What follows belongs to an exercise in optimizing a design on an open flow for small area; a production flow would make more cautious choices.
Function was checked by simulation only, so behaviour that the tests miss may differ from the original.
The series may have gaps, and a smaller design here may also do less where the tests do not look.
The flow treats the clock pin as an ideal source, which a real chip does not have.
Power is estimated from default activity; no workload was simulated.

Run 1, cell placement:
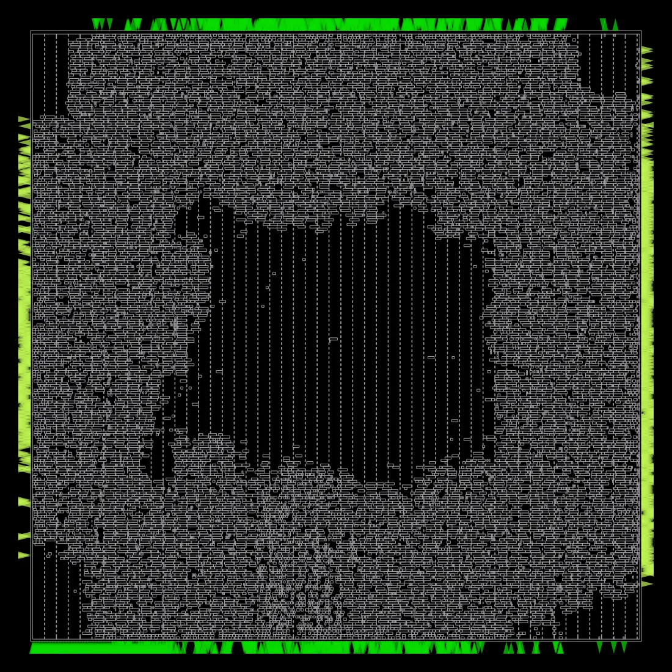
Run 1, routed metal, one colour a layer:
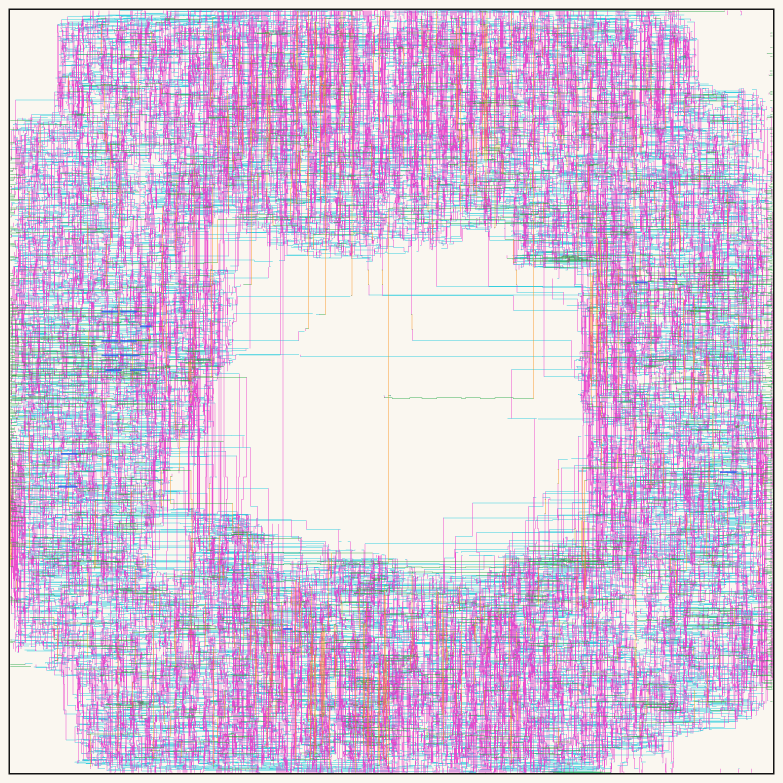
Run 1, metal 1:
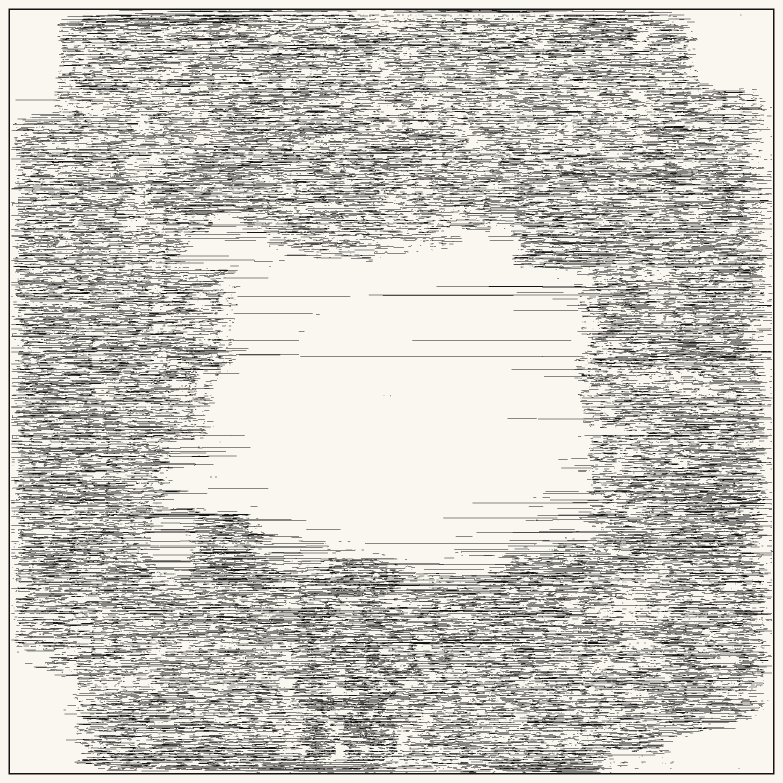
==> flow/run.sh <==
#!/bin/bash
# synth_recipe.tcl (not shown) runs the flow's synth.tcl, then flattens the netlist and writes it again
# the make line also repeats each setting of config.mk as NAME=value (left out here)
make -C /OpenROAD-flow-scripts/flow DESIGN_CONFIG=/design/flow/config.mk WORK_HOME=/design/flow/orfs CLKGATE_MAP_FILE= SYNTH_SCRIPT=/design/flow/synth_recipe.tcl finish
==> flow/config.mk <==
export PLATFORM = sky130hd
export DESIGN_NAME = axi4_straddle_convertor
export DESIGN_NICKNAME = axi4_straddle_convertor
export VERILOG_FILES = /design/flow/design.v
export SDC_FILE = /design/flow/constraint.sdc
export NUM_CORES = 4
export LEC_CHECK = 0
export CAP_MARGIN = 20
export CORE_MARGIN = 2
export CORE_UTILIZATION = 40
export PLACE_DENSITY = 0.6
export SLEW_MARGIN = 20
==> flow/constraint.sdc <==
create_clock -name core_clock -period 5.5 [get_ports {ACLK}]
set_input_delay 1.1000 -clock core_clock [delete_from_list [all_inputs] [get_ports {ACLK}]]
set_output_delay 1.1000 -clock core_clock [all_outputs]
set_load 0.01 [all_outputs]
==> flow/design.v <==
`timescale 1ns / 1ps
module axi4_straddle_convertor #
(
    parameter integer AXI_TUSER_L        = 161,  
    parameter integer BUFFER_SIZE        = 4
)
(
    input wire                                  ACLK,
    input wire                                  ARESETN,
    input wire [AXI_TUSER_L-1:0]               S_AXIS_TUSER,
    input wire [511:0]                         S_AXIS_TDATA,
    input wire [15:0]                          S_AXIS_TKEEP,
    input wire                                 S_AXIS_TLAST,
    input wire                                 S_AXIS_TVALID,
    output wire                                S_AXIS_TREADY,
    output wire [AXI_TUSER_L-1:0]              M_AXIS_TUSER,
    output wire [511:0]                        M_AXIS_TDATA,
    output wire [15:0]                         M_AXIS_TKEEP,
    output wire                                M_AXIS_TLAST,
    output wire                                M_AXIS_TVALID,
    input wire                                 M_AXIS_TREADY,
    output reg [1:0]                                error_invalid_state
);
reg [511:0] data0_reg [0:BUFFER_SIZE-1];
reg [15:0]  keep0_reg [0:BUFFER_SIZE-1];
reg [511:0] data1_reg [0:BUFFER_SIZE-1];
reg [15:0]  keep1_reg [0:BUFFER_SIZE-1];
reg [$clog2(BUFFER_SIZE)-1:0] write_ptr0, read_ptr0;
reg [$clog2(BUFFER_SIZE)-1:0] write_ptr1, read_ptr1;
reg [1:0] buffer0_lanes_valid;
reg [1:0] buffer1_lanes_valid;
reg illegal_sop_encountered;
reg illegal_eop_encountered;
reg buffer1_full, buffer1_empty;
reg buffer0_full, buffer0_empty;
reg [1:0] tlp_active;
reg [1:0] tlp_active_next;
reg [1:0] tlp_active_current;
reg old_tlp;
reg old_tlp_current;
reg [BUFFER_SIZE-1:0] buffer0_eop;
reg [BUFFER_SIZE-1:0] buffer1_eop;
reg reading_from_buffer0;   
reg output_is_sop;   
reg [3:0] byte_lane_tracker;
reg [3:0] byte_lane_tracker_next;
reg [3:0] byte_lane_tracker_current;
reg [3:0] is_eop_delayed;
reg [15:0] keep0_masked;
reg [15:0] keep1_masked;
reg [15:0] mask0, mask1;
wire [3:0]  is_sop;
wire [3:0]  is_eop;
wire [1:0]  is_sop0_ptr, is_sop1_ptr;
wire [3:0]  is_eop0_ptr, is_eop1_ptr;
wire discontinue;
wire [73:0] first_be0, first_be1, last_be0, last_be1;
assign first_be0 = S_AXIS_TUSER[3:0];
assign first_be1 = S_AXIS_TUSER[7:4];
assign last_be0  = S_AXIS_TUSER[11:8];
assign last_be1  = S_AXIS_TUSER[15:12];
assign is_sop = (AXI_TUSER_L == 161) ? S_AXIS_TUSER[67:64] : S_AXIS_TUSER[81:80];
assign is_eop = (AXI_TUSER_L == 161) ? S_AXIS_TUSER[79:76] : S_AXIS_TUSER[87:86];
assign is_sop0_ptr = (AXI_TUSER_L == 161) ? S_AXIS_TUSER[69:68] : S_AXIS_TUSER[83:82];
assign is_sop1_ptr = (AXI_TUSER_L == 161) ? S_AXIS_TUSER[71:70] : S_AXIS_TUSER[85:84];
assign is_eop0_ptr = (AXI_TUSER_L == 161) ? S_AXIS_TUSER[83:80] : S_AXIS_TUSER[91:88];
assign is_eop1_ptr = (AXI_TUSER_L == 161) ? S_AXIS_TUSER[87:84] : S_AXIS_TUSER[95:92];
assign discontinue = (AXI_TUSER_L == 161) ? S_AXIS_TUSER[96]    : S_AXIS_TUSER[96];
assign S_AXIS_TREADY = !buffer0_full && !buffer1_full;
wire [$clog2(BUFFER_SIZE)-1:0] next_write_ptr0 = (write_ptr0 == BUFFER_SIZE - 1) ? 0 : write_ptr0 + 1;
wire [$clog2(BUFFER_SIZE)-1:0] next_write_ptr1 = (write_ptr1 == BUFFER_SIZE - 1) ? 0 : write_ptr1 + 1;
wire [$clog2(BUFFER_SIZE)-1:0] next_next_write_ptr0 = (next_write_ptr0 == BUFFER_SIZE - 1) ? 0 : next_write_ptr0 + 1;
wire [$clog2(BUFFER_SIZE)-1:0] next_next_write_ptr1 = (next_write_ptr1 == BUFFER_SIZE - 1) ? 0 : next_write_ptr1 + 1;
wire buffer0_would_be_full = (next_write_ptr0 == read_ptr0);
wire buffer1_would_be_full = (next_write_ptr1 == read_ptr1);
wire buffer0_next_would_be_full = (next_next_write_ptr0 == read_ptr0);
wire buffer1_next_would_be_full = (next_next_write_ptr1 == read_ptr1);
reg buffer0_lane0_filled;
reg buffer1_lane0_filled;
wire buffer0_has_data = (write_ptr0 != read_ptr0);
wire buffer1_has_data = (write_ptr1 != read_ptr1);
wire actual_read_from_buffer0 = buffer0_has_data && (!buffer1_has_data || reading_from_buffer0);
assign M_AXIS_TVALID = buffer0_has_data || buffer1_has_data;
assign M_AXIS_TDATA = actual_read_from_buffer0 ? data0_reg[read_ptr0] : data1_reg[read_ptr1];
assign M_AXIS_TKEEP = actual_read_from_buffer0 ? keep0_reg[read_ptr0] : keep1_reg[read_ptr1];
assign M_AXIS_TLAST = actual_read_from_buffer0 ? buffer0_eop[read_ptr0] : buffer1_eop[read_ptr1];
reg [3:0] output_eop_ptr;
reg [AXI_TUSER_L-1:0] output_tuser;
reg [3:0] output_first_be, output_last_be;
always @(*) begin
    output_eop_ptr = 4'b0000;
    if (M_AXIS_TKEEP[15]) output_eop_ptr = 4'd15;
    else if (M_AXIS_TKEEP[14]) output_eop_ptr = 4'd14;
    else if (M_AXIS_TKEEP[13]) output_eop_ptr = 4'd13;
    else if (M_AXIS_TKEEP[12]) output_eop_ptr = 4'd12;
    else if (M_AXIS_TKEEP[11]) output_eop_ptr = 4'd11;
    else if (M_AXIS_TKEEP[10]) output_eop_ptr = 4'd10;
    else if (M_AXIS_TKEEP[9]) output_eop_ptr = 4'd9;
    else if (M_AXIS_TKEEP[8]) output_eop_ptr = 4'd8;
    else if (M_AXIS_TKEEP[7]) output_eop_ptr = 4'd7;
    else if (M_AXIS_TKEEP[6]) output_eop_ptr = 4'd6;
    else if (M_AXIS_TKEEP[5]) output_eop_ptr = 4'd5;
    else if (M_AXIS_TKEEP[4]) output_eop_ptr = 4'd4;
    else if (M_AXIS_TKEEP[3]) output_eop_ptr = 4'd3;
    else if (M_AXIS_TKEEP[2]) output_eop_ptr = 4'd2;
    else if (M_AXIS_TKEEP[1]) output_eop_ptr = 4'd1;
    else output_eop_ptr = 4'd0;
    output_first_be = 4'h0;
    output_last_be = 4'h0;
    if (AXI_TUSER_L == 161) begin
        output_tuser = {161{1'b0}};
        output_tuser[64] = output_is_sop;   
        output_tuser[76] = M_AXIS_TLAST;    
        output_tuser[83:80] = output_eop_ptr;   
    end else begin
        output_tuser = {AXI_TUSER_L{1'b0}};
        if (output_is_sop) begin
            output_tuser[3:0] = output_first_be;    
            output_tuser[11:8] = output_last_be;    
        end
        output_tuser[80] = output_is_sop;       
        output_tuser[86] = M_AXIS_TLAST;        
        output_tuser[91:88] = output_eop_ptr;   
    end
end
assign M_AXIS_TUSER = output_tuser&{AXI_TUSER_L{M_AXIS_TVALID}};
always @(*) begin
    keep0_masked = S_AXIS_TKEEP;
    keep1_masked = S_AXIS_TKEEP;
    mask0 = S_AXIS_TKEEP & ((16'h1 << (is_eop0_ptr + 1)) - 1);
    mask1 = S_AXIS_TKEEP & ((16'h1 << (is_eop1_ptr + 1)) - 1);
    if (S_AXIS_TVALID && S_AXIS_TREADY) begin
        if (tlp_active_current[0] && !tlp_active_next[0]) begin
            keep0_masked = (is_eop[0]&&(!old_tlp_current)) ? mask0 : mask1;
        end
        if (tlp_active_current[1] && !tlp_active_next[1]) begin
            keep1_masked = (is_eop[1]&&old_tlp_current) ? mask0 : mask1;
        end
    end
end
always @(*) begin
    tlp_active_next            = tlp_active;
    tlp_active_current         = tlp_active;
    byte_lane_tracker_current  = byte_lane_tracker;
    byte_lane_tracker_next     = byte_lane_tracker;
    old_tlp_current            = old_tlp;
    illegal_sop_encountered    = 1'b0;
    illegal_eop_encountered    = 1'b0;
    if (S_AXIS_TVALID && S_AXIS_TREADY) begin
        casez ({is_sop[1:0],tlp_active})
            4'b11??:begin
                tlp_active_current        = 2'b11;
                byte_lane_tracker_current = 4'b1001;
                old_tlp_current           = 1'b0;
            end
            4'b0100:begin
                tlp_active_current        = 2'b01;  
                byte_lane_tracker_current = (is_sop0_ptr == 2'b00) ? 4'b0011 : 4'b0010;
                old_tlp_current           = 1'b0;
            end
            4'b0101:begin
                tlp_active_current        = 2'b11;  
                byte_lane_tracker_current = (is_sop0_ptr == 2'b00) ? 4'b0110 : 4'b1001;
                old_tlp_current           = 1'b0;
            end
            4'b0110:begin
                tlp_active_current        = 2'b11;  
                byte_lane_tracker_current = (is_sop0_ptr == 2'b00) ? 4'b1001 : 4'b0110;
                old_tlp_current           = 1'b1;
            end
            4'b00??:begin
                tlp_active_current        = tlp_active;
                byte_lane_tracker_current = byte_lane_tracker;
                old_tlp_current           = old_tlp;
            end
            default:begin
                tlp_active_current        = tlp_active;
                byte_lane_tracker_current = byte_lane_tracker;
                old_tlp_current           = old_tlp;
                illegal_sop_encountered   = 1'b1;
            end
        endcase
        casez ({is_eop[1:0],tlp_active_current})
            4'b1111:begin
                tlp_active_next           = 2'b00;
                byte_lane_tracker_next    = 4'b0000;
            end
            4'b0111:begin
                tlp_active_next           = (!old_tlp_current)? 2'b10 : 2'b01;  
                byte_lane_tracker_next    = (!old_tlp_current)? 4'b1100 : 4'b0011;
            end
            4'b0101:begin
                tlp_active_next           = 2'b00;  
                byte_lane_tracker_next    = 4'b0000;  
            end
            4'b0110:begin
                tlp_active_next           = 2'b00;  
                byte_lane_tracker_next    = 4'b0000;
            end
            4'b00??:begin
                tlp_active_next           = tlp_active_current;
                byte_lane_tracker_next    = byte_lane_tracker_current;
            end
            default:begin
                tlp_active_next           = tlp_active_current;
                byte_lane_tracker_next    = byte_lane_tracker_current;
                illegal_eop_encountered   = 1'b1;
            end
        endcase 
    end
end
always @(posedge ACLK) begin
    if (!ARESETN) begin
        write_ptr0 <= 0;
        read_ptr0  <= 0;
        write_ptr1 <= 0;
        read_ptr1  <= 0;
        buffer0_lanes_valid <= 2'b00;
        buffer1_lanes_valid <= 2'b00;
        tlp_active        <= 2'b00;
        byte_lane_tracker <= 4'b0000;
        is_eop_delayed    <= 4'b0000;
        buffer0_full      <= 0;
        buffer0_empty     <= 1;
        buffer1_full      <= 0;
        buffer1_empty     <= 1;
        old_tlp           <= 0;
        buffer0_eop <= {BUFFER_SIZE{1'b0}};
        buffer1_eop <= {BUFFER_SIZE{1'b0}};
        buffer0_lane0_filled <= 0;
        buffer1_lane0_filled <= 0;
        reading_from_buffer0 <= 1;   
        output_is_sop <= 1;   
        error_invalid_state  <= 2'b00;
    end else begin
        is_eop_delayed <= (S_AXIS_TVALID)? is_eop : 4'b1111;
        old_tlp        <= old_tlp_current;
        tlp_active        <= S_AXIS_TREADY? tlp_active_next : tlp_active_current;
        byte_lane_tracker <= S_AXIS_TREADY? byte_lane_tracker_next : byte_lane_tracker_current;
        if (S_AXIS_TVALID && S_AXIS_TREADY) begin
            error_invalid_state <= error_invalid_state |{illegal_sop_encountered, illegal_eop_encountered};
        end
        if (S_AXIS_TVALID && S_AXIS_TREADY) begin
            if (tlp_active_current[0]) begin
                case (byte_lane_tracker_current[1:0])
                    2'b01: begin  
                        if (!buffer0_lane0_filled) begin
                            buffer0_lane0_filled <= 1;
                            data0_reg[write_ptr0][255:0] <= S_AXIS_TDATA[255:0];
                            keep0_reg[write_ptr0][7:0] <= keep0_masked[7:0];
                            keep0_reg[write_ptr0][15:8] <= 8'h00;
                        end else begin
                            buffer0_lane0_filled <= 0;
                            data0_reg[write_ptr0][511:256] <= S_AXIS_TDATA[255:0];
                            keep0_reg[write_ptr0][15:8] <= keep0_masked[7:0];
                        end
                    end
                    2'b10: begin  
                        if (!buffer0_lane0_filled) begin
                            buffer0_lane0_filled <= 1;
                            data0_reg[write_ptr0][255:0] <= S_AXIS_TDATA[511:256];
                            keep0_reg[write_ptr0][7:0] <= keep0_masked[15:8];
                            keep0_reg[write_ptr0][15:8] <= 8'h00;
                        end else begin
                            buffer0_lane0_filled <= 0;
                            data0_reg[write_ptr0][511:256] <= S_AXIS_TDATA[511:256];
                            keep0_reg[write_ptr0][15:8] <= keep0_masked[15:8];
                        end
                    end
                    2'b11: begin  
                        if (!buffer0_lane0_filled) begin
                            buffer0_lane0_filled <= 0;
                            data0_reg[write_ptr0][255:0] <= S_AXIS_TDATA[255:0];
                            data0_reg[write_ptr0][511:256] <= S_AXIS_TDATA[511:256];
                            keep0_reg[write_ptr0][7:0] <= keep0_masked[7:0];
                            keep0_reg[write_ptr0][15:8] <= keep0_masked[15:8];
                        end else begin
                            buffer0_lane0_filled <= 1;
                            data0_reg[write_ptr0][511:256] <= S_AXIS_TDATA[255:0];
                            data0_reg[next_write_ptr0][255:0] <= S_AXIS_TDATA[511:256];
                            keep0_reg[write_ptr0][15:8] <= keep0_masked[7:0];
                            keep0_reg[next_write_ptr0][7:0] <= keep0_masked[15:8];
                            keep0_reg[next_write_ptr0][15:8] <= 8'h00;
                        end
                    end
                    default: begin  
                        buffer0_lane0_filled <= buffer0_lane0_filled;
                    end
                endcase
                if (tlp_active_current[0] && !tlp_active_next[0]) begin
                    if (byte_lane_tracker_current[1] && buffer0_lane0_filled && byte_lane_tracker_current[0]) begin
                        buffer0_eop[next_write_ptr0] <= 1'b1;
                    end else begin
                        buffer0_eop[write_ptr0] <= 1'b1;
                    end
                end else begin
                    buffer0_eop[write_ptr0] <= 1'b0;
                end
                if (tlp_active_current[0] && !tlp_active_next[0]) begin
                    write_ptr0 <= next_write_ptr0;
                    buffer0_lane0_filled <= 0;
                end else begin
                    casez({buffer0_lane0_filled, byte_lane_tracker_current[1:0]})
                        3'b11?: write_ptr0 <= next_write_ptr0;
                        3'b1?1: write_ptr0 <= next_write_ptr0;
                        3'b?11: write_ptr0 <= next_write_ptr0;
                        default: write_ptr0 <= write_ptr0;
                    endcase
                end
            end
            if (tlp_active_current[1]) begin
                case (byte_lane_tracker_current[3:2])
                    2'b01: begin  
                        if (!buffer1_lane0_filled) begin
                            buffer1_lane0_filled <= 1;
                            data1_reg[write_ptr1][255:0] <= S_AXIS_TDATA[255:0];
                            keep1_reg[write_ptr1][7:0] <= keep1_masked[7:0];
                            keep1_reg[write_ptr1][15:8] <= 8'h00;
                        end else begin
                            buffer1_lane0_filled <= 0;
                            data1_reg[write_ptr1][511:256] <= S_AXIS_TDATA[255:0];
                            keep1_reg[write_ptr1][15:8] <= keep1_masked[7:0];
                        end
                    end
                    2'b10: begin  
                        if (!buffer1_lane0_filled) begin
                            buffer1_lane0_filled <= 1;
                            data1_reg[write_ptr1][255:0] <= S_AXIS_TDATA[511:256];
                            keep1_reg[write_ptr1][7:0] <= keep1_masked[15:8];
                            keep1_reg[write_ptr1][15:8] <= 8'h00;
                        end else begin
                            buffer1_lane0_filled <= 0;
                            data1_reg[write_ptr1][511:256] <= S_AXIS_TDATA[511:256];
                            keep1_reg[write_ptr1][15:8] <= keep1_masked[15:8];
                        end
                    end
                    2'b11: begin  
                        if (!buffer1_lane0_filled) begin
                            buffer1_lane0_filled <= 0;
                            data1_reg[write_ptr1][255:0] <= S_AXIS_TDATA[255:0];
                            data1_reg[write_ptr1][511:256] <= S_AXIS_TDATA[511:256];
                            keep1_reg[write_ptr1][7:0] <= keep1_masked[7:0];
                            keep1_reg[write_ptr1][15:8] <= keep1_masked[15:8];
                        end else begin
                            buffer1_lane0_filled <= 1;
                            data1_reg[write_ptr1][511:256] <= S_AXIS_TDATA[255:0];
                            data1_reg[next_write_ptr1][255:0] <= S_AXIS_TDATA[511:256];
                            keep1_reg[write_ptr1][15:8] <= keep1_masked[7:0];
                            keep1_reg[next_write_ptr1][7:0] <= keep1_masked[15:8];
                            keep1_reg[next_write_ptr1][15:8] <= 8'h00;
                        end
                    end
                    default: begin  
                        buffer1_lane0_filled <= buffer1_lane0_filled;
                    end
                endcase
                if (tlp_active_current[1] && !tlp_active_next[1]) begin
                    if (byte_lane_tracker_current[3] && buffer1_lane0_filled && byte_lane_tracker_current[2]) begin
                        buffer1_eop[next_write_ptr1] <= 1'b1;
                    end else begin
                        buffer1_eop[write_ptr1] <= 1'b1;
                    end
                end else begin
                    buffer1_eop[write_ptr1] <= 1'b0;
                end
                if (tlp_active_current[1] && !tlp_active_next[1]) begin
                    write_ptr1 <= next_write_ptr1;
                    buffer1_lane0_filled <= 0;
                end else begin
                    casez({buffer1_lane0_filled, byte_lane_tracker_current[3:2]})
                        3'b11?: write_ptr1 <= next_write_ptr1;
                        3'b1?1: write_ptr1 <= next_write_ptr1;
                        3'b?11: write_ptr1 <= next_write_ptr1;
                        default: write_ptr1 <= write_ptr1;
                    endcase
                end
            end
        end
        if (M_AXIS_TVALID && M_AXIS_TREADY) begin
            if (actual_read_from_buffer0) begin
                read_ptr0 <= read_ptr0 + 1;
                if (buffer0_eop[read_ptr0] && buffer1_has_data) begin
                    reading_from_buffer0 <= 0;
                end
                if (buffer0_eop[read_ptr0]) begin
                    output_is_sop <= 1;
                end else begin
                    output_is_sop <= 0;
                end
            end else begin
                read_ptr1 <= read_ptr1 + 1;
                if (buffer1_eop[read_ptr1] && buffer0_has_data) begin
                    reading_from_buffer0 <= 1;
                end
                if (buffer1_eop[read_ptr1]) begin
                    output_is_sop <= 1;
                end else begin
                    output_is_sop <= 0;
                end
            end
        end
        buffer0_empty <= (write_ptr0 == read_ptr0) && (buffer0_lanes_valid == 2'b00);
        buffer0_full  <= buffer0_would_be_full || (buffer0_lane0_filled && buffer0_next_would_be_full);
        buffer1_empty <= (write_ptr1 == read_ptr1) && (buffer1_lanes_valid == 2'b00);
        buffer1_full  <= buffer1_would_be_full || (buffer1_lane0_filled && buffer1_next_would_be_full);
    end
end
endmodule
==> reports/metrics.csv, run 1 <==
metric,value,unit
synth_top_family_by_area,multiplexers,
yosys.cell_types.count,86,
ys_seq_elements,4259,
yosysWarnings,1,
drive_gt1_share,34.2,%
crit_type,flip-flop to output port,
slowest_stage,clkdlybuf4s50_1,
drc,0,
cp.arrival,4.24,ns
die_w,711,um
setup_viol,0,
syn_inst,12100,
synth_xor_area_share,0.0569,%
finalMaxSlewViolations,0,
crit_chain,xor2_1 > o21ai_4 > nand2_4 > buf_12 > buf_12 > buf_6 > nand2_1 > nand2_1 > clkdlybuf4s50_1,
endpoint_kind,output port,
min_path_type,flip-flop to flip-flop,
port_buffers,1084,
synth-edff-count,4160,
status,"complete, no violations",
synth-adder-area-share,0.150,%
post_cts_buffers,7,
path_clk_slew,0.08,ns
slew_headroom,25.2,%
max_clock_freq,0.187,GHz
final_common_cell,edfxtp_1,
grt_start_max_net_pins,96,
-- 'cell placement' (at the start) --
total core area: 498000 um2
# fillers: 42300
Row Count: 259
tap cell count: 6655

-- 'routed metal, one colour a layer' (at the start) --
colour	layer	wire length
orange	M4	18200 um
cyan	M1	249 mm
blue	M5	198 um
magenta	M2	307 mm
green	M3	34.4 mm
All-Layer GR Usage: 23.5%
Post-Route WL: 609 mm
per-cell routed wire length: 30.1 um
via count: 113000

-- 'metal 1' (at the start) --
nets with wire on the layer	12980
wire length on this layer	249 mm
main direction	horizontal
longest straight run	240 um
share of all routed wire	41%
M1 GR Usage: 30.9%

[run 1: metrics by stage]
step / hold WS [ns] / setup slack, ns / power (mW) / cell area [um2]
after CTS: 0.475 / 0.0282 / 98.5 / 236000
final: 0.480 / 0.162 / 97.6 / 237000
after global placement: 0.448 / 0.186 / 67.7 / 222000
after detailed placement: 0.458 / 0.178 / 67.8 / 222000
after floorplan: 0.432 / -1.29 / 52.3 / 201000
after global routing: 0.501 / 0.00296 / 101 / 236000
[run 1: worst register-to-register path, stage by stage, from the launching register on]
cell and delay [ns]:
dfxtp_1 0.59, or4b_1 0.50, a21boi_0 0.17, o41ai_2 0.67, ha_1 0.33, buf_4 0.15
and3_1 0.29, and2_2 0.25, nor2_4 0.06, buf_12 0.21, buf_12 0.20, buf_12 0.26
mux2_4 0.30
[run 1: worst paths after layout]
| path | start | to | slack (ns) | cells after the start |
|---|---|---|---|---|
| max | write_ptr1[1] | M_AXIS_TDATA[188] | 0.16 | 9 |
| min | output_is_sop | output_is_sop | 0.48 | 2 |
| max reg2reg | tlp_active[0] | data1_reg[2][191] | 1.24 | 12 |
| min reg2reg | output_is_sop | output_is_sop | 0.48 | 2 |
[run 1: logic make-up (layout without fill, tap and decap cells)]
family | count (synthesis) | count (layout)
mux | 3480 | 3480
buf+inv | 1412 | 2644
other cells | 2 | 201
compound gates | 300 | 300
fa+ha+maj | 24 | 24
xor+xnor | 13 | 13
flops | 4259 | 4259
simple gates | 2624 | 2625
[run 1: layout make-up]
type / count / area (um2)
Fill cell: 42300 / 262000
Sequential cell: 4259 / 127000
Multi-Input combinational cell: 6599 / 66500
Timing Repair Buffer: 1783 / 19900
Clock buffer: 550 / 11700
Tap cell: 6655 / 8330
Clock inverter: 290 / 3000
Antenna cell: 44 / 110
Inverter: 21 / 78.8
[run 1: per-layer routing]
| layer | part of all wire, % | track usage, % | vias up | wire length, um |
|---|---|---|---|---|
| li1 | - | - | 48100 | - |
| met1 | 41 | 30.9 | 60100 | 249000 |
| met2 | 50 | 40.4 | 4001 | 307000 |
| met3 | 5.6 | 3.52 | 909 | 34400 |
| met4 | 3.0 | 7.04 | 30 | 18200 |
| met5 | 0.032 | 0 | - | 197 |
[run 1: report_power, final]
group / switching [mW] / internal (mW) / total [mW]
clock network: 13.3 / 17.3 / 30.6
logic: 17.3 / 13.3 / 30.6
registers: 0.242 / 36.2 / 36.4
--- run 2 (changed files replaced; the others as in run 1) ---
==> flow/design.v <==
`timescale 1ns / 1ps
module axi4_straddle_convertor #
(
    parameter integer AXI_TUSER_L        = 161,
    parameter integer BUFFER_SIZE        = 4
)
(
    input wire                                  ACLK,
    input wire                                  ARESETN,
    input wire [AXI_TUSER_L-1:0]               S_AXIS_TUSER,
    input wire [511:0]                         S_AXIS_TDATA,
    input wire [15:0]                          S_AXIS_TKEEP,
    input wire                                 S_AXIS_TLAST,
    input wire                                 S_AXIS_TVALID,
    output wire                                S_AXIS_TREADY,
    output wire [AXI_TUSER_L-1:0]              M_AXIS_TUSER,
    output wire [511:0]                        M_AXIS_TDATA,
    output wire [15:0]                         M_AXIS_TKEEP,
    output wire                                M_AXIS_TLAST,
    output wire                                M_AXIS_TVALID,
    input wire                                 M_AXIS_TREADY,
    output reg [1:0]                           error_invalid_state
);
wire [1:0] is_sop      = S_AXIS_TUSER[65:64];
wire [1:0] is_eop      = S_AXIS_TUSER[77:76];
wire [1:0] is_sop0_ptr = S_AXIS_TUSER[69:68];
wire [3:0] is_eop0_ptr = S_AXIS_TUSER[83:80];
wire [3:0] is_eop1_ptr = S_AXIS_TUSER[87:84];
reg [1:0] wp0, rp0, wp1, rp1;
reg       f0, f1;               
reg       full0, full1;
reg [1:0] tlp_active;
reg [3:0] tracker;
reg       old_tlp;
reg [3:0] eop0, eop1;
reg       rfb0;                 
reg       out_sop;
assign S_AXIS_TREADY = !full0 && !full1;
wire fire = S_AXIS_TVALID && S_AXIS_TREADY;
reg [1:0] ac, an;
reg [3:0] tc;
reg       oc;
reg       ill_sop, ill_eop;
always @(*) begin
    ac = tlp_active;
    tc = tracker;
    oc = old_tlp;
    ill_sop = 1'b0;
    casez ({is_sop, tlp_active})
        4'b11??: begin ac = 2'b11; tc = 4'b1001; oc = 1'b0; end
        4'b0100: begin ac = 2'b01; tc = (is_sop0_ptr == 2'b00) ? 4'b0011 : 4'b0010; oc = 1'b0; end
        4'b0101: begin ac = 2'b11; tc = (is_sop0_ptr == 2'b00) ? 4'b0110 : 4'b1001; oc = 1'b0; end
        4'b0110: begin ac = 2'b11; tc = (is_sop0_ptr == 2'b00) ? 4'b1001 : 4'b0110; oc = 1'b1; end
        4'b00??: ;
        default: ill_sop = 1'b1;
    endcase
    an = ac;
    ill_eop = 1'b0;
    casez ({is_eop, ac})
        4'b1111: an = 2'b00;
        4'b0111: an = oc ? 2'b01 : 2'b10;
        4'b0101: an = 2'b00;
        4'b0110: an = 2'b00;
        4'b00??: ;
        default: ill_eop = 1'b1;
    endcase
end
reg [3:0] tn;
always @(*) begin
    tn = tc;
    if (is_eop == 2'b11 && ac == 2'b11) tn = 4'b0000;
    else if (is_eop == 2'b01) begin
        case (ac)
            2'b11: tn = oc ? 4'b0011 : 4'b1100;
            2'b01, 2'b10: tn = 4'b0000;
            default: ;
        endcase
    end
end
wire [1:0] t0 = tc[1:0];
wire [1:0] t1 = tc[3:2];
wire w0 = ARESETN && fire && ac[0];
wire w1 = ARESETN && fire && ac[1];
wire end0 = ac[0] && !an[0];
wire end1 = ac[1] && !an[1];
wire wl0_cur = w0 && !f0 && (t0 != 2'b00);
wire wl0_nxt = w0 &&  f0 && (t0 == 2'b11);
wire wu0     = w0 && ((t0 == 2'b11) || (f0 && t0 != 2'b00));
wire wl1_cur = w1 && !f1 && (t1 != 2'b00);
wire wl1_nxt = w1 &&  f1 && (t1 == 2'b11);
wire wu1     = w1 && ((t1 == 2'b11) || (f1 && t1 != 2'b00));
wire sl0 = t0[1] && (!t0[0] ||  f0);
wire su0 = t0[1] && (!t0[0] || !f0);
wire sl1 = t1[1] && (!t1[0] ||  f1);
wire su1 = t1[1] && (!t1[0] || !f1);
wire [15:0] mask0, mask1;
genvar gi;
generate
    for (gi = 0; gi < 16; gi = gi + 1) begin : g_mask
        assign mask0[gi] = S_AXIS_TKEEP[gi] && (gi <= is_eop0_ptr);
        assign mask1[gi] = S_AXIS_TKEEP[gi] && (gi <= is_eop1_ptr);
    end
endgenerate
wire [15:0] km0 = !end0 ? S_AXIS_TKEEP : (is_eop[0] && !oc) ? mask0 : mask1;
wire [15:0] km1 = !end1 ? S_AXIS_TKEEP : (is_eop[1] &&  oc) ? mask0 : mask1;
wire [255:0] wdl0 = sl0 ? S_AXIS_TDATA[511:256] : S_AXIS_TDATA[255:0];
wire [255:0] wdu0 = su0 ? S_AXIS_TDATA[511:256] : S_AXIS_TDATA[255:0];
wire [255:0] wdl1 = sl1 ? S_AXIS_TDATA[511:256] : S_AXIS_TDATA[255:0];
wire [255:0] wdu1 = su1 ? S_AXIS_TDATA[511:256] : S_AXIS_TDATA[255:0];
wire [7:0]   wkl0 = sl0 ? km0[15:8] : km0[7:0];
wire [7:0]   wku0 = su0 ? km0[15:8] : km0[7:0];
wire [7:0]   wkl1 = sl1 ? km1[15:8] : km1[7:0];
wire [7:0]   wku1 = su1 ? km1[15:8] : km1[7:0];
wire [1:0] wp0n = wp0 + 2'd1;
wire [1:0] wp1n = wp1 + 2'd1;
reg [255:0] dl0 [0:3];
reg [255:0] du0 [0:3];
reg [255:0] dl1 [0:3];
reg [255:0] du1 [0:3];
reg [7:0]   kl0 [0:3];
reg [7:0]   ku0 [0:3];
reg [7:0]   kl1 [0:3];
reg [7:0]   ku1 [0:3];
generate
    for (gi = 0; gi < 4; gi = gi + 1) begin : g_ent
        wire el0 = (wl0_cur && wp0 == gi) || (wl0_nxt && wp0n == gi);
        wire eu0 = wu0 && wp0 == gi;
        wire el1 = (wl1_cur && wp1 == gi) || (wl1_nxt && wp1n == gi);
        wire eu1 = wu1 && wp1 == gi;
        always @(posedge ACLK) begin
            if (el0) begin dl0[gi] <= wdl0; kl0[gi] <= wkl0; end
            if (eu0) begin du0[gi] <= wdu0; ku0[gi] <= wku0; end
            else if (el0) ku0[gi] <= 8'h00;
            if (el1) begin dl1[gi] <= wdl1; kl1[gi] <= wkl1; end
            if (eu1) begin du1[gi] <= wdu1; ku1[gi] <= wku1; end
            else if (el1) ku1[gi] <= 8'h00;
        end
    end
endgenerate
wire has0 = (wp0 != rp0);
wire has1 = (wp1 != rp1);
wire sel0 = has0 && (!has1 || rfb0);
assign M_AXIS_TVALID = has0 || has1;
wire [3:0] oh0, oh1;
generate
    for (gi = 0; gi < 4; gi = gi + 1) begin : g_oh
        assign oh0[gi] =  sel0 && (rp0 == gi);
        assign oh1[gi] = !sel0 && (rp1 == gi);
    end
endgenerate
reg [511:0] rdata;
reg [15:0]  rkeep;
integer k;
always @(*) begin
    rdata = 512'd0;
    rkeep = 16'd0;
    for (k = 0; k < 4; k = k + 1) begin
        rdata = rdata | ({512{oh0[k]}} & {du0[k], dl0[k]})
                      | ({512{oh1[k]}} & {du1[k], dl1[k]});
        rkeep = rkeep | ({16{oh0[k]}} & {ku0[k], kl0[k]})
                      | ({16{oh1[k]}} & {ku1[k], kl1[k]});
    end
end
assign M_AXIS_TDATA = rdata;
assign M_AXIS_TKEEP = rkeep;
wire   last0 = eop0[rp0];
wire   last1 = eop1[rp1];
assign M_AXIS_TLAST = sel0 ? last0 : last1;
reg [3:0] eop_ptr;
integer j;
always @(*) begin
    eop_ptr = 4'd0;
    for (j = 1; j < 16; j = j + 1)
        if (rkeep[j]) eop_ptr = j;
end
wire v = M_AXIS_TVALID;
assign M_AXIS_TUSER = {{(AXI_TUSER_L-84){1'b0}},
                       eop_ptr & {4{v}},
                       3'b000, M_AXIS_TLAST & v,
                       11'd0, out_sop & v,
                       64'd0};
always @(posedge ACLK) begin
    if (!ARESETN) begin
        wp0 <= 2'd0; rp0 <= 2'd0; wp1 <= 2'd0; rp1 <= 2'd0;
        f0 <= 1'b0; f1 <= 1'b0;
        full0 <= 1'b0; full1 <= 1'b0;
        tlp_active <= 2'b00;
        tracker <= 4'b0000;
        old_tlp <= 1'b0;
        eop0 <= 4'b0000; eop1 <= 4'b0000;
        rfb0 <= 1'b1;
        out_sop <= 1'b1;
        error_invalid_state <= 2'b00;
    end else begin
        if (fire) begin
            old_tlp <= oc;
            tlp_active <= an;
            tracker <= tn;
            error_invalid_state <= error_invalid_state | {ill_sop, ill_eop};
        end
        if (w0) begin
            if (end0) begin
                if (f0 && t0 == 2'b11) eop0[wp0n] <= 1'b1;
                else                   eop0[wp0]  <= 1'b1;
                wp0 <= wp0n;
                f0 <= 1'b0;
            end else begin
                eop0[wp0] <= 1'b0;
                if ((f0 && t0 != 2'b00) || t0 == 2'b11) wp0 <= wp0n;
                if (t0 == 2'b01 || t0 == 2'b10) f0 <= !f0;
            end
        end
        if (w1) begin
            if (end1) begin
                if (f1 && t1 == 2'b11) eop1[wp1n] <= 1'b1;
                else                   eop1[wp1]  <= 1'b1;
                wp1 <= wp1n;
                f1 <= 1'b0;
            end else begin
                eop1[wp1] <= 1'b0;
                if ((f1 && t1 != 2'b00) || t1 == 2'b11) wp1 <= wp1n;
                if (t1 == 2'b01 || t1 == 2'b10) f1 <= !f1;
            end
        end
        if (M_AXIS_TVALID && M_AXIS_TREADY) begin
            if (sel0) begin
                rp0 <= rp0 + 2'd1;
                if (last0 && has1) rfb0 <= 1'b0;
                out_sop <= last0;
            end else begin
                rp1 <= rp1 + 2'd1;
                if (last1 && has0) rfb0 <= 1'b1;
                out_sop <= last1;
            end
        end
        full0 <= (wp0n == rp0) || (f0 && (wp0 + 2'd2 == rp0));
        full1 <= (wp1n == rp1) || (f1 && (wp1 + 2'd2 == rp1));
    end
end
endmodule
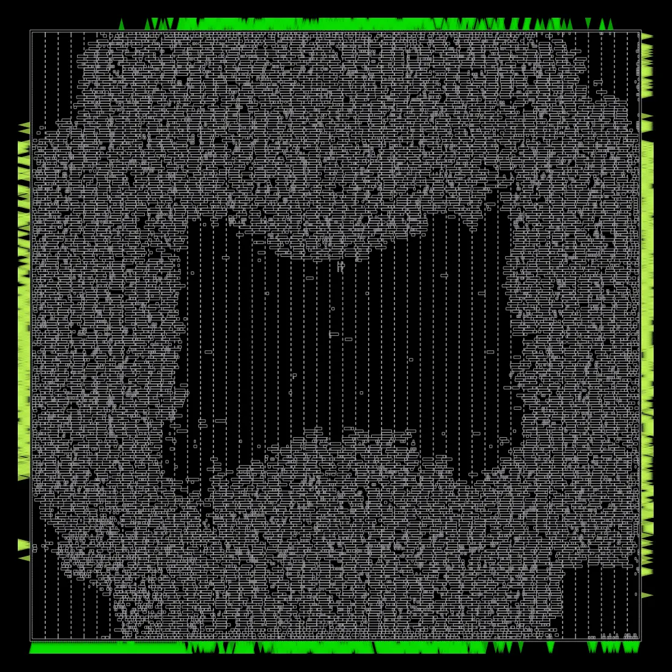
Run 2: cell placement
utilization after layout: 48.8%
tap cell count: 5520
Seq area share: 62.3%
# fillers: 35700
total core area: 419000 um2

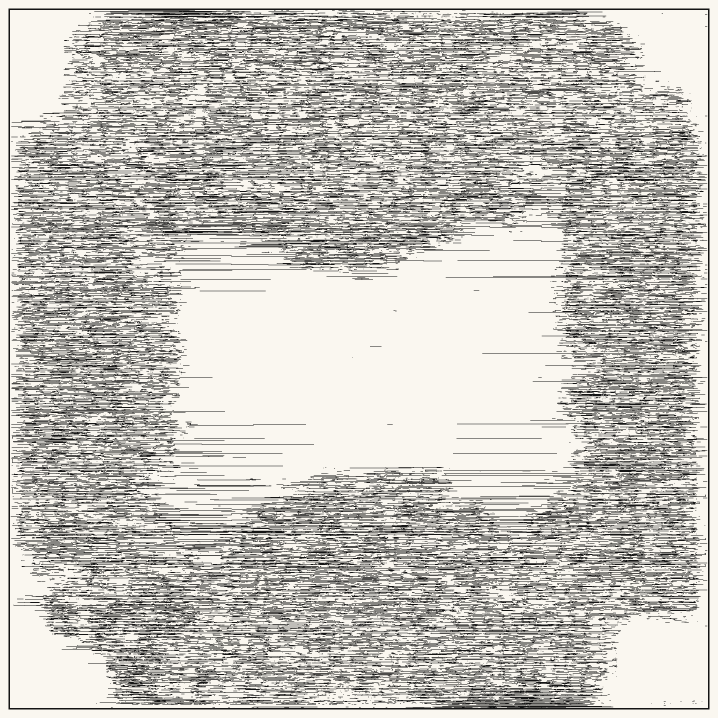
Run 2: metal 1
longest straight run	196 um
wire length on this layer	233 mm
M1 GR Usage: 37.1%
via count: 116000
Post-Route WL: 612 mm

==> reports/metrics.csv, run 2 <==
metric,value,unit
status,"complete, no violations",
combPwrFrac,28.0,%
endpoint_kind,output port,
wl_per_cell,32.0,um
yosysSeqAreaShare,75.8,%
worstMarginPinSlew,1.00,ns
antenna_found_initial,88,
layout_min_cycle_time,5.38,ns
rr_endpoint,du1[3][144],
power_switching,29.1,mW
intPower,63.0,mW
path_clk_slew,0.07,ns
ys_seq_elements,4255,
die_w,652,um
drtAntennaViolNets,0,
period_share,97.8,%
p_clk_share,31.7,%
slowest_stage,clkdlybuf4s50_1,
yosysWarnings,9,
syn_inst,11900,
drive_gt1_share,9.82,%
crit_type,flip-flop to output port,
min_path_type,flip-flop to flip-flop,
seq_area,127000,um2
setup_viol,0,
dieArea,426000,um2
worstHoldEndpoint,out_sop,
placed_area,190000,um2
drc,0,
maxCapViolCount,0,
multi_input_area,37100,um2
swShare,31.6,%
finalMaxSlewViolations,0,
final_common_cell,edfxtp_1,
grt_use_total,27.7,%
critPathBufInv,4,
min_from,out_sop,
pwr-share-seq,40.3,%
r2r_start,tlp_active[1],
fin_hold_ws,0.467,ns
syn_area,168000,um2
yosys.cell_types.count,68,
min_path_cells,2,
cp.arrival,4.28,ns
max_clock_freq,0.186,GHz
synth-edff-count,4224,
grt_start_max_net_pins,88,
rows,238,
slew_headroom,33.2,%
r2r_slack,1.66,ns
crit_chain,inv_1 > ha_4 > buf_12 > buf_4 > a221oi_1 > o21ai_0 > a221o_1 > clkdlybuf4s50_1,
r2r_cells,12,
skew,0.0797,ns
port_buffers,1084,
place_congestion,0.895,
[run 2: area by class of cell]
type	count	share of cell area, %
Sequential cell	4255	62.3
Clock inverter	263	1.35
Clock buffer	526	5.49
Timing Repair Buffer	1704	9.15
Tap cell	5520	3.38
Antenna cell	59	0.0722
Multi-Input combinational cell	6798	18.1
Inverter	43	0.0949
[run 2: per-layer routing]
layer	vias up	GRT usage, %	routed length (um)
li1	48400	-	-
met1	58600	37.1	233000
met2	7491	44.2	285000
met3	1126	4.71	62700
met4	22	13.0	30900
met5	-	0	150
[run 2: worst max path at each step]
stage	depth (start not counted)	slack [ns]	endpoint	from
floorplan	11	-1.31	dl1[2][0]	S_AXIS_TUSER[65]
global placement	12	0.50	du1[3][160]	S_AXIS_TUSER[64]
detailed placement	12	0.49	du1[3][148]	S_AXIS_TUSER[64]
CTS	10	0.006	M_AXIS_TDATA[250]	wp1[1]
global route	9	-0.009	M_AXIS_TDATA[183]	wp0[1]
finish	8	0.12	M_AXIS_TDATA[446]	rp0[1]
[run 2: tightest hold or removal path, cell delays in order (launching register included)]
cell	delay [ns]
dfxtp_1	0.32
nand2_1	0.05
nand3_1	0.07
[run 2: power groups by stage]
stage                     sequential (mW)  clock [mW]  combinational [mW]
after floorplan                      37.8           0                10.8
after global placement               37.8           0                25.3
after detailed placement             37.8           0                25.3
after CTS                            37.1        29.4                25.6
after global routing                 37.1        30.6                26.8
final                                37.1        29.2                25.8
[run 2: cells by family after synthesis]
kind of cell / Yosys count / synth area share, %
and+or+nand+nor: 4024 / 9.30
other: 1 / 0.00223
adders and majority gates: 24 / 0.179
DFF: 4255 / 75.8
muxes: 58 / 0.368
buffers and inverters: 1026 / 2.80
xor gates and xnor gates: 8 / 0.0417
AOI/OAI and AO/OA: 2529 / 11.5
[run 2: metrics by stage]
stage	setup slack [ns]	total power, mW	setup TNS, ns
4_1_cts	0.00585	92.1	0
6_report	0.122	92.1	0
5_1_grt	-0.00857	94.6	-0.00857
3_5_place_dp	0.491	63.1	0
2_1_floorplan	-1.31	48.6	-5379.70
3_3_place_gp	0.499	63.1	0
[run 2: timing repair]
item / CTS / global route
gates cloned: 0 / 0
pin swaps: 4 / 2
setup buffers: 15 / 6
hold endpoints to repair: 0 / 0
resized for setup: 24 / 10
endpoints found under the setup margin: 448 / 70
## Run 3: files that changed since run 2, shown whole
removed: flow/run.sh
==> flow/design.v <==
`timescale 1ns / 1ps
module axi4_straddle_convertor #
(
    parameter integer AXI_TUSER_L        = 161,
    parameter integer BUFFER_SIZE        = 4
)
(
    input wire                                  ACLK,
    input wire                                  ARESETN,
    input wire [AXI_TUSER_L-1:0]               S_AXIS_TUSER,
    input wire [511:0]                         S_AXIS_TDATA,
    input wire [15:0]                          S_AXIS_TKEEP,
    input wire                                 S_AXIS_TLAST,
    input wire                                 S_AXIS_TVALID,
    output wire                                S_AXIS_TREADY,
    output wire [AXI_TUSER_L-1:0]              M_AXIS_TUSER,
    output wire [511:0]                        M_AXIS_TDATA,
    output wire [15:0]                         M_AXIS_TKEEP,
    output wire                                M_AXIS_TLAST,
    output wire                                M_AXIS_TVALID,
    input wire                                 M_AXIS_TREADY,
    output reg [1:0]                           error_invalid_state
);
wire [1:0] is_sop      = S_AXIS_TUSER[65:64];
wire [1:0] is_eop      = S_AXIS_TUSER[77:76];
wire [1:0] is_sop0_ptr = S_AXIS_TUSER[69:68];
wire [3:0] is_eop0_ptr = S_AXIS_TUSER[83:80];
wire [3:0] is_eop1_ptr = S_AXIS_TUSER[87:84];
reg [1:0] wp0, rp0, wp1, rp1;
reg       f0, f1;               
reg       full0, full1;
reg [1:0] tlp_active;
reg [3:0] tracker;
reg       old_tlp;
reg [3:0] eop0, eop1;
reg       rfb0;                 
reg       out_sop;
assign S_AXIS_TREADY = !full0 && !full1;
wire fire = S_AXIS_TVALID && S_AXIS_TREADY;
reg [1:0] ac, an;
reg [3:0] tc;
reg       oc;
reg       ill_sop, ill_eop;
always @(*) begin
    ac = tlp_active;
    tc = tracker;
    oc = old_tlp;
    ill_sop = 1'b0;
    casez ({is_sop, tlp_active})
        4'b11??: begin ac = 2'b11; tc = 4'b1001; oc = 1'b0; end
        4'b0100: begin ac = 2'b01; tc = (is_sop0_ptr == 2'b00) ? 4'b0011 : 4'b0010; oc = 1'b0; end
        4'b0101: begin ac = 2'b11; tc = (is_sop0_ptr == 2'b00) ? 4'b0110 : 4'b1001; oc = 1'b0; end
        4'b0110: begin ac = 2'b11; tc = (is_sop0_ptr == 2'b00) ? 4'b1001 : 4'b0110; oc = 1'b1; end
        4'b00??: ;
        default: ill_sop = 1'b1;
    endcase
    an = ac;
    ill_eop = 1'b0;
    casez ({is_eop, ac})
        4'b1111: an = 2'b00;
        4'b0111: an = oc ? 2'b01 : 2'b10;
        4'b0101: an = 2'b00;
        4'b0110: an = 2'b00;
        4'b00??: ;
        default: ill_eop = 1'b1;
    endcase
end
reg [3:0] tn;
always @(*) begin
    tn = tc;
    if (is_eop == 2'b11 && ac == 2'b11) tn = 4'b0000;
    else if (is_eop == 2'b01) begin
        case (ac)
            2'b11: tn = oc ? 4'b0011 : 4'b1100;
            2'b01, 2'b10: tn = 4'b0000;
            default: ;
        endcase
    end
end
wire [1:0] t0 = tc[1:0];
wire [1:0] t1 = tc[3:2];
wire w0 = ARESETN && fire && ac[0];
wire w1 = ARESETN && fire && ac[1];
wire end0 = ac[0] && !an[0];
wire end1 = ac[1] && !an[1];
wire wl0_cur = w0 && !f0 && (t0 != 2'b00);
wire wl0_nxt = w0 &&  f0 && (t0 == 2'b11);
wire wu0     = w0 && ((t0 == 2'b11) || (f0 && t0 != 2'b00));
wire wl1_cur = w1 && !f1 && (t1 != 2'b00);
wire wl1_nxt = w1 &&  f1 && (t1 == 2'b11);
wire wu1     = w1 && ((t1 == 2'b11) || (f1 && t1 != 2'b00));
wire sl0 = t0[1] && (!t0[0] ||  f0);
wire su0 = t0[1] && (!t0[0] || !f0);
wire sl1 = t1[1] && (!t1[0] ||  f1);
wire su1 = t1[1] && (!t1[0] || !f1);
wire [15:0] mask0, mask1;
genvar gi;
generate
    for (gi = 0; gi < 16; gi = gi + 1) begin : g_mask
        assign mask0[gi] = S_AXIS_TKEEP[gi] && (gi <= is_eop0_ptr);
        assign mask1[gi] = S_AXIS_TKEEP[gi] && (gi <= is_eop1_ptr);
    end
endgenerate
wire [15:0] km0 = !end0 ? S_AXIS_TKEEP : (is_eop[0] && !oc) ? mask0 : mask1;
wire [15:0] km1 = !end1 ? S_AXIS_TKEEP : (is_eop[1] &&  oc) ? mask0 : mask1;
wire [255:0] wdl0, wdu0, wdl1, wdu1;
wire [7:0]   wkl0, wku0, wkl1, wku1;
generate
    for (gi = 0; gi < 256; gi = gi + 1) begin : g_wd
        axi4s_muxi u_l0 (.a(S_AXIS_TDATA[gi]), .b(S_AXIS_TDATA[256+gi]), .s(sl0), .y(wdl0[gi]));
        axi4s_muxi u_u0 (.a(S_AXIS_TDATA[gi]), .b(S_AXIS_TDATA[256+gi]), .s(su0), .y(wdu0[gi]));
        axi4s_muxi u_l1 (.a(S_AXIS_TDATA[gi]), .b(S_AXIS_TDATA[256+gi]), .s(sl1), .y(wdl1[gi]));
        axi4s_muxi u_u1 (.a(S_AXIS_TDATA[gi]), .b(S_AXIS_TDATA[256+gi]), .s(su1), .y(wdu1[gi]));
    end
    for (gi = 0; gi < 8; gi = gi + 1) begin : g_wk
        axi4s_muxi u_l0 (.a(km0[gi]), .b(km0[8+gi]), .s(sl0), .y(wkl0[gi]));
        axi4s_muxi u_u0 (.a(km0[gi]), .b(km0[8+gi]), .s(su0), .y(wku0[gi]));
        axi4s_muxi u_l1 (.a(km1[gi]), .b(km1[8+gi]), .s(sl1), .y(wkl1[gi]));
        axi4s_muxi u_u1 (.a(km1[gi]), .b(km1[8+gi]), .s(su1), .y(wku1[gi]));
    end
endgenerate
wire [1:0] wp0n = wp0 + 2'd1;
wire [1:0] wp1n = wp1 + 2'd1;
reg [255:0] dl0 [0:3];
reg [255:0] du0 [0:3];
reg [255:0] dl1 [0:3];
reg [255:0] du1 [0:3];
reg [7:0]   kl0 [0:3];
reg [7:0]   ku0 [0:3];
reg [7:0]   kl1 [0:3];
reg [7:0]   ku1 [0:3];
generate
    for (gi = 0; gi < 4; gi = gi + 1) begin : g_ent
        wire el0 = (wl0_cur && wp0 == gi) || (wl0_nxt && wp0n == gi);
        wire eu0 = wu0 && wp0 == gi;
        wire el1 = (wl1_cur && wp1 == gi) || (wl1_nxt && wp1n == gi);
        wire eu1 = wu1 && wp1 == gi;
        always @(posedge ACLK) begin
            if (el0) begin dl0[gi] <= wdl0; kl0[gi] <= wkl0; end
            if (eu0) begin du0[gi] <= wdu0; ku0[gi] <= wku0; end
            else if (el0) ku0[gi] <= 8'hff;
            if (el1) begin dl1[gi] <= wdl1; kl1[gi] <= wkl1; end
            if (eu1) begin du1[gi] <= wdu1; ku1[gi] <= wku1; end
            else if (el1) ku1[gi] <= 8'hff;
        end
    end
endgenerate
wire has0 = (wp0 != rp0);
wire has1 = (wp1 != rp1);
assign M_AXIS_TVALID = has0 || has1;
reg       sel0;
reg [3:0] ns0, ns1;
wire rd    = M_AXIS_TVALID && M_AXIS_TREADY;
wire last0 = eop0[rp0];
wire last1 = eop1[rp1];
wire adv0  = w0 && (end0 || (f0 && t0 != 2'b00) || t0 == 2'b11);
wire adv1  = w1 && (end1 || (f1 && t1 != 2'b00) || t1 == 2'b11);
wire [1:0] wp0_nx = adv0 ? wp0n : wp0;
wire [1:0] wp1_nx = adv1 ? wp1n : wp1;
wire [1:0] rp0_nx = (rd &&  sel0) ? rp0 + 2'd1 : rp0;
wire [1:0] rp1_nx = (rd && !sel0) ? rp1 + 2'd1 : rp1;
wire rfb0_nx = !rd ? rfb0 :
               sel0 ? (rfb0 && !(last0 && has1)) : (rfb0 || (last1 && has0));
wire sel0_nx = (wp0_nx != rp0_nx) && ((wp1_nx == rp1_nx) || rfb0_nx);
wire [511:0] rdata;
wire [15:0]  rkeep;
generate
    for (gi = 0; gi < 256; gi = gi + 1) begin : g_rd
        axi4s_rdmux8 u_rl (
            .ns({ns1, ns0}),
            .dn({dl1[3][gi], dl1[2][gi], dl1[1][gi], dl1[0][gi],
                dl0[3][gi], dl0[2][gi], dl0[1][gi], dl0[0][gi]}),
            .y(rdata[gi]));
        axi4s_rdmux8 u_ru (
            .ns({ns1, ns0}),
            .dn({du1[3][gi], du1[2][gi], du1[1][gi], du1[0][gi],
                du0[3][gi], du0[2][gi], du0[1][gi], du0[0][gi]}),
            .y(rdata[256+gi]));
    end
    for (gi = 0; gi < 8; gi = gi + 1) begin : g_rk
        axi4s_rdmux8 u_kl (
            .ns({ns1, ns0}),
            .dn({kl1[3][gi], kl1[2][gi], kl1[1][gi], kl1[0][gi],
                kl0[3][gi], kl0[2][gi], kl0[1][gi], kl0[0][gi]}),
            .y(rkeep[gi]));
        axi4s_rdmux8 u_ku (
            .ns({ns1, ns0}),
            .dn({ku1[3][gi], ku1[2][gi], ku1[1][gi], ku1[0][gi],
                ku0[3][gi], ku0[2][gi], ku0[1][gi], ku0[0][gi]}),
            .y(rkeep[8+gi]));
    end
endgenerate
assign M_AXIS_TDATA = rdata;
assign M_AXIS_TKEEP = rkeep;
assign M_AXIS_TLAST = sel0 ? last0 : last1;
reg [3:0] eop_ptr;
integer j;
always @(*) begin
    eop_ptr = 4'd0;
    for (j = 1; j < 16; j = j + 1)
        if (rkeep[j]) eop_ptr = j;
end
wire v = M_AXIS_TVALID;
assign M_AXIS_TUSER = {{(AXI_TUSER_L-84){1'b0}},
                       eop_ptr & {4{v}},
                       3'b000, M_AXIS_TLAST & v,
                       11'd0, out_sop & v,
                       64'd0};
always @(posedge ACLK) begin
    if (!ARESETN) begin
        wp0 <= 2'd0; rp0 <= 2'd0; wp1 <= 2'd0; rp1 <= 2'd0;
        f0 <= 1'b0; f1 <= 1'b0;
        full0 <= 1'b0; full1 <= 1'b0;
        tlp_active <= 2'b00;
        tracker <= 4'b0000;
        old_tlp <= 1'b0;
        eop0 <= 4'b0000; eop1 <= 4'b0000;
        rfb0 <= 1'b1;
        sel0 <= 1'b0;
        ns0 <= 4'b1111; ns1 <= 4'b1110;
        out_sop <= 1'b1;
        error_invalid_state <= 2'b00;
    end else begin
        if (fire) begin
            old_tlp <= oc;
            tlp_active <= an;
            tracker <= tn;
            error_invalid_state <= error_invalid_state | {ill_sop, ill_eop};
        end
        if (w0) begin
            if (end0) begin
                if (f0 && t0 == 2'b11) eop0[wp0n] <= 1'b1;
                else                   eop0[wp0]  <= 1'b1;
                f0 <= 1'b0;
            end else begin
                eop0[wp0] <= 1'b0;
                if (t0 == 2'b01 || t0 == 2'b10) f0 <= !f0;
            end
        end
        if (w1) begin
            if (end1) begin
                if (f1 && t1 == 2'b11) eop1[wp1n] <= 1'b1;
                else                   eop1[wp1]  <= 1'b1;
                f1 <= 1'b0;
            end else begin
                eop1[wp1] <= 1'b0;
                if (t1 == 2'b01 || t1 == 2'b10) f1 <= !f1;
            end
        end
        wp0  <= wp0_nx;
        wp1  <= wp1_nx;
        rp0  <= rp0_nx;
        rp1  <= rp1_nx;
        rfb0 <= rfb0_nx;
        sel0 <= sel0_nx;
        ns0  <= ~({4{ sel0_nx}} & (4'b0001 << rp0_nx));
        ns1  <= ~({4{!sel0_nx}} & (4'b0001 << rp1_nx));
        if (rd) out_sop <= sel0 ? last0 : last1;
        full0 <= (wp0n == rp0) || (f0 && (wp0 + 2'd2 == rp0));
        full1 <= (wp1n == rp1) || (f1 && (wp1 + 2'd2 == rp1));
    end
end
endmodule
module axi4s_rdmux8 (
    input  wire [7:0] ns,
    input  wire [7:0] dn,
    output wire       y
);
    wire [3:0] p;
    genvar i;
    generate
        for (i = 0; i < 4; i = i + 1) begin : g_p
            axi4s_oai22 u_p (.a1(ns[2*i]), .a2(dn[2*i]), .b1(ns[2*i+1]), .b2(dn[2*i+1]), .y(p[i]));
        end
    endgenerate
    axi4s_or4 u_o (.a(p), .y(y));
endmodule
module axi4s_oai22 (
    input  wire a1, a2, b1, b2,
    output wire y
);
    assign y = !((a1 || a2) && (b1 || b2));
endmodule
module axi4s_or4 (
    input  wire [3:0] a,
    output wire       y
);
    assign y = |a;
endmodule
module axi4s_muxi (
    input  wire a, b, s,
    output wire y
);
    assign y = !(s ? b : a);
endmodule
==> flow/flow/run.sh <==
#!/bin/bash
# Own layout flow: the standard flow (standard.sh) with
# minimum-size port buffers, a clock tree of larger leaf clusters without
# dummy loads, and downsizing of non-critical cells after global routing.
set -o pipefail
export BUFFER_PORTS_ARGS="-buffer_cell sky130_fd_sc_hd__buf_1"
export CTS_ARGS="-sink_clustering_enable -repair_clock_nets -dont_use_dummy_load -buf_list sky130_fd_sc_hd__clkbuf_16 -sink_clustering_size 24 -sink_clustering_max_diameter 80"
export RECOVER_POWER=100
bash standard.sh > standard.log 2>&1
==> flow/standard.sh <==
#!/bin/bash
# synth_recipe.tcl (not shown) runs the flow's synth.tcl, then flattens the netlist and writes it again
# the make line also repeats each setting of config.mk as NAME=value (left out here)
make -C /OpenROAD-flow-scripts/flow DESIGN_CONFIG=/design/flow/config.mk WORK_HOME=/design/flow/orfs CLKGATE_MAP_FILE= SYNTH_SCRIPT=/design/flow/synth_recipe.tcl "${@:-finish}"
==> flow/config.mk <==
export PLATFORM = sky130hd
export DESIGN_NAME = axi4_straddle_convertor
export DESIGN_NICKNAME = axi4_straddle_convertor
export VERILOG_FILES = /design/flow/design.v
export SDC_FILE = /design/flow/constraint.sdc
export NUM_CORES = 4
export LEC_CHECK = 0
export CAP_MARGIN = 10
export CORE_MARGIN = 2
export CORE_UTILIZATION = 65
export PLACE_DENSITY = 0.8
export SLEW_MARGIN = 10
export SYNTH_HIERARCHICAL = 1
export SYNTH_MINIMUM_KEEP_SIZE = 0
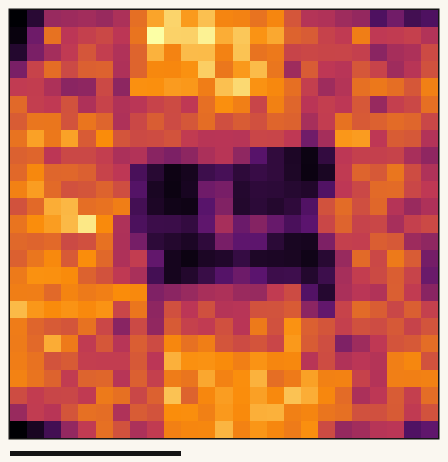
Run 3: wiring heat map
Scale bar: 200 um. 25 x 25 tiles, from black (low) to pale yellow (high), scaled to the fullest tile. Values are wire area over tile area, all layers added.
fullest tile	0.65
nearly empty tiles	0.30%
emptiest ninth of the die	middle
tiles over half the peak	66%
mean over tiles	0.35
All-Layer GR Usage: 37.2%
via count: 100000
Post-Route WL: 479 mm

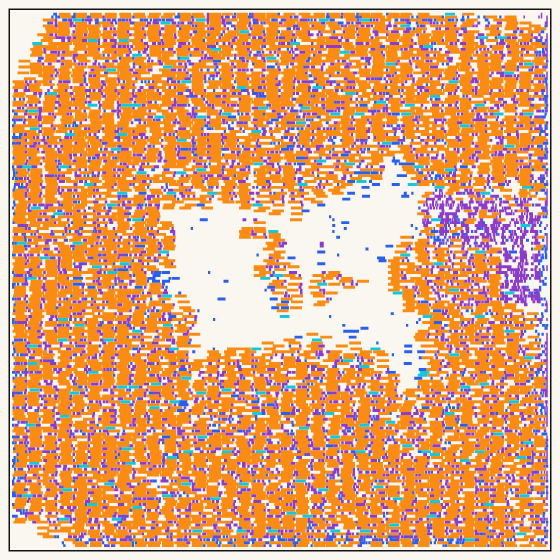
Run 3: placement by cell class
colour	class	cells
purple	remaining logic cells	4395
orange	registers	4264
cyan	clock-net drivers	202
blue	remaining buffers and delay cells	1372
cell area after layout: 176000 um2
utilization after layout: 71.6%

==> reports/metrics.csv, run 3 <==
metric,value,unit
place_congestion,0.874,
intPower,45.8,mW
skew,0.137,ns
cts_resized,0,
slowest_stage,clkbuf_2,
p_clk_share,25.3,%
endpoint_kind,flip-flop,
crit_type,flip-flop to flip-flop,
maxCapViolCount,39,
met3WireLength,66.4,mm
worst_slack,0.175,ns
min_from,error_invalid_state[0],
post_cts_buffers,0,
synth_xor_area_share,0.120,%
critPathBufInv,2,
core,245000,um2
grt_start_max_net_pins,155,
drive_gt1_share,5.05,%
final_common_cell,edfxtp_1,
finalMaxSlewViolations,1511,
drc,0,
synth_compound_area_share,9.05,%
die_w,500,um
r2r_cells,9,
wl_met1,159,mm
yosysWarnings,15,
cp.arrival,5.93,ns
status,finished with violations,
period_share,96.8,%
ys_seq_elements,4264,
wl_per_cell,35.3,um
crit_chain,nor2b_1 > o21ai_0 > a21oi_1 > o21ai_0 > o21ai_0 > a21oi_4 > clkbuf_2 > clkbuf_4 > mux2i_1,
wl_met2,221,mm
synth-simple-area-share,3.33,%
setup_tns,0,ns
synth-adder-area-share,0.125,%
swShare,26.1,%
min_path_cells,1,
yosys.cell_types.count,71,
worstHoldEndpoint,error_invalid_state[0],
max_clock_freq,0.188,GHz
check.faults,"max-capacitance violations, max-slew violations",
path_depth,9,
dieArea,250000,um2
combPwrFrac,15.2,%
run 3: cell count changes after synthesis, moves of 368 or more:
cell and change:
a221oi_1 -540, a222oi_1 -368, a22oi_1 -653, clkbuf_1 -544, mux2i_1 +1025, nand2_1 -3277, o22ai_1 +2109, or4_1 +526
run 3: power by group through the flow:
stage / logic [mW] / clock network, mW / registers (mW)
after global routing: 9.64 / 16.7 / 36.9
after CTS: 9.11 / 15.7 / 36.8
after global placement: 8.82 / 0 / 37.5
after detailed placement: 9.06 / 0 / 37.6
after floorplan: 4.99 / 0 / 38.1
final: 9.41 / 15.7 / 36.8
run 3: area by class of cell:
cell class / instances / area (um2) / area share, %
diodes: 116 / 290 / 0.165
inverters: 29 / 139 / 0.0790
multi-input cells: 4366 / 31600 / 18.0
flip-flops and latches: 4264 / 128000 / 72.6
repair buffers: 1372 / 7030 / 4.00
well taps: 3220 / 4030 / 2.29
clock buffers: 202 / 5050 / 2.88
run 3: metal layers:
layer	vias to the layer above	global-route usage, %
met5	-	0
met4	70	22.9
met3	1409	9.16
met2	8809	56.4
met1	49600	49.2
li1	40100	-
run 3: worst max path at each step:
stage	slack, ns	endpoint	startpoint
finish	0.18	du1[2][58]	tlp_active[0]
global placement	0.89	du1[3][193]	S_AXIS_TUSER[64]
CTS	0.44	M_AXIS_TUSER[83]	ns0[2]
detailed placement	0.81	dl0[3][102]	S_AXIS_TUSER[64]
floorplan	-3.98	ku1[0][0]	S_AXIS_TUSER[64]
global route	0.16	M_AXIS_TDATA[382]	ns0[0]
run 3: cell families (layout without fill, tap and decap cells):
kind of cell	Yosys count	count (layout)
multiplexers	1074	1074
buffers and inverters	221	1603
AO/OA/AOI/OAI	2309	2309
AND/OR/NAND/NOR	795	795
flip-flops	4264	4264
other	1	271
XOR/XNOR	17	17
adder cells (fa/ha/maj)	16	16
run 3: Yosys stat by module, one instance, submodules excluded, excerpt:
module,cells,copies in the design
axi4s_or4,1,528
axi4s_muxi,1,1056
axi4_straddle_convertor,5001,1
axi4s_oai22,1,2112
run 3: stage by stage:
stage	cells	hold slack, ns	power, mW	area [um2]
global placement	13300	0.455	46.4	172000
detailed placement	13300	0.468	46.6	172000
CTS	13500	0.480	61.6	177000
global route	13600	0.507	63.2	176000
finish	13600	0.478	61.9	176000
floorplan	8851	0.432	43.1	161000
--- run 4 (diff from run 3) ---
==> flow/flow/run.sh (replaced) <==
#!/bin/bash
set -o pipefail
export BUFFER_PORTS_ARGS="-buffer_cell sky130_fd_sc_hd__buf_1"
export CTS_ARGS="-sink_clustering_enable -repair_clock_nets -dont_use_dummy_load -buf_list sky130_fd_sc_hd__clkbuf_16 -sink_clustering_size 24 -sink_clustering_max_diameter 80"
bash standard.sh > standard.log 2>&1
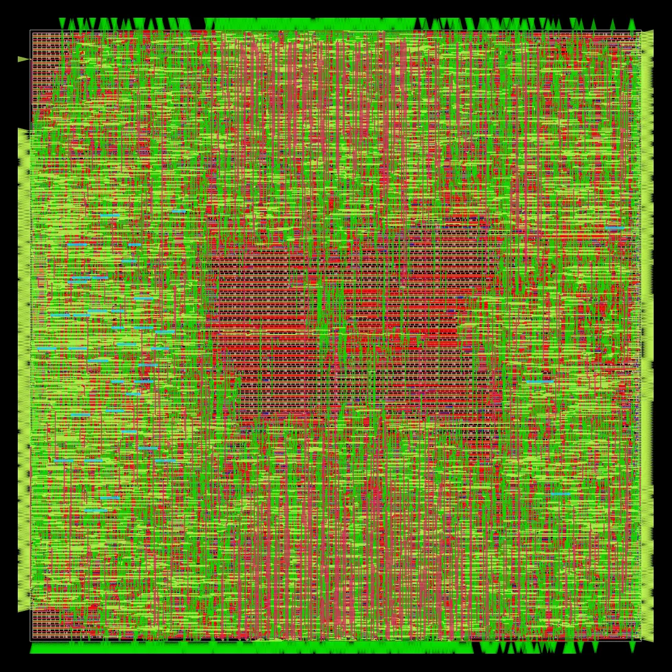
Run 4: signal routing as the flow saved it
via count: 99800
max layer used: met5

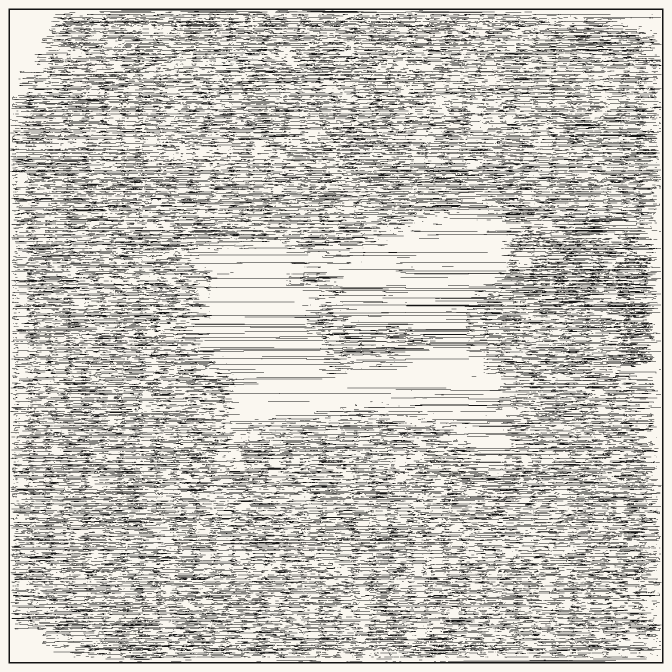
Run 4: metal 1
longest straight run	121 um
main direction	horizontal
M1 GR Usage: 49.2%
Post-Route WL: 479 mm

==> reports/metrics.csv, run 4 <==
metric,value,unit
path_clk_slew,0.07,ns
place_congestion,0.874,
setup_tns,0,ns
yosysWarnings,15,
synth_compound_area_share,9.05,%
syn_area,160000,um2
grt_use_total,37.2,%
crit_chain,buf_12 > buf_4 > o22ai_1 > or4_1 > buf_1,
r2r_start,tlp_active[1],
synth_mux_area_share,6.73,%
worstHoldEndpoint,error_invalid_state[0],
worstMarginPinSlew,1.29,ns
synth-edff-count,4224,
grt_start_max_net_pins,155,
die_w,500,um
p_clk_share,25.4,%
post_cts_buffers,0,
swShare,26.2,%
slew_headroom,14.1,%
status,"complete, no violations",
layout_min_cycle_time,5.10,ns
synth-adder-area-share,0.125,%
cts_resized,0,
drive_gt1_share,5.90,%
rows,182,
finalMaxSlewViolations,0,
r2r_cells,13,
critPathBufInv,3,
max_clock_freq,0.196,GHz
dieArea,250000,um2
setup_viol,0,
synth_xor_area_share,0.120,%
period_share,92.8,%
pwr-share-seq,59.4,%
slowest_stage,dfxtp_4,
fin_util,72.1,%
path_depth,5,
antenna_found_initial,149,
design_power_total,62.0,mW
crit_type,flip-flop to output port,
drc,0,
intPower,45.7,mW
min_path_cells,1,
core,245000,um2
==> run 4: cell counts after synthesis <==
No cell type changed its count.
==> run 4: cell type report <==
cell class / count / area [um2]
sequential: 4264 / 128000
fill: 14500 / 68400
multi-input combinational: 4366 / 31700
timing repair buffer: 1372 / 8170
clock buffer: 202 / 5050
tap: 3220 / 4030
antenna: 111 / 278
inverter: 29 / 169
==> run 4: power by group through the flow <==
stage / Clock, mW / Sequential (mW) / Combinational [mW]
final: 15.7 / 36.8 / 9.44
after global routing: 16.7 / 36.8 / 9.66
after CTS: 15.7 / 36.8 / 9.11
after detailed placement: 0 / 37.6 / 9.06
after global placement: 0 / 37.5 / 8.82
after floorplan: 0 / 38.1 / 4.99
==> run 4: worst reg2reg max path, stage by stage, from the launching register on <==
cell	delay, ns
dfxtp_1	0.62
nand2b_1	0.21
o32ai_1	0.09
nand2_1	0.08
a21oi_1	0.08
nor2_2	0.37
inv_1	0.10
ha_1	0.24
inv_1	0.06
a21oi_1	0.08
nor2_1	0.29
nand2_1	0.33
inv_8	0.44
buf_4	0.52
==> run 4: routing by layer <==
layer  vias up  track usage [%]  routed length, um
met3      1415             9.16              67300
met2      8790             56.4             221000
met4        74             22.9              31900
li1      40100                -                  -
met5         -                0                474
met1     49400             49.2             158000
==> run 4: through the flow <==
| stage | instance area, um2 | cells | worst slack [ns] | hold WS [ns] |
|---|---|---|---|---|
| after floorplan | 161000 | 8851 | -3.98 | 0.432 |
| after global placement | 172000 | 13300 | 0.888 | 0.455 |
| after detailed placement | 172000 | 13300 | 0.810 | 0.468 |
| after CTS | 177000 | 13500 | 0.442 | 0.480 |
| after global routing | 177000 | 13600 | 0.350 | 0.507 |
| final | 177000 | 13600 | 0.396 | 0.476 |
==> run 4: how the worst max path moves through the flow <==
stage | start | to | slack, ns
after global routing | ns0[2] | M_AXIS_TUSER[83] | 0.35
after floorplan | S_AXIS_TUSER[64] | ku1[0][0] | -3.98
after detailed placement | S_AXIS_TUSER[64] | dl0[3][102] | 0.81
final | ns1[2] | M_AXIS_TDATA[297] | 0.40
after CTS | ns0[2] | M_AXIS_TUSER[83] | 0.44
after global placement | S_AXIS_TUSER[64] | du1[3][193] | 0.89
--- run 5 (diff from run 4) ---
--- a/flow/config.mk
+++ b/flow/config.mk
@@ -7,3 +7,3 @@
 export LEC_CHECK = 0
-export CAP_MARGIN = 10
+export CAP_MARGIN = 0
 export CORE_MARGIN = 2
@@ -11,3 +11,3 @@
 export PLACE_DENSITY = 0.8
-export SLEW_MARGIN = 10
+export SLEW_MARGIN = 0
 export SYNTH_HIERARCHICAL = 1
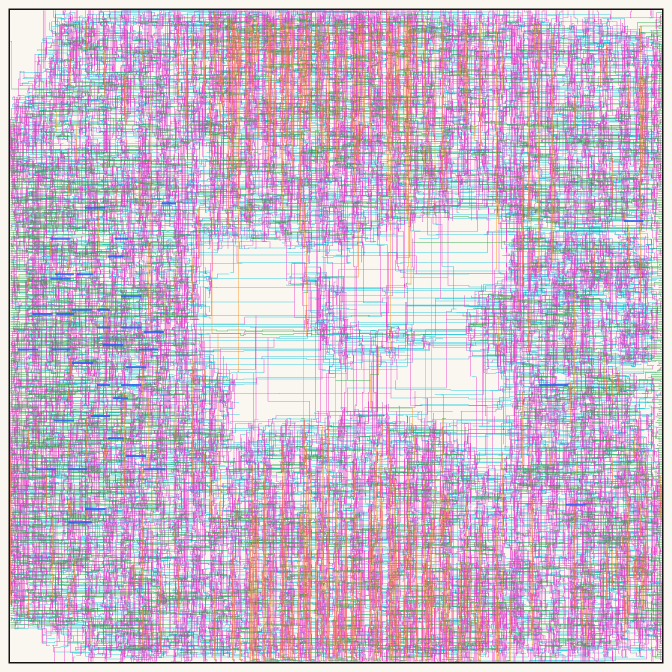
Run 5: routed metal, one colour a layer
colour	layer	wire length
blue	M5	475 um
magenta	M2	221 mm
cyan	M1	158 mm
green	M3	67.3 mm
orange	M4	31.9 mm
per-cell routed wire length: 35.3 um

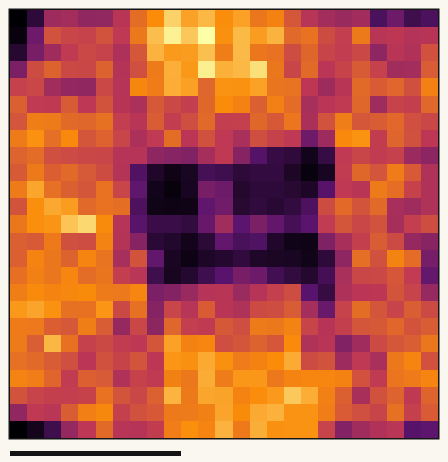
Run 5: wiring heat map
Scale bar: 200 um. 25 x 25 tiles, from black (low) to pale yellow (high), scaled to the fullest tile. Values are wire area over tile area, all layers added.
mean over tiles	0.35
fullest tile	0.65
tiles over half the peak	66%
emptiest ninth of the die	middle
nearly empty tiles	0.30%

==> reports/metrics.csv, run 5 <==
metric,value,unit
status,"complete, no violations",
min_path_cells,1,
ys_seq_elements,4264,
yosysSeqAreaShare,79.7,%
path_depth,5,
layout_min_cycle_time,5.10,ns
placed_cells,13300,
max_clock_freq,0.196,GHz
port_buffers,1084,
cts_resized,0,
setup_tns,0,ns
synth_xor_area_share,0.120,%
design_power_total,62.0,mW
instances_no_fill,13600,
grtUsageMet3,9.16,%
design_area,177000,um2
dp_slack,0.810,ns
fin_hold_ws,0.476,ns
placed_area,172000,um2
drtAntennaViolNets,0,
met1_usage,49.2,%
drive_gt1_share,5.90,%
nFillCells,14500,
path_clk_slew,0.07,ns
maxCapViolCount,0,
synth-adder-area-share,0.125,%
totalWireLength,479,mm
post_cts_buffers,0,
skew,0.137,ns
place_congestion,0.874,
crit_chain,buf_12 > buf_4 > o22ai_1 > or4_1 > buf_1,
## run 5: cell counts in the layout (fill, tap and decap cells not counted)
No cell type changed its count.
## run 5: final cells by class
| cell class | instances | area [um2] | area share [%] |
|---|---|---|---|
| inverter | 29 | 169 | 0.0954 |
| tap | 3220 | 4030 | 2.27 |
| antenna | 111 | 278 | 0.157 |
| multi-input combinational | 4366 | 31700 | 17.9 |
| sequential | 4264 | 128000 | 72.1 |
| timing repair buffer | 1372 | 8170 | 4.61 |
| clock buffer | 202 | 5050 | 2.85 |
## run 5: final timing paths
kind | startpoint | endpoint | slack, ns
max reg2reg | tlp_active[1] | du0[1][232] | 1.63
min reg2reg | error_invalid_state[0] | error_invalid_state[0] | 0.48
max | ns1[2] | M_AXIS_TDATA[297] | 0.40
min | error_invalid_state[0] | error_invalid_state[0] | 0.48
## run 5: worst register-to-register path, stage by stage, from the launching register on
cell,delay [ns]
dfxtp_1,0.62
nand2b_1,0.21
o32ai_1,0.09
nand2_1,0.08
a21oi_1,0.08
nor2_2,0.37
inv_1,0.10
ha_1,0.24
inv_1,0.06
a21oi_1,0.08
nor2_1,0.29
nand2_1,0.33
inv_8,0.44
buf_4,0.52
## run 5: power breakdown
part | internal [mW] | total (mW) | switching, mW
Combinational | 2.62 | 9.44 | 6.82
Clock | 6.52 | 15.7 | 9.19
Sequential | 36.6 | 36.8 | 0.210
Total | 45.7 | 62.0 | 16.2
## run 5: per-layer routing
| metal | part of all wire [%] | routed length [um] | vias up |
|---|---|---|---|
| met1 | 33 | 158000 | 49400 |
| met3 | 14 | 67300 | 1415 |
| met2 | 46 | 221000 | 8790 |
| met5 | 0.099 | 474 | - |
| li1 | - | - | 40100 |
| met4 | 6.7 | 31900 | 74 |
## run 5: Yosys stat by module (local to each module, per instance), excerpt
module	cells	cell area (um2)	flops+latches
axi4_straddle_convertor	5001	132000	4264
axi4s_oai22	1	6.26	0
axi4s_or4	1	7.51	0
axi4s_muxi	1	10.0	0
## run 5: kinds of logic after synthesis
logic type               Yosys count
AND/OR/NAND/NOR                  795
flip-flops                      4264
other                              1
XOR/XNOR                          17
multiplexers                    1074
AO/OA/AOI/OAI                   2309
adder cells (fa/ha/maj)           16
buffers and inverters            221
--- run 6 (diff from run 5) ---
==> flow/flow/run.sh (replaced) <==
#!/bin/bash
set -o pipefail
export BUFFER_PORTS_ARGS="-buffer_cell sky130_fd_sc_hd__buf_1"
export CTS_ARGS="-sink_clustering_enable -repair_clock_nets -dont_use_dummy_load -buf_list sky130_fd_sc_hd__clkbuf_16 -sink_clustering_size 30 -sink_clustering_max_diameter 60"
bash standard.sh > standard.log 2>&1
--- a/flow/config.mk
+++ b/flow/config.mk
@@ -7,7 +7,7 @@
 export LEC_CHECK = 0
-export CAP_MARGIN = 0
+export CAP_MARGIN = 10
 export CORE_MARGIN = 2
-export CORE_UTILIZATION = 65
-export PLACE_DENSITY = 0.8
-export SLEW_MARGIN = 0
+export CORE_UTILIZATION = 70
+export PLACE_DENSITY = 0.85
+export SLEW_MARGIN = 10
 export SYNTH_HIERARCHICAL = 1
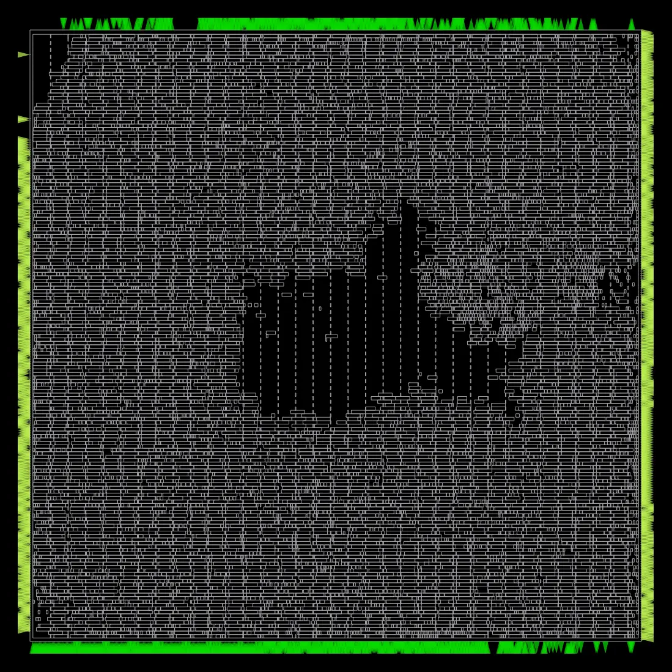
Run 6: cell placement
tap cell count: 3009
Row Count: 175
# fillers: 11600
utilization after layout: 77.5%
Seq area share: 72.5%

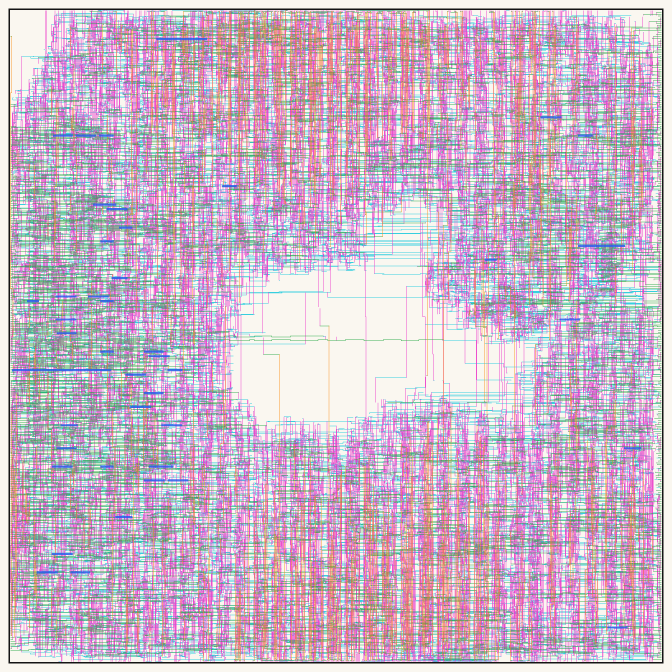
Run 6: routed metal, one colour a layer
colour	layer	wire length
green	M3	74.0 mm
orange	M4	37.5 mm
blue	M5	620 um
cyan	M1	145 mm
magenta	M2	220 mm
per-cell routed wire length: 35.7 um
via count: 101000
All-Layer GR Usage: 40.0%
Post-Route WL: 477 mm

==> reports/metrics.csv, run 6 <==
metric,value,unit
synth_mux_area_share,6.73,%
intPower,45.5,mW
dieArea,233000,um2
synth_compound_area_share,9.05,%
status,"complete, no violations",
combPwrFrac,15.4,%
placed_cells,13000,
yosysWarnings,15,
yosys.cell_types.count,71,
final_common_cell,edfxtp_1,
worstMarginPinSlew,1.33,ns
cp.arrival,4.09,ns
dp_slack,0.545,ns
drc,0,
place_congestion,0.903,
syn_area,160000,um2
slowest_stage,dfxtp_4,
antenna_found_initial,158,
endpoint_kind,output port,
yosysSeqAreaShare,79.7,%
p_clk_share,24.9,%
syn_inst,8697,
slew_headroom,11.2,%
skew,0.145,ns
r2r_cells,13,
ys_seq_elements,4264,
synth_xor_area_share,0.120,%
synth_top_family_by_area,compound AO/OA/AOI/OAI gates,
path_depth,6,
maxCapViolCount,0,
crit_type,flip-flop to output port,
pwr-share-seq,59.8,%
run 6: cell types whose count changed in the layout (fill, tap and decap cells not counted):
cell and change:
o21ai_1 +2, buf_4 +42, buf_12 -40, o21ai_0 -2
diode_2 +7, clkbuf_16 -7
run 6: final timing paths:
check                                             from                     end  slack, ns
worst min-delay path            error_invalid_state[0]  error_invalid_state[0]       0.48
worst max-delay path                            ns0[2]        M_AXIS_TUSER[82]       0.31
worst min register to register  error_invalid_state[0]  error_invalid_state[0]       0.48
worst max register to register           tlp_active[1]              du0[0][92]       1.57
run 6: through the flow:
| step | total power [mW] | instance area [um2] |
|---|---|---|
| final | 61.6 | 176000 |
| after global routing | 62.8 | 176000 |
| after CTS | 61.1 | 176000 |
| after detailed placement | 46.5 | 171000 |
| after global placement | 46.2 | 171000 |
| after floorplan | 43.1 | 161000 |
run 6: Yosys stat by module (local to each module, per instance), excerpt:
| module | cell area, um2 | cells inside | flops+latches |
|---|---|---|---|
| axi4_straddle_convertor | 132000 | 5001 | 4264 |
| axi4s_oai22 | 6.26 | 1 | 0 |
| axi4s_or4 | 7.51 | 1 | 0 |
| axi4s_muxi | 10.0 | 1 | 0 |
run 6: cells by family (layout without fill, tap and decap cells):
kind of cell    after synthesis  count (layout)
compound gates             2309            2309
other cells                   1             273
mux                        1074            1074
fa+ha+maj                    16              16
xor+xnor                     17              17
flops                      4264            4264
simple gates                795             795
buf+inv                     221            1598
run 6: layer usage:
metal	vias up	part of all wire, %	track usage [%]
met4	86	7.9	28.5
met2	10100	46	60.7
li1	40100	-	-
met1	49400	30	50.3
met5	-	0.13	0.123
met3	1728	16	11.5
run 6: layout make-up:
type | instances | area (um2) | share of cell area [%]
Clock buffer | 195 | 4880 | 2.77
Tap cell | 3009 | 3760 | 2.14
Antenna cell | 118 | 295 | 0.168
Timing Repair Buffer | 1374 | 7680 | 4.36
Multi-Input combinational cell | 4366 | 31700 | 18.0
Inverter | 29 | 169 | 0.0959
Sequential cell | 4264 | 128000 | 72.5
run 6: power by group through the flow:
stage	combinational [mW]	sequential [mW]	clock (mW)
floorplan	4.99	38.1	0
global placement	8.70	37.5	0
detailed placement	8.96	37.6	0
CTS	9.05	36.8	15.2
global route	9.66	36.9	16.2
finish	9.47	36.8	15.3
--- run 7 (diff from run 6) ---
==> flow/flow/run.sh (replaced) <==
#!/bin/bash
set -o pipefail
export BUFFER_PORTS_ARGS="-buffer_cell sky130_fd_sc_hd__buf_1"
export CTS_ARGS="-sink_clustering_enable -repair_clock_nets -dont_use_dummy_load -buf_list sky130_fd_sc_hd__clkbuf_16 -sink_clustering_size 34 -sink_clustering_max_diameter 64"
bash standard.sh > standard.log 2>&1
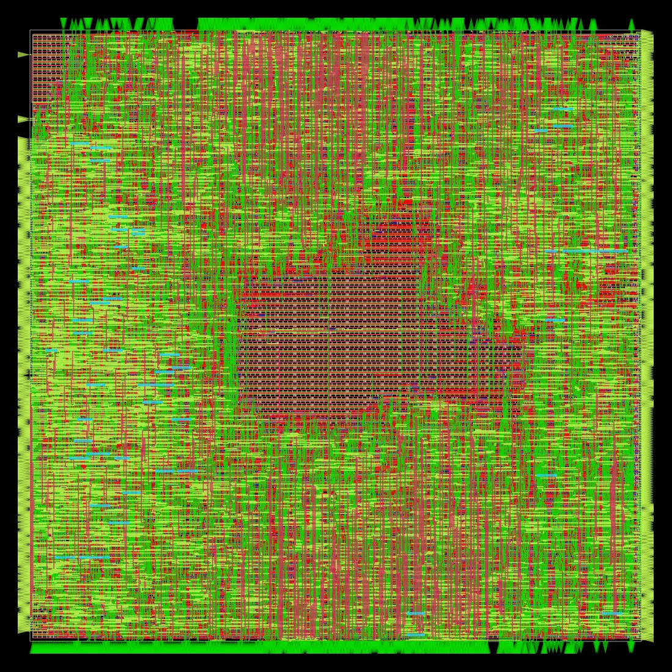
Run 7: signal routing as the flow saved it
metal3 WL: 72.9 mm
M1 WL: 145 mm
Post-Route WL: 474 mm
via count: 101000

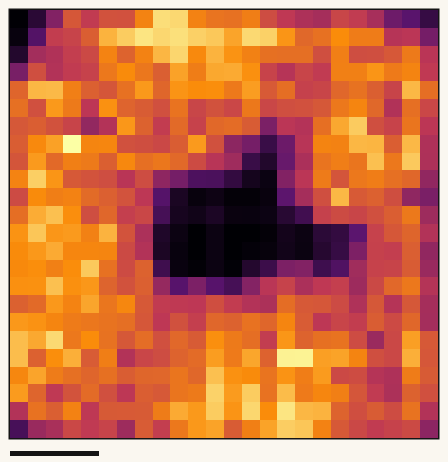
Run 7: wiring heat map
Scale bar: 100 um. 24 x 24 tiles, from black (low) to pale yellow (high), scaled to the fullest tile. Values are wire area over tile area, all layers added.
emptiest ninth of the die	middle
tiles over half the peak	75%
mean over tiles	0.38
per-cell routed wire length: 35.5 um
All-Layer GR Usage: 39.8%

==> reports/metrics.csv, run 7 <==
metric,value,unit
rr_endpoint,du1[3][147],
syn_area,160000,um2
p_clk_share,24.3,%
min_path_type,flip-flop to flip-flop,
dp_hpwl,283,mm
pwr-share-seq,60.2,%
yosysSeqAreaShare,79.7,%
drtAntennaViolNets,0,
worstHoldEndpoint,error_invalid_state[0],
synth-edff-count,4224,
max_clock_freq,0.190,GHz
routed.top_layer,met5,
syn_inst,8697,
post_cts_buffers,0,
ys_seq_elements,4264,
port_buffers,1084,
status,"complete, no violations",
clk_latency,0.92,ns
dieArea,233000,um2
slew_headroom,16.4,%
finalMaxSlewViolations,0,
synth_area_per_cell,18.4,um2
rows,175,
setup_viol,0,
antenna_found_initial,159,
layout_min_cycle_time,5.25,ns
swShare,26.2,%
die_w,482,um
final_common_cell,edfxtp_1,
power_switching,16.0,mW
r2r_cells,11,
yosysWarnings,15,
crit_chain,o22ai_1 > or4_1 > nor4_1 > o41ai_1 > a21oi_1 > buf_1,
endpoint_kind,output port,
path_clk_slew,0.08,ns
drive_gt1_share,5.75,%
combPwrFrac,15.5,%
setup_tns,0,ns
period_share,95.5,%
synth_most_common_cell,edfxtp_1,
place_congestion,0.903,
design_area,176000,um2
wl_met2,219,mm
cts_resized,0,
critPathBufInv,1,
placed_area,171000,um2
crit_type,flip-flop to output port,
maxCapViolCount,0,
min_from,error_invalid_state[0],
r2r_slack,1.54,ns
cp.arrival,4.15,ns
min_path_cells,1,
## run 7: modules after synthesis (local to each module, per instance), excerpt
module / cells inside / flops+latches
axi4s_muxi: 1 / 0
axi4s_or4: 1 / 0
axi4_straddle_convertor: 5001 / 4264
axi4s_oai22: 1 / 0
## run 7: layout make-up
| type | instances | area, um2 |
|---|---|---|
| Antenna cell | 121 | 303 |
| Multi-Input combinational cell | 4366 | 31700 |
| Fill cell | 11700 | 51400 |
| Timing Repair Buffer | 1374 | 7680 |
| Sequential cell | 4264 | 128000 |
| Tap cell | 3009 | 3760 |
| Clock buffer | 183 | 4580 |
| Inverter | 29 | 169 |
## run 7: how the worst max path moves through the flow
stage	endpoint	slack (ns)	start	depth (start not counted)
after floorplan	ku1[0][0]	-3.98	S_AXIS_TUSER[64]	9
after global placement	du1[2][210]	0.61	S_AXIS_TUSER[64]	14
after detailed placement	du1[2][210]	0.55	S_AXIS_TUSER[64]	14
after CTS	M_AXIS_TUSER[82]	0.30	ns0[2]	6
after global routing	M_AXIS_TUSER[82]	0.18	ns0[2]	6
final	M_AXIS_TUSER[82]	0.25	ns0[2]	6
## run 7: metrics by stage
step	worst slack (ns)	hold slack [ns]	instances	utilization (%)	power [mW]
floorplan	-3.98	0.432	8851	-	43.1
global route	0.176	0.504	13300	77.4	62.3
finish	0.247	0.478	13300	77.4	61.2
detailed placement	0.545	0.459	13000	75.2	46.5
CTS	0.303	0.478	13200	77.3	60.6
global placement	0.607	0.455	13000	75.2	46.2
## run 7: kinds of logic after synthesis
| kind of cell | synth area share (%) |
|---|---|
| adder cells (fa/ha/maj) | 0.125 |
| XOR/XNOR | 0.120 |
| AND/OR/NAND/NOR | 3.33 |
| buffers and inverters | 0.900 |
| other | 0.00234 |
| flip-flops | 79.7 |
| multiplexers | 6.73 |
| AO/OA/AOI/OAI | 9.05 |
## run 7: metal layers
metal	global-route usage, %	vias to the layer above
met1	50.0	49400
met2	60.4	9865
met4	27.7	90
met3	11.8	1747
met5	0	-
li1	-	40100
## run 7: power groups by stage
stage	clock network [mW]	registers (mW)	logic, mW
2_1_floorplan	0	38.1	4.99
3_3_place_gp	0	37.5	8.70
3_5_place_dp	0	37.6	8.96
4_1_cts	14.8	36.8	9.04
5_1_grt	15.8	36.9	9.68
6_report	14.9	36.8	9.47
--- run 8 (diff from run 7) ---
==> flow/flow/run.sh (replaced) <==
#!/bin/bash
set -o pipefail
export BUFFER_PORTS_ARGS="-buffer_cell sky130_fd_sc_hd__buf_1"
export CTS_ARGS="-sink_clustering_enable -repair_clock_nets -dont_use_dummy_load -buf_list sky130_fd_sc_hd__clkbuf_16 -sink_clustering_size 32 -sink_clustering_max_diameter 60"
bash standard.sh > standard.log 2>&1
--- a/flow/config.mk
+++ b/flow/config.mk
@@ -9,4 +9,4 @@
 export CORE_MARGIN = 2
-export CORE_UTILIZATION = 70
-export PLACE_DENSITY = 0.85
+export CORE_UTILIZATION = 75
+export PLACE_DENSITY = 0.9
 export SLEW_MARGIN = 10
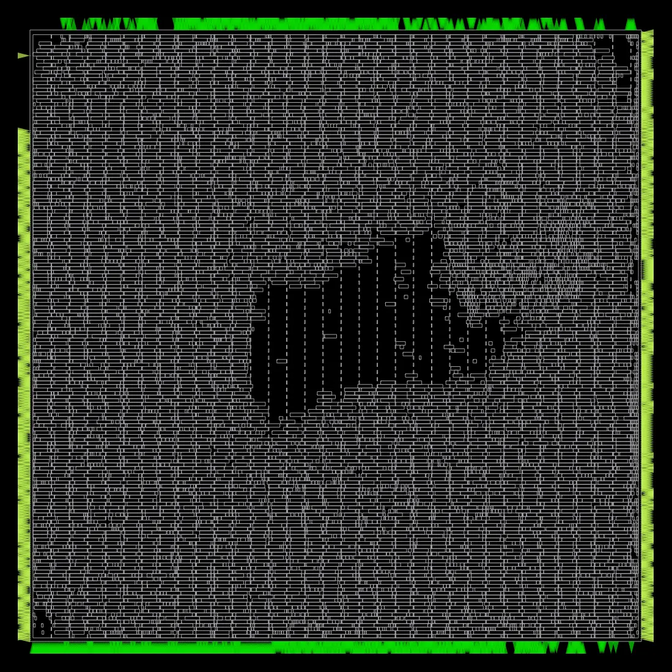
Run 8: cell placement
tap cell count: 2821
Seq area share: 72.6%
sequential cell count: 4264
utilization after layout: 83.0%

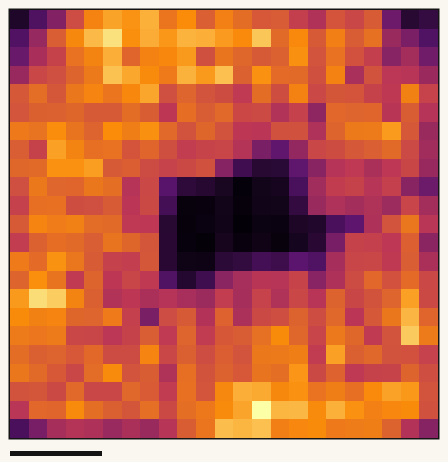
Run 8: wiring heat map
Scale bar: 100 um. 23 x 23 tiles, from black (low) to pale yellow (high), scaled to the fullest tile. Values are wire area over tile area, all layers added.
mean over tiles	0.46
fullest tile	0.84
nearly empty tiles	1.3%
All-Layer GR Usage: 46.8%
Post-Route WL: 522 mm
per-cell routed wire length: 39.6 um
via count: 107000

==> reports/metrics.csv, run 8 <==
metric,value,unit
status,finished with violations,
check.faults,negative setup slack,
synth-simple-area-share,3.33,%
layout_min_cycle_time,5.52,ns
swShare,27.1,%
synth_xor_area_share,0.120,%
maxCapViolCount,0,
setup_viol,1,
synth_most_common_cell,edfxtp_1,
path_clk_slew,0.08,ns
ys_seq_elements,4264,
setup_tns,-0.0192,ns
syn_area,160000,um2
yosys.cell_types.count,71,
dp_hpwl,298,mm
drive_gt1_share,5.72,%
antenna_found_initial,177,
worst_slack,-0.0192,ns
slowest_stage,dfxtp_4,
place_congestion,0.907,
grt_start_max_net_pins,155,
intPower,45.4,mW
dieArea,217000,um2
placed_cells,12800,
finalMaxSlewViolations,0,
port_buffers,1084,
syn_inst,8697,
r2r_cells,11,
worstMarginPinSlew,1.27,ns
r2r_slack,1.39,ns
synth-edff-count,4224,
design_area,176000,um2
cp.arrival,4.42,ns
drc,0,
cts_resized,0,
yosysSeqAreaShare,79.7,%
synth_compound_area_share,9.05,%
pwr-share-seq,59.2,%
die_w,466,um
synth_top_family_by_area,compound AO/OA/AOI/OAI gates,
drtAntennaViolNets,0,
critPathBufInv,3,
yosysWarnings,15,
combPwrFrac,16.1,%
clk_latency,0.95,ns
p_clk_share,24.7,%
min_from,tracker[1],
power_switching,16.9,mW
min_path_cells,2,
crit_type,flip-flop to output port,
-- run 8: changes by cell type in the layout (fill, tap and decap cells not counted), sizes merged --
cell,delta
diode,+42
buf,-9
clkbuf,+6
-- run 8: how the worst max path moves through the flow --
stage                           from           endpoint  cells after the start
finish                        ns1[2]  M_AXIS_TDATA[153]                      5
global route                  ns1[2]  M_AXIS_TDATA[153]                      5
CTS                           ns0[1]   M_AXIS_TUSER[80]                      9
detailed placement  S_AXIS_TUSER[65]        du1[0][106]                     13
global placement    S_AXIS_TUSER[64]         du1[0][74]                     15
floorplan           S_AXIS_TUSER[64]          ku1[0][0]                      9
-- run 8: metal layers --
layer	global-route usage (%)	part of all wire, %	up-vias	routed length [um]
li1	-	-	40100	-
met1	56.8	27	50400	143000
met2	69.7	45	13700	233000
met3	16.6	18	3096	96600
met4	34.9	9.3	66	48800
met5	0.593	0.10	-	546
-- run 8: modules after synthesis (local to each module, per instance), a selection --
module | times used | flip-flops and latches | cells inside | area [um2]
axi4s_or4 | 528 | 0 | 1 | 7.51
axi4_straddle_convertor | 1 | 4264 | 5001 | 132000
axi4s_muxi | 1056 | 0 | 1 | 10.0
axi4s_oai22 | 2112 | 0 | 1 | 6.26
-- run 8: worst reg2reg max path: stages (launching register included) --
cell and delay (ns):
dfxtp_1 0.64, inv_1 0.20, o2111a_1 0.32, nor2_1 0.28
inv_2 0.13, ha_1 0.23, nor2b_1 0.20, nor2_1 0.16
nor2_1 0.25, nand2_1 0.32, inv_8 0.61, buf_12 0.37
-- run 8: power by group through the flow --
stage	registers (mW)	clock network (mW)	logic [mW]
global placement	37.5	0	8.69
detailed placement	37.5	0	9.07
global route	36.8	16.1	10.0
CTS	36.8	15.0	9.23
floorplan	38.1	0	4.99
finish	36.8	15.4	10.0
-- run 8: area by class of cell --
cell class                 count  area, um2
timing repair buffer        1365       7700
clock buffer                 189       4730
inverter                      29        169
antenna                      163        408
tap                         2821       3530
sequential                  4264     128000
fill                        8678      36200
multi-input combinational   4366      31700
-- run 8: stage by stage --
step	hold WS [ns]	setup slack, ns
CTS	0.472	0.425
detailed placement	0.460	0.795
finish	0.473	-0.0192
global route	0.520	0.204
global placement	0.459	0.911
floorplan	0.432	-3.98
--- run 9 (diff from run 8) ---
==> flow/flow/run.sh (replaced) <==
#!/bin/bash
set -o pipefail
export BUFFER_PORTS_ARGS="-buffer_cell sky130_fd_sc_hd__buf_1"
export CTS_ARGS="-sink_clustering_enable -repair_clock_nets -dont_use_dummy_load -buf_list sky130_fd_sc_hd__clkbuf_16 -sink_clustering_size 24 -sink_clustering_max_diameter 80"
export POST_CTS_TCL="$PWD/flow/downsize_buffers.tcl"
bash standard.sh > standard.log 2>&1
==> flow/flow/downsize_buffers.tcl (new file) <==
# POST_CTS hook: give each signal cell that placement-time repair sized up
# the smallest drive strength of the same cell whose output slew, and the
# slew at every pin it drives, stay under slew_limit (well inside the
# library's limits). Clock-tree cells are left alone. The global-route
# stage that follows repairs design rules and setup timing again with its
# own parasitics.
set slew_limit 0.6
set n_down 0
set area_saved 0.0
foreach inst [get_cells *] {
  set orig [get_property $inst ref_name]
  if {![regexp {^(sky130_fd_sc_hd__[a-z0-9]+)_([0-9]+)$} $orig -> base drive]} continue
  if {$drive <= 1} continue
  if {[regexp {clkbuf|clkinv|clkdlybuf|conb|tapvpwr|fill|diode|decap} $base]} continue
  set opins [get_pins -of_objects $inst -filter "direction == output"]
  if {[llength $opins] != 1} continue
  set opin [lindex $opins 0]
  set net [get_nets -of_objects $opin]
  if {$net eq ""} continue
  set orig_area [get_property [get_lib_cells */$orig] area]
  # smaller drive strengths of the same cell, smallest area first
  set cands {}
  foreach lc [get_lib_cells */${base}_*] {
    set n [get_property $lc name]
    if {![regexp "^${base}_(\[0-9\]+)\$" $n -> d]} continue
    set a [get_property $lc area]
    if {$a < $orig_area} { lappend cands [list $a $n] }
  }
  set done 0
  foreach c [lsort -real -index 0 $cands] {
    lassign $c c_area c_name
    replace_cell $inst $c_name
    set ok [expr {[get_property $opin slew_max] <= $slew_limit}]
    if {$ok} {
      foreach ld [get_pins -of_objects $net -filter "direction == input"] {
        if {[get_property $ld slew_max] > $slew_limit} { set ok 0; break }
      }
    }
    if {$ok} {
      incr n_down
      set area_saved [expr {$area_saved + $orig_area - $c_area}]
      set done 1
      break
    }
  }
  if {!$done} { replace_cell $inst $orig }
}
puts "downsize_buffers: downsized $n_down cells, saved $area_saved um^2"
detailed_placement
check_placement -verbose
--- a/flow/config.mk
+++ b/flow/config.mk
@@ -9,4 +9,4 @@
 export CORE_MARGIN = 2
-export CORE_UTILIZATION = 75
-export PLACE_DENSITY = 0.9
+export CORE_UTILIZATION = 65
+export PLACE_DENSITY = 0.8
 export SLEW_MARGIN = 10
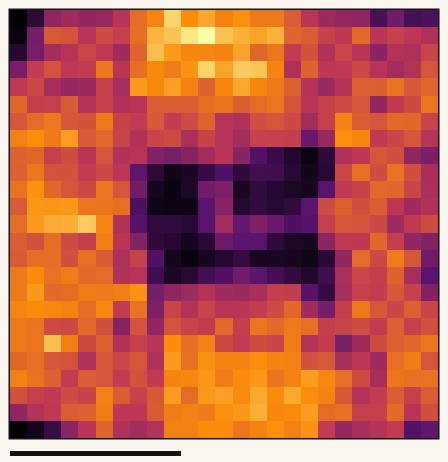
Run 9: wiring heat map
Scale bar: 200 um. 25 x 25 tiles, from black (low) to pale yellow (high), scaled to the fullest tile. Values are wire area over tile area, all layers added.
nearly empty tiles	0.30%
fullest tile	0.66
tiles over half the peak	64%
emptiest ninth of the die	middle
mean over tiles	0.35
All-Layer GR Usage: 37.2%
Post-Route WL: 479 mm
via count: 99900
per-cell routed wire length: 35.3 um

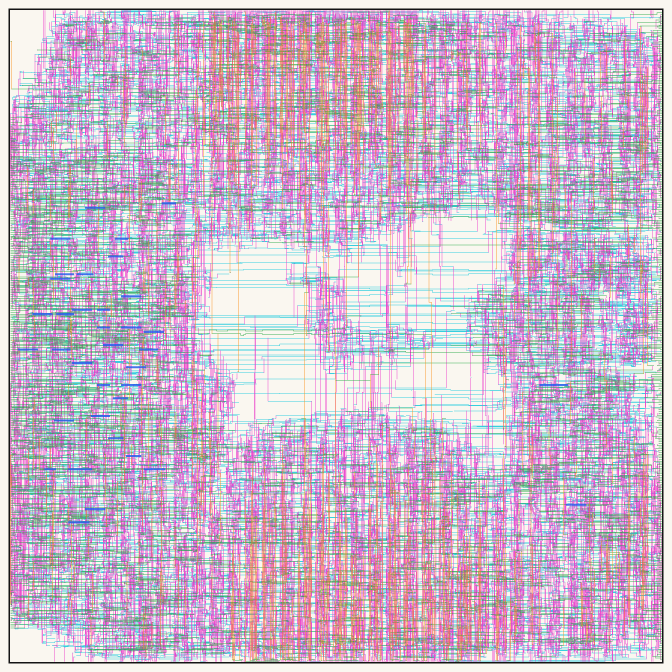
Run 9: routed metal, one colour a layer
colour	layer	wire length
green	M3	67.7 mm
magenta	M2	220 mm
cyan	M1	157 mm
orange	M4	32.9 mm
blue	M5	452 um

==> reports/metrics.csv, run 9 <==
metric,value,unit
drtAntennaViolNets,0,
max_clock_freq,0.195,GHz
min_path_type,flip-flop to flip-flop,
setup_viol,0,
clk_latency,0.92,ns
yosys.cell_types.count,71,
slew_headroom,12.2,%
nFillCells,14800,
path_clk_slew,0.09,ns
antenna_found_initial,150,
drc,0,
core,245000,um2
finalMaxSlewViolations,0,
crit_start,ns1[0],
dp_slack,0.810,ns
synth_most_common_cell,edfxtp_1,
dieArea,250000,um2
skew,0.139,ns
crit_type,flip-flop to output port,
rr_endpoint,du0[2][173],
min_path_cells,1,
min_from,error_invalid_state[0],
grt_start_max_net_pins,155,
setup_tns,0,ns
die_w,500,um
yosysWarnings,15,
design_power_total,61.8,mW
worstHoldEndpoint,error_invalid_state[0],
status,"complete, no violations",
multi_input_area,31600,um2
endpoint_kind,output port,
r2r_slack,0.60,ns
r2r_start,tlp_active[1],
synth-edff-count,4224,
maxCapViolCount,0,
worst_slack,0.373,ns
dp_hpwl,283,mm
drive_gt1_share,5.17,%
yosysSeqAreaShare,79.7,%
instances_no_fill,13600,
## run 9: changes by cell type in the layout (fill, tap and decap cells not counted), sizes merged
cell    change
clkbuf     +14
diode      -50
buf         +7
## run 9: logic make-up (layout without fill, tap and decap cells)
| kind of cell | count (synthesis) | in the layout | synth area share (%) |
|---|---|---|---|
| AOI/OAI and AO/OA | 2309 | 2309 | 9.05 |
| and+or+nand+nor | 795 | 795 | 3.33 |
| xor gates and xnor gates | 17 | 17 | 0.120 |
| buffers and inverters | 221 | 1604 | 0.900 |
| other | 1 | 268 | 0.00234 |
| adders and majority gates | 16 | 16 | 0.125 |
| muxes | 1074 | 1074 | 6.73 |
| DFF | 4264 | 4264 | 79.7 |
## run 9: critical path: stages, from the launching register on
cell     delay (ns)
dfxtp_4        0.90
buf_2          0.62
o22ai_1        0.19
or4_1          0.59
nor4_1         0.39
a21oi_1        0.25
buf_1          0.19
## run 9: modules after synthesis, one instance, submodules excluded, a selection
module	times used	area (um2)
axi4_straddle_convertor	1	132000
axi4s_muxi	1056	10.0
axi4s_or4	528	7.51
axi4s_oai22	2112	6.26
## run 9: how the worst max path moves through the flow
| stage | to | slack, ns | cells after the start |
|---|---|---|---|
| after floorplan | ku1[0][0] | -3.98 | 9 |
| after global placement | du1[3][193] | 0.89 | 15 |
| after detailed placement | dl0[3][102] | 0.81 | 14 |
| after global routing | M_AXIS_TUSER[83] | 0.27 | 6 |
| final | M_AXIS_TUSER[83] | 0.37 | 6 |
## run 9: per-stage QoR
stage	instance area [um2]	util (%)	hold slack [ns]
finish	175000	71.5	0.478
global placement	172000	70.0	0.455
global route	175000	71.5	0.507
floorplan	161000	-	0.432
detailed placement	172000	70.0	0.468
## run 9: metal layers
layer	vias to the layer above	GRT usage (%)	share of wire, %
met4	72	23.2	6.9
li1	40100	-	-
met5	-	0	0.094
met1	49600	49.1	33
met2	8703	56.4	46
met3	1430	9.21	14
## run 9: area by class of cell
| class | count | share of cell area [%] |
|---|---|---|
| antenna | 113 | 0.161 |
| clock buffer | 202 | 2.88 |
| inverter | 29 | 0.0820 |
| multi-input combinational | 4366 | 18.0 |
| sequential | 4264 | 72.8 |
| tap | 3220 | 2.30 |
| timing repair buffer | 1373 | 3.81 |
## run 9: power breakdown
part | internal (mW) | switching, mW | leakage (nW)
sequential | 36.6 | 0.209 | 38.5
combinational | 2.54 | 6.80 | 14.0
clock | 6.52 | 9.17 | 2.49
--- run 10 (diff from run 9) ---
==> flow/flow/run.sh (replaced) <==
#!/bin/bash
set -o pipefail
export BUFFER_PORTS_ARGS="-buffer_cell sky130_fd_sc_hd__buf_1"
export CTS_ARGS="-sink_clustering_enable -repair_clock_nets -dont_use_dummy_load -buf_list sky130_fd_sc_hd__clkbuf_16 -sink_clustering_size 30 -sink_clustering_max_diameter 60"
export POST_CTS_TCL="$PWD/flow/downsize_buffers.tcl"
bash standard.sh > standard.log 2>&1
--- a/flow/config.mk
+++ b/flow/config.mk
@@ -9,4 +9,4 @@
 export CORE_MARGIN = 2
-export CORE_UTILIZATION = 65
-export PLACE_DENSITY = 0.8
+export CORE_UTILIZATION = 70
+export PLACE_DENSITY = 0.85
 export SLEW_MARGIN = 10
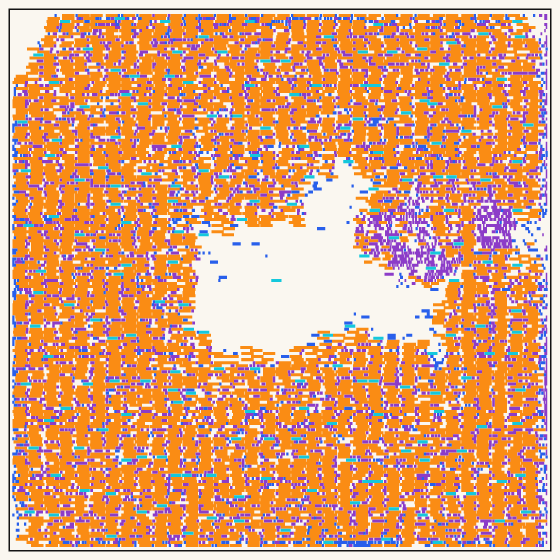
Run 10: placement by cell class
colour	class	cells
blue	remaining buffers and delay cells	1374
purple	remaining logic cells	4395
orange	registers	4264
cyan	clock-net drivers	195
total core area: 227000 um2
utilization after layout: 76.9%
cell area after layout: 175000 um2

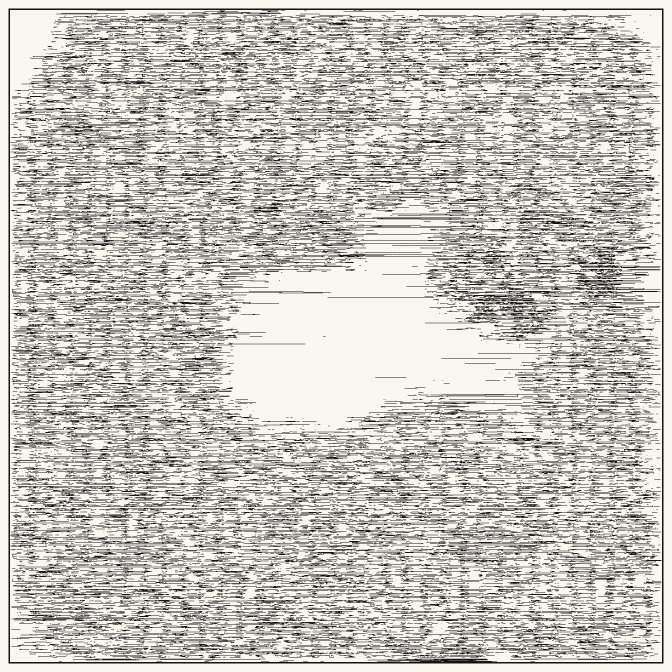
Run 10: metal 1
share of all routed wire	30%
wire length on this layer	145 mm
via count: 102000
M1 GR Usage: 50.2%
Post-Route WL: 478 mm

==> reports/metrics.csv, run 10 <==
metric,value,unit
maxCapViolCount,0,
dp_hpwl,283,mm
max_stage_delay,0.89,ns
yosys.cell_types.count,71,
clk_latency,0.93,ns
nFillCells,11900,
status,"complete, no violations",
drtAntennaViolNets,0,
place_congestion,0.903,
crit_chain,buf_2 > o22ai_1 > or4_1 > o21bai_1 > a21oi_1 > o21bai_1 > a21oi_1 > o311a_1 > buf_1,
crit_family,compound AO/OA/AOI/OAI gates,
fin_hold_ws,0.477,ns
path_clk_slew,0.09,ns
wl_per_cell,35.8,um
endpoint_kind,output port,
placed_area,171000,um2
crit_start,ns1[0],
layout_min_cycle_time,5.33,ns
skew,0.134,ns
instances_no_fill,13400,
syn_inst,8697,
worst_slack,0.171,ns
grt_use_total,40.0,%
critPathBufInv,2,
yosysWarnings,15,
syn_area,160000,um2
drive_gt1_share,5.02,%
dp_slack,0.545,ns
dieArea,233000,um2
worstMarginPinSlew,1.31,ns
min_from,error_invalid_state[0],
setup_tns,0,ns
final_common_cell,edfxtp_1,
min_path_type,flip-flop to flip-flop,
## run 10: changes by cell type in the layout (fill, tap and decap cells not counted), sizes merged
cell,before,now
buf,1372,1374
clkbuf,203,195
diode,113,122
## run 10: path summary, 6_finish.rpt
kind / to / slack (ns) / cells after the start
min: error_invalid_state[0] / 0.48 / 1
max: M_AXIS_TUSER[80] / 0.17 / 9
min reg2reg: error_invalid_state[0] / 0.48 / 1
max reg2reg: dl1[2][253] / 1.41 / 11
## run 10: kinds of logic after synthesis
group,Yosys count,synth area share [%]
other cells,1,0.00234
flops,4264,79.7
mux,1074,6.73
simple gates,795,3.33
buf+inv,221,0.900
fa+ha+maj,16,0.125
xor+xnor,17,0.120
compound gates,2309,9.05
## run 10: layout make-up
type                    instances  area [um2]  area share (%)
flip-flops and latches       4264      128000            73.0
multi-input cells            4366       31500            18.0
repair buffers               1374        6520            3.73
clock buffers                 195        4880            2.79
well taps                    3009        3760            2.15
diodes                        122         305           0.175
inverters                      29         166          0.0952
## run 10: routing by layer
metal | vias up | track usage [%] | routed length [um]
met3 | 1716 | 11.2 | 73800
met1 | 49900 | 50.2 | 145000
met5 | - | 0.204 | 609
li1 | 40100 | - | -
met2 | 10000 | 60.6 | 220000
met4 | 88 | 28.9 | 38200
## run 10: worst reg2reg max path, delay by kind of cell, from the launching register on
family | cells | cell delay (ns)
AOI/OAI and AO/OA | 4 | 0.64
adders and majority gates | 1 | 0.23
DFF | 1 | 0.61
and+or+nand+nor | 2 | 0.37
buffers and inverters | 4 | 1.91
## run 10: power breakdown
| part | internal, mW | switching (mW) |
|---|---|---|
| Combinational | 2.53 | 6.90 |
| Sequential | 36.6 | 0.227 |
| Clock | 6.31 | 9.04 |
## run 10: modules after synthesis, one instance, submodules excluded, excerpt
module / cells / flops+latches / area, um2 / copies in the design
axi4s_or4: 1 / 0 / 7.51 / 528
axi4s_muxi: 1 / 0 / 10.0 / 1056
axi4_straddle_convertor: 5001 / 4264 / 132000 / 1
axi4s_oai22: 1 / 0 / 6.26 / 2112
--- run 11 (diff from run 10) ---
--- a/flow/flow/downsize_buffers.tcl
+++ b/flow/flow/downsize_buffers.tcl
@@ -3,6 +3,8 @@
 # slew at every pin it drives, stay under slew_limit (well inside the
-# library's limits). Clock-tree cells are left alone. The global-route
+# library's limits) and whose worst setup slack stays above slack_floor.
+# Clock-tree cells are left alone. The global-route
 # stage that follows repairs design rules and setup timing again with its
 # own parasitics.
-set slew_limit 0.6
+set slew_limit 1.0
+set slack_floor 0.9
 set n_down 0
@@ -32,3 +34,4 @@
     replace_cell $inst $c_name
-    set ok [expr {[get_property $opin slew_max] <= $slew_limit}]
+    set ok [expr {[get_property $opin slew_max] <= $slew_limit
+                  && [get_property $opin slack_max] >= $slack_floor}]
     if {$ok} {
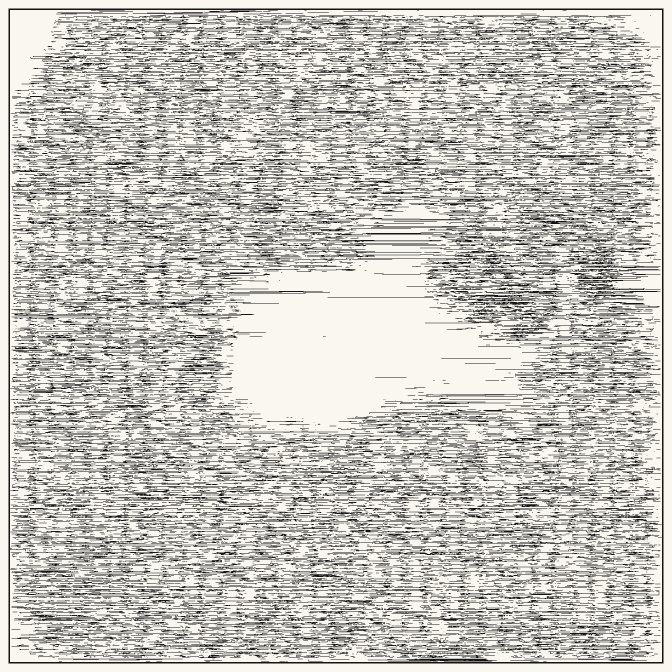
Run 11: metal 1
nets with wire on the layer	10060
main direction	horizontal
longest straight run	92.0 um
wire length on this layer	146 mm
via count: 101000
Post-Route WL: 477 mm

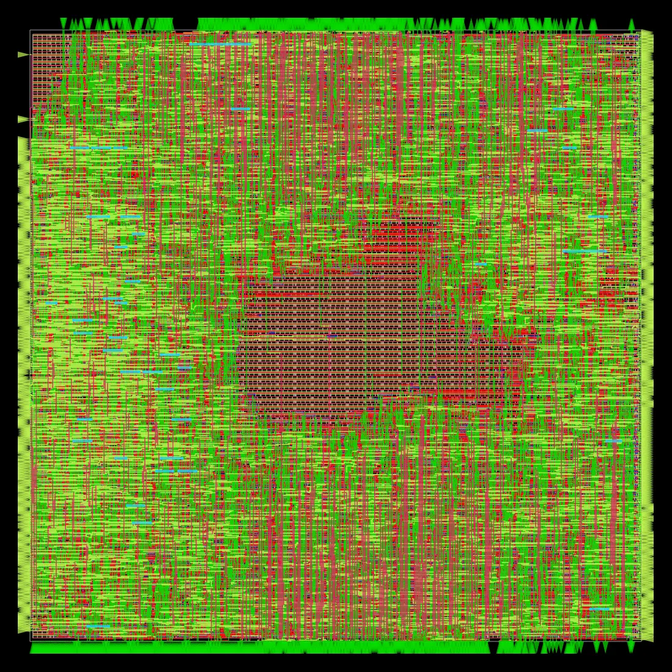
Run 11: signal routing as the flow saved it
All-Layer GR Usage: 40.0%
M1 WL: 146 mm

==> reports/metrics.csv, run 11 <==
metric,value,unit
dieArea,233000,um2
placed_area,171000,um2
maxCapViolCount,0,
check.faults,negative setup slack,
max_clock_freq,0.182,GHz
crit_type,flip-flop to output port,
cp.arrival,4.40,ns
path_clk_slew,0.09,ns
rows,175,
yosys.cell_types.count,71,
slowest_stage,dfxtp_4,
place_congestion,0.903,
status,finished with violations,
slew_headroom,6.11,%
drive_gt1_share,4.58,%
layout_min_cycle_time,5.50,ns
clk_latency,0.93,ns
setup_viol,1,
antenna_found_initial,151,
setup_tns,-0.00103,ns
grt-busiest-layer,met2,
nFillCells,11900,
synth_most_common_cell,edfxtp_1,
syn_inst,8697,
final_common_cell,edfxtp_1,
design_area,174000,um2
met1_usage,50.3,%
worst_slack,-0.00103,ns
-- run 11: final timing paths --
check	from	endpoint	slack, ns	depth (start not counted)
max reg2reg	tlp_active[0]	du1[1][152]	0.68	9
min	error_invalid_state[0]	error_invalid_state[0]	0.47	1
min reg2reg	error_invalid_state[0]	error_invalid_state[0]	0.47	1
max	ns1[0]	M_AXIS_TDATA[152]	-0.001	5
-- run 11: layer usage --
| metal | share of wire, % | vias up |
|---|---|---|
| met4 | 7.9 | 80 |
| li1 | - | 40100 |
| met5 | 0.11 | - |
| met2 | 46 | 9969 |
| met3 | 15 | 1664 |
| met1 | 31 | 49600 |
-- run 11: layout make-up --
type	instances	area share, %
multi-input cells	4366	18.1
flip-flops and latches	4264	73.3
repair buffers	1376	3.45
clock buffers	195	2.80
well taps	3009	2.16
inverters	29	0.0826
diodes	119	0.171
-- run 11: through the flow --
stage               worst slack (ns)  std cells  hold WS, ns  total power, mW
detailed placement             0.545      13000        0.459             46.5
global placement               0.607      13000        0.455             46.2
global route                -0.00571      13300        0.504             62.7
finish                      -0.00103      13400        0.475             61.6
floorplan                      -3.98       8851        0.432             43.1
-- run 11: worst max-delay path, delay by kind of cell (launching register included) --
family,cells,cell delay (ns)
AND/OR/NAND/NOR,1,0.49
buffers and inverters,3,1.80
flip-flops,1,0.89
AO/OA/AOI/OAI,1,0.18
-- run 11: modules after synthesis, one instance, submodules excluded, excerpt --
| module | area [um2] | cells inside | times used | flip-flops and latches |
|---|---|---|---|---|
| axi4_straddle_convertor | 132000 | 5001 | 1 | 4264 |
| axi4s_oai22 | 6.26 | 1 | 2112 | 0 |
| axi4s_muxi | 10.0 | 1 | 1056 | 0 |
| axi4s_or4 | 7.51 | 1 | 528 | 0 |
-- run 11: logic make-up (layout without fill, tap and decap cells) --
family	Yosys count	count (layout)	share of synthesized area (%)
muxes	1074	1074	6.73
other	1	274	0.00234
xor gates and xnor gates	17	17	0.120
adders and majority gates	16	16	0.125
AOI/OAI and AO/OA	2309	2309	9.05
and+or+nand+nor	795	795	3.33
DFF	4264	4264	79.7
buffers and inverters	221	1600	0.900
-- run 11: power by group --
part | switching [mW] | total [mW] | internal, mW | leakage, nW
clock | 9.04 | 15.4 | 6.31 | 2.40
combinational | 6.86 | 9.36 | 2.51 | 13.7
sequential | 0.227 | 36.8 | 36.6 | 38.5
--- run 12 (diff from run 11) ---
--- a/flow/flow/downsize_buffers.tcl
+++ b/flow/flow/downsize_buffers.tcl
@@ -8,3 +8,3 @@
 set slew_limit 1.0
-set slack_floor 0.9
+set slack_floor 0.6
 set n_down 0
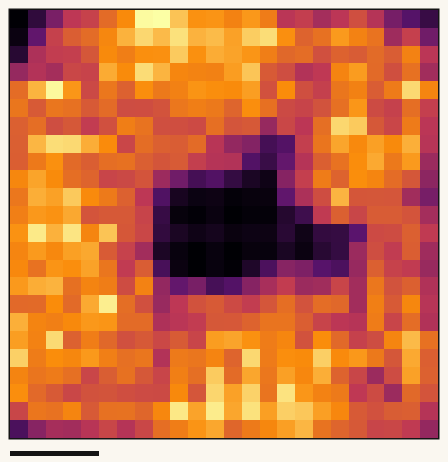
Run 12: wiring heat map
Scale bar: 100 um. 24 x 24 tiles, from black (low) to pale yellow (high), scaled to the fullest tile. Values are wire area over tile area, all layers added.
emptiest ninth of the die	middle
fullest tile	0.65
mean over tiles	0.38
tiles over half the peak	76%
nearly empty tiles	1.7%
Post-Route WL: 477 mm
per-cell routed wire length: 35.7 um
via count: 101000
All-Layer GR Usage: 40.0%

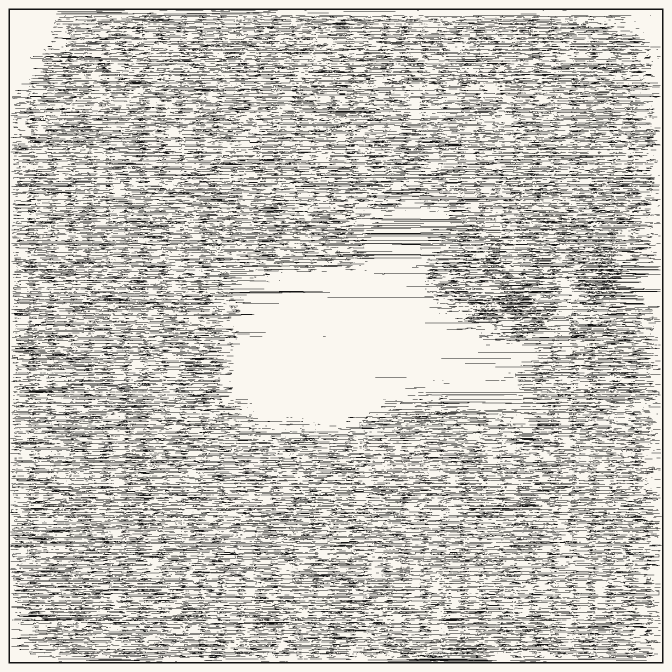
Run 12: metal 1
wire length on this layer	146 mm
longest straight run	88.8 um
share of all routed wire	31%
M1 GR Usage: 50.3%

==> reports/metrics.csv, run 12 <==
metric,value,unit
path_clk_slew,0.09,ns
nFillCells,11900,
drtAntennaViolNets,0,
intPower,45.4,mW
skew,0.133,ns
synth-edff-count,4224,
power_switching,16.1,mW
dp_hpwl,283,mm
die_w,482,um
crit_path_end,M_AXIS_TDATA[152],
min_path_type,flip-flop to flip-flop,
ys_seq_elements,4264,
status,finished with violations,
yosysSeqAreaShare,79.7,%
clk_latency,0.93,ns
swShare,26.2,%
syn_inst,8697,
final_common_cell,edfxtp_1,
maxCapViolCount,0,
period_share,100,%
synth_most_common_cell,edfxtp_1,
rows,175,
yosysWarnings,15,
fin_hold_ws,0.475,ns
crit_chain,buf_6 > buf_2 > o22ai_1 > or4_1 > buf_1,
max_clock_freq,0.181,GHz
worst_slack,-0.0121,ns
min_from,error_invalid_state[0],
power_leader,sequential cells,
endpoint_kind,output port,
antenna_found_initial,151,
synth_area_per_cell,18.4,um2
slowest_stage,dfxtp_4,
place_congestion,0.903,
critPathBufInv,3,
check.faults,negative setup slack,
crit_family,buffers and inverters,
max_stage_delay,0.89,ns
dieArea,233000,um2
setup_viol,1,
port_buffers,1084,
slew_headroom,4.15,%
r2r_slack,0.61,ns
worstMarginPinSlew,1.44,ns
rr_endpoint,du1[1][152],
[run 12: cell counts after synthesis]
No cell type changed its count.
[run 12: final cells by class]
class	count	area [um2]	share of cell area, %
Inverter	29	144	0.0826
Antenna cell	114	285	0.164
Tap cell	3009	3760	2.16
Sequential cell	4264	128000	73.3
Clock buffer	195	4880	2.80
Multi-Input combinational cell	4366	31500	18.1
Timing Repair Buffer	1376	6000	3.44
[run 12: worst register-to-register path, delay by kind of cell (launching register included)]
kind,cells,cell delay [ns]
compound gates,5,1.58
mux,1,0.85
flops,1,0.53
simple gates,1,0.11
buf+inv,2,1.52
[run 12: logic make-up (layout without fill, tap and decap cells)]
| group | Yosys count | in the layout | share of synthesized area (%) |
|---|---|---|---|
| buffers and inverters | 221 | 1600 | 0.900 |
| multiplexers | 1074 | 1074 | 6.73 |
| other | 1 | 269 | 0.00234 |
| AO/OA/AOI/OAI | 2309 | 2309 | 9.05 |
| XOR/XNOR | 17 | 17 | 0.120 |
| adder cells (fa/ha/maj) | 16 | 16 | 0.125 |
| AND/OR/NAND/NOR | 795 | 795 | 3.33 |
| flip-flops | 4264 | 4264 | 79.7 |
[run 12: worst min-delay path by stage]
stage	endpoint	slack [ns]	cells after the start
floorplan	out_sop	0.43	2
global placement	tracker[3]	0.46	2
detailed placement	error_invalid_state[0]	0.46	1
global route	error_invalid_state[0]	0.50	1
finish	error_invalid_state[0]	0.48	1
[run 12: Yosys stat by module, one instance, submodules excluded, a selection]
module | flip-flops and latches | cells inside | cell area [um2] | times used
axi4_straddle_convertor | 4264 | 5001 | 132000 | 1
axi4s_muxi | 0 | 1 | 10.0 | 1056
axi4s_or4 | 0 | 1 | 7.51 | 528
axi4s_oai22 | 0 | 1 | 6.26 | 2112
[run 12: per-layer routing]
layer  GRT usage (%)  wire length [um]  share of wire, %
met3            11.3             72800                15
met1            50.3            146000                31
met4            28.3             37700               7.9
met5           0.143               530              0.11
met2            60.8            220000                46
[run 12: per-stage QoR]
stage | total power, mW | std cells | utilization [%] | cell area (um2)
final | 61.6 | 13400 | 76.7 | 174000
after floorplan | 43.1 | 8851 | - | 161000
after global placement | 46.2 | 13000 | 75.2 | 171000
after detailed placement | 46.5 | 13000 | 75.2 | 171000
after global routing | 62.7 | 13300 | 76.6 | 174000

[static timing again, ports no longer ideal]
The results above use ideal ports. As a check the final layouts listed here were re-extracted and re-timed, cells and wires unchanged. Step 1: set_driving_cell puts a clkbuf_16 on ACLK and a buf_2 on each other input, an assumption about the parent block. Step 2 moves the port delays by t, midway between the first and last clock arrival at a register: inputs arrive t later, outputs are due t later. That takes back most of the time a late clock gives input paths. Slacks: ideal / step 1 / step 2; pairs: ideal / step 1.
run | t, ns | setup slack, ns | worst hold slack (ns) | slew at the worst register clock pin (ns) | cell pins on the clock port's net
run 1 | 1.123 | 0.162 / 0.046 / 0.094 | 0.480 / 0.480 / 0.480 | 0.08 / 0.08 | 1
run 2 | 1.109 | 0.122 / 0.005 / 0.361 | 0.467 / 0.467 / 0.467 | 0.07 / 0.07 | 1
run 3 | 0.951 | 0.175 / 0.114 / -0.689 | 0.478 / 0.478 / 0.478 | 0.10 / 0.10 | 1
run 4 | 0.949 | 0.396 / 0.296 / 0.751 | 0.476 / 0.476 / 0.476 | 0.10 / 0.10 | 1
run 5 | 0.949 | 0.396 / 0.296 / 0.751 | 0.476 / 0.476 / 0.476 | 0.10 / 0.10 | 1
run 6 | 0.939 | 0.312 / 0.215 / 0.330 | 0.479 / 0.479 / 0.479 | 0.11 / 0.11 | 1
run 7 | 0.948 | 0.247 / 0.150 / 0.261 | 0.478 / 0.478 / 0.478 | 0.12 / 0.12 | 1
run 8 | 0.978 | -0.019 / -0.122 / 0.623 | 0.473 / 0.473 / 0.473 | 0.12 / 0.12 | 1
run 9 | 0.954 | 0.373 / 0.268 / -0.349 | 0.478 / 0.478 / 0.478 | 0.10 / 0.10 | 1
run 10 | 0.952 | 0.171 / 0.074 / 0.079 | 0.477 / 0.477 / 0.477 | 0.11 / 0.11 | 1
run 11 | 0.954 | -0.001 / -0.100 / -0.383 | 0.475 / 0.475 / 0.475 | 0.11 / 0.11 | 1
run 12 | 0.952 | -0.012 / -0.111 / -0.445 | 0.475 / 0.475 / 0.475 | 0.11 / 0.11 | 1
The setup slack of run 3, which loses most, moves by -0.061 ns with the drivers and by -0.864 ns with both steps.
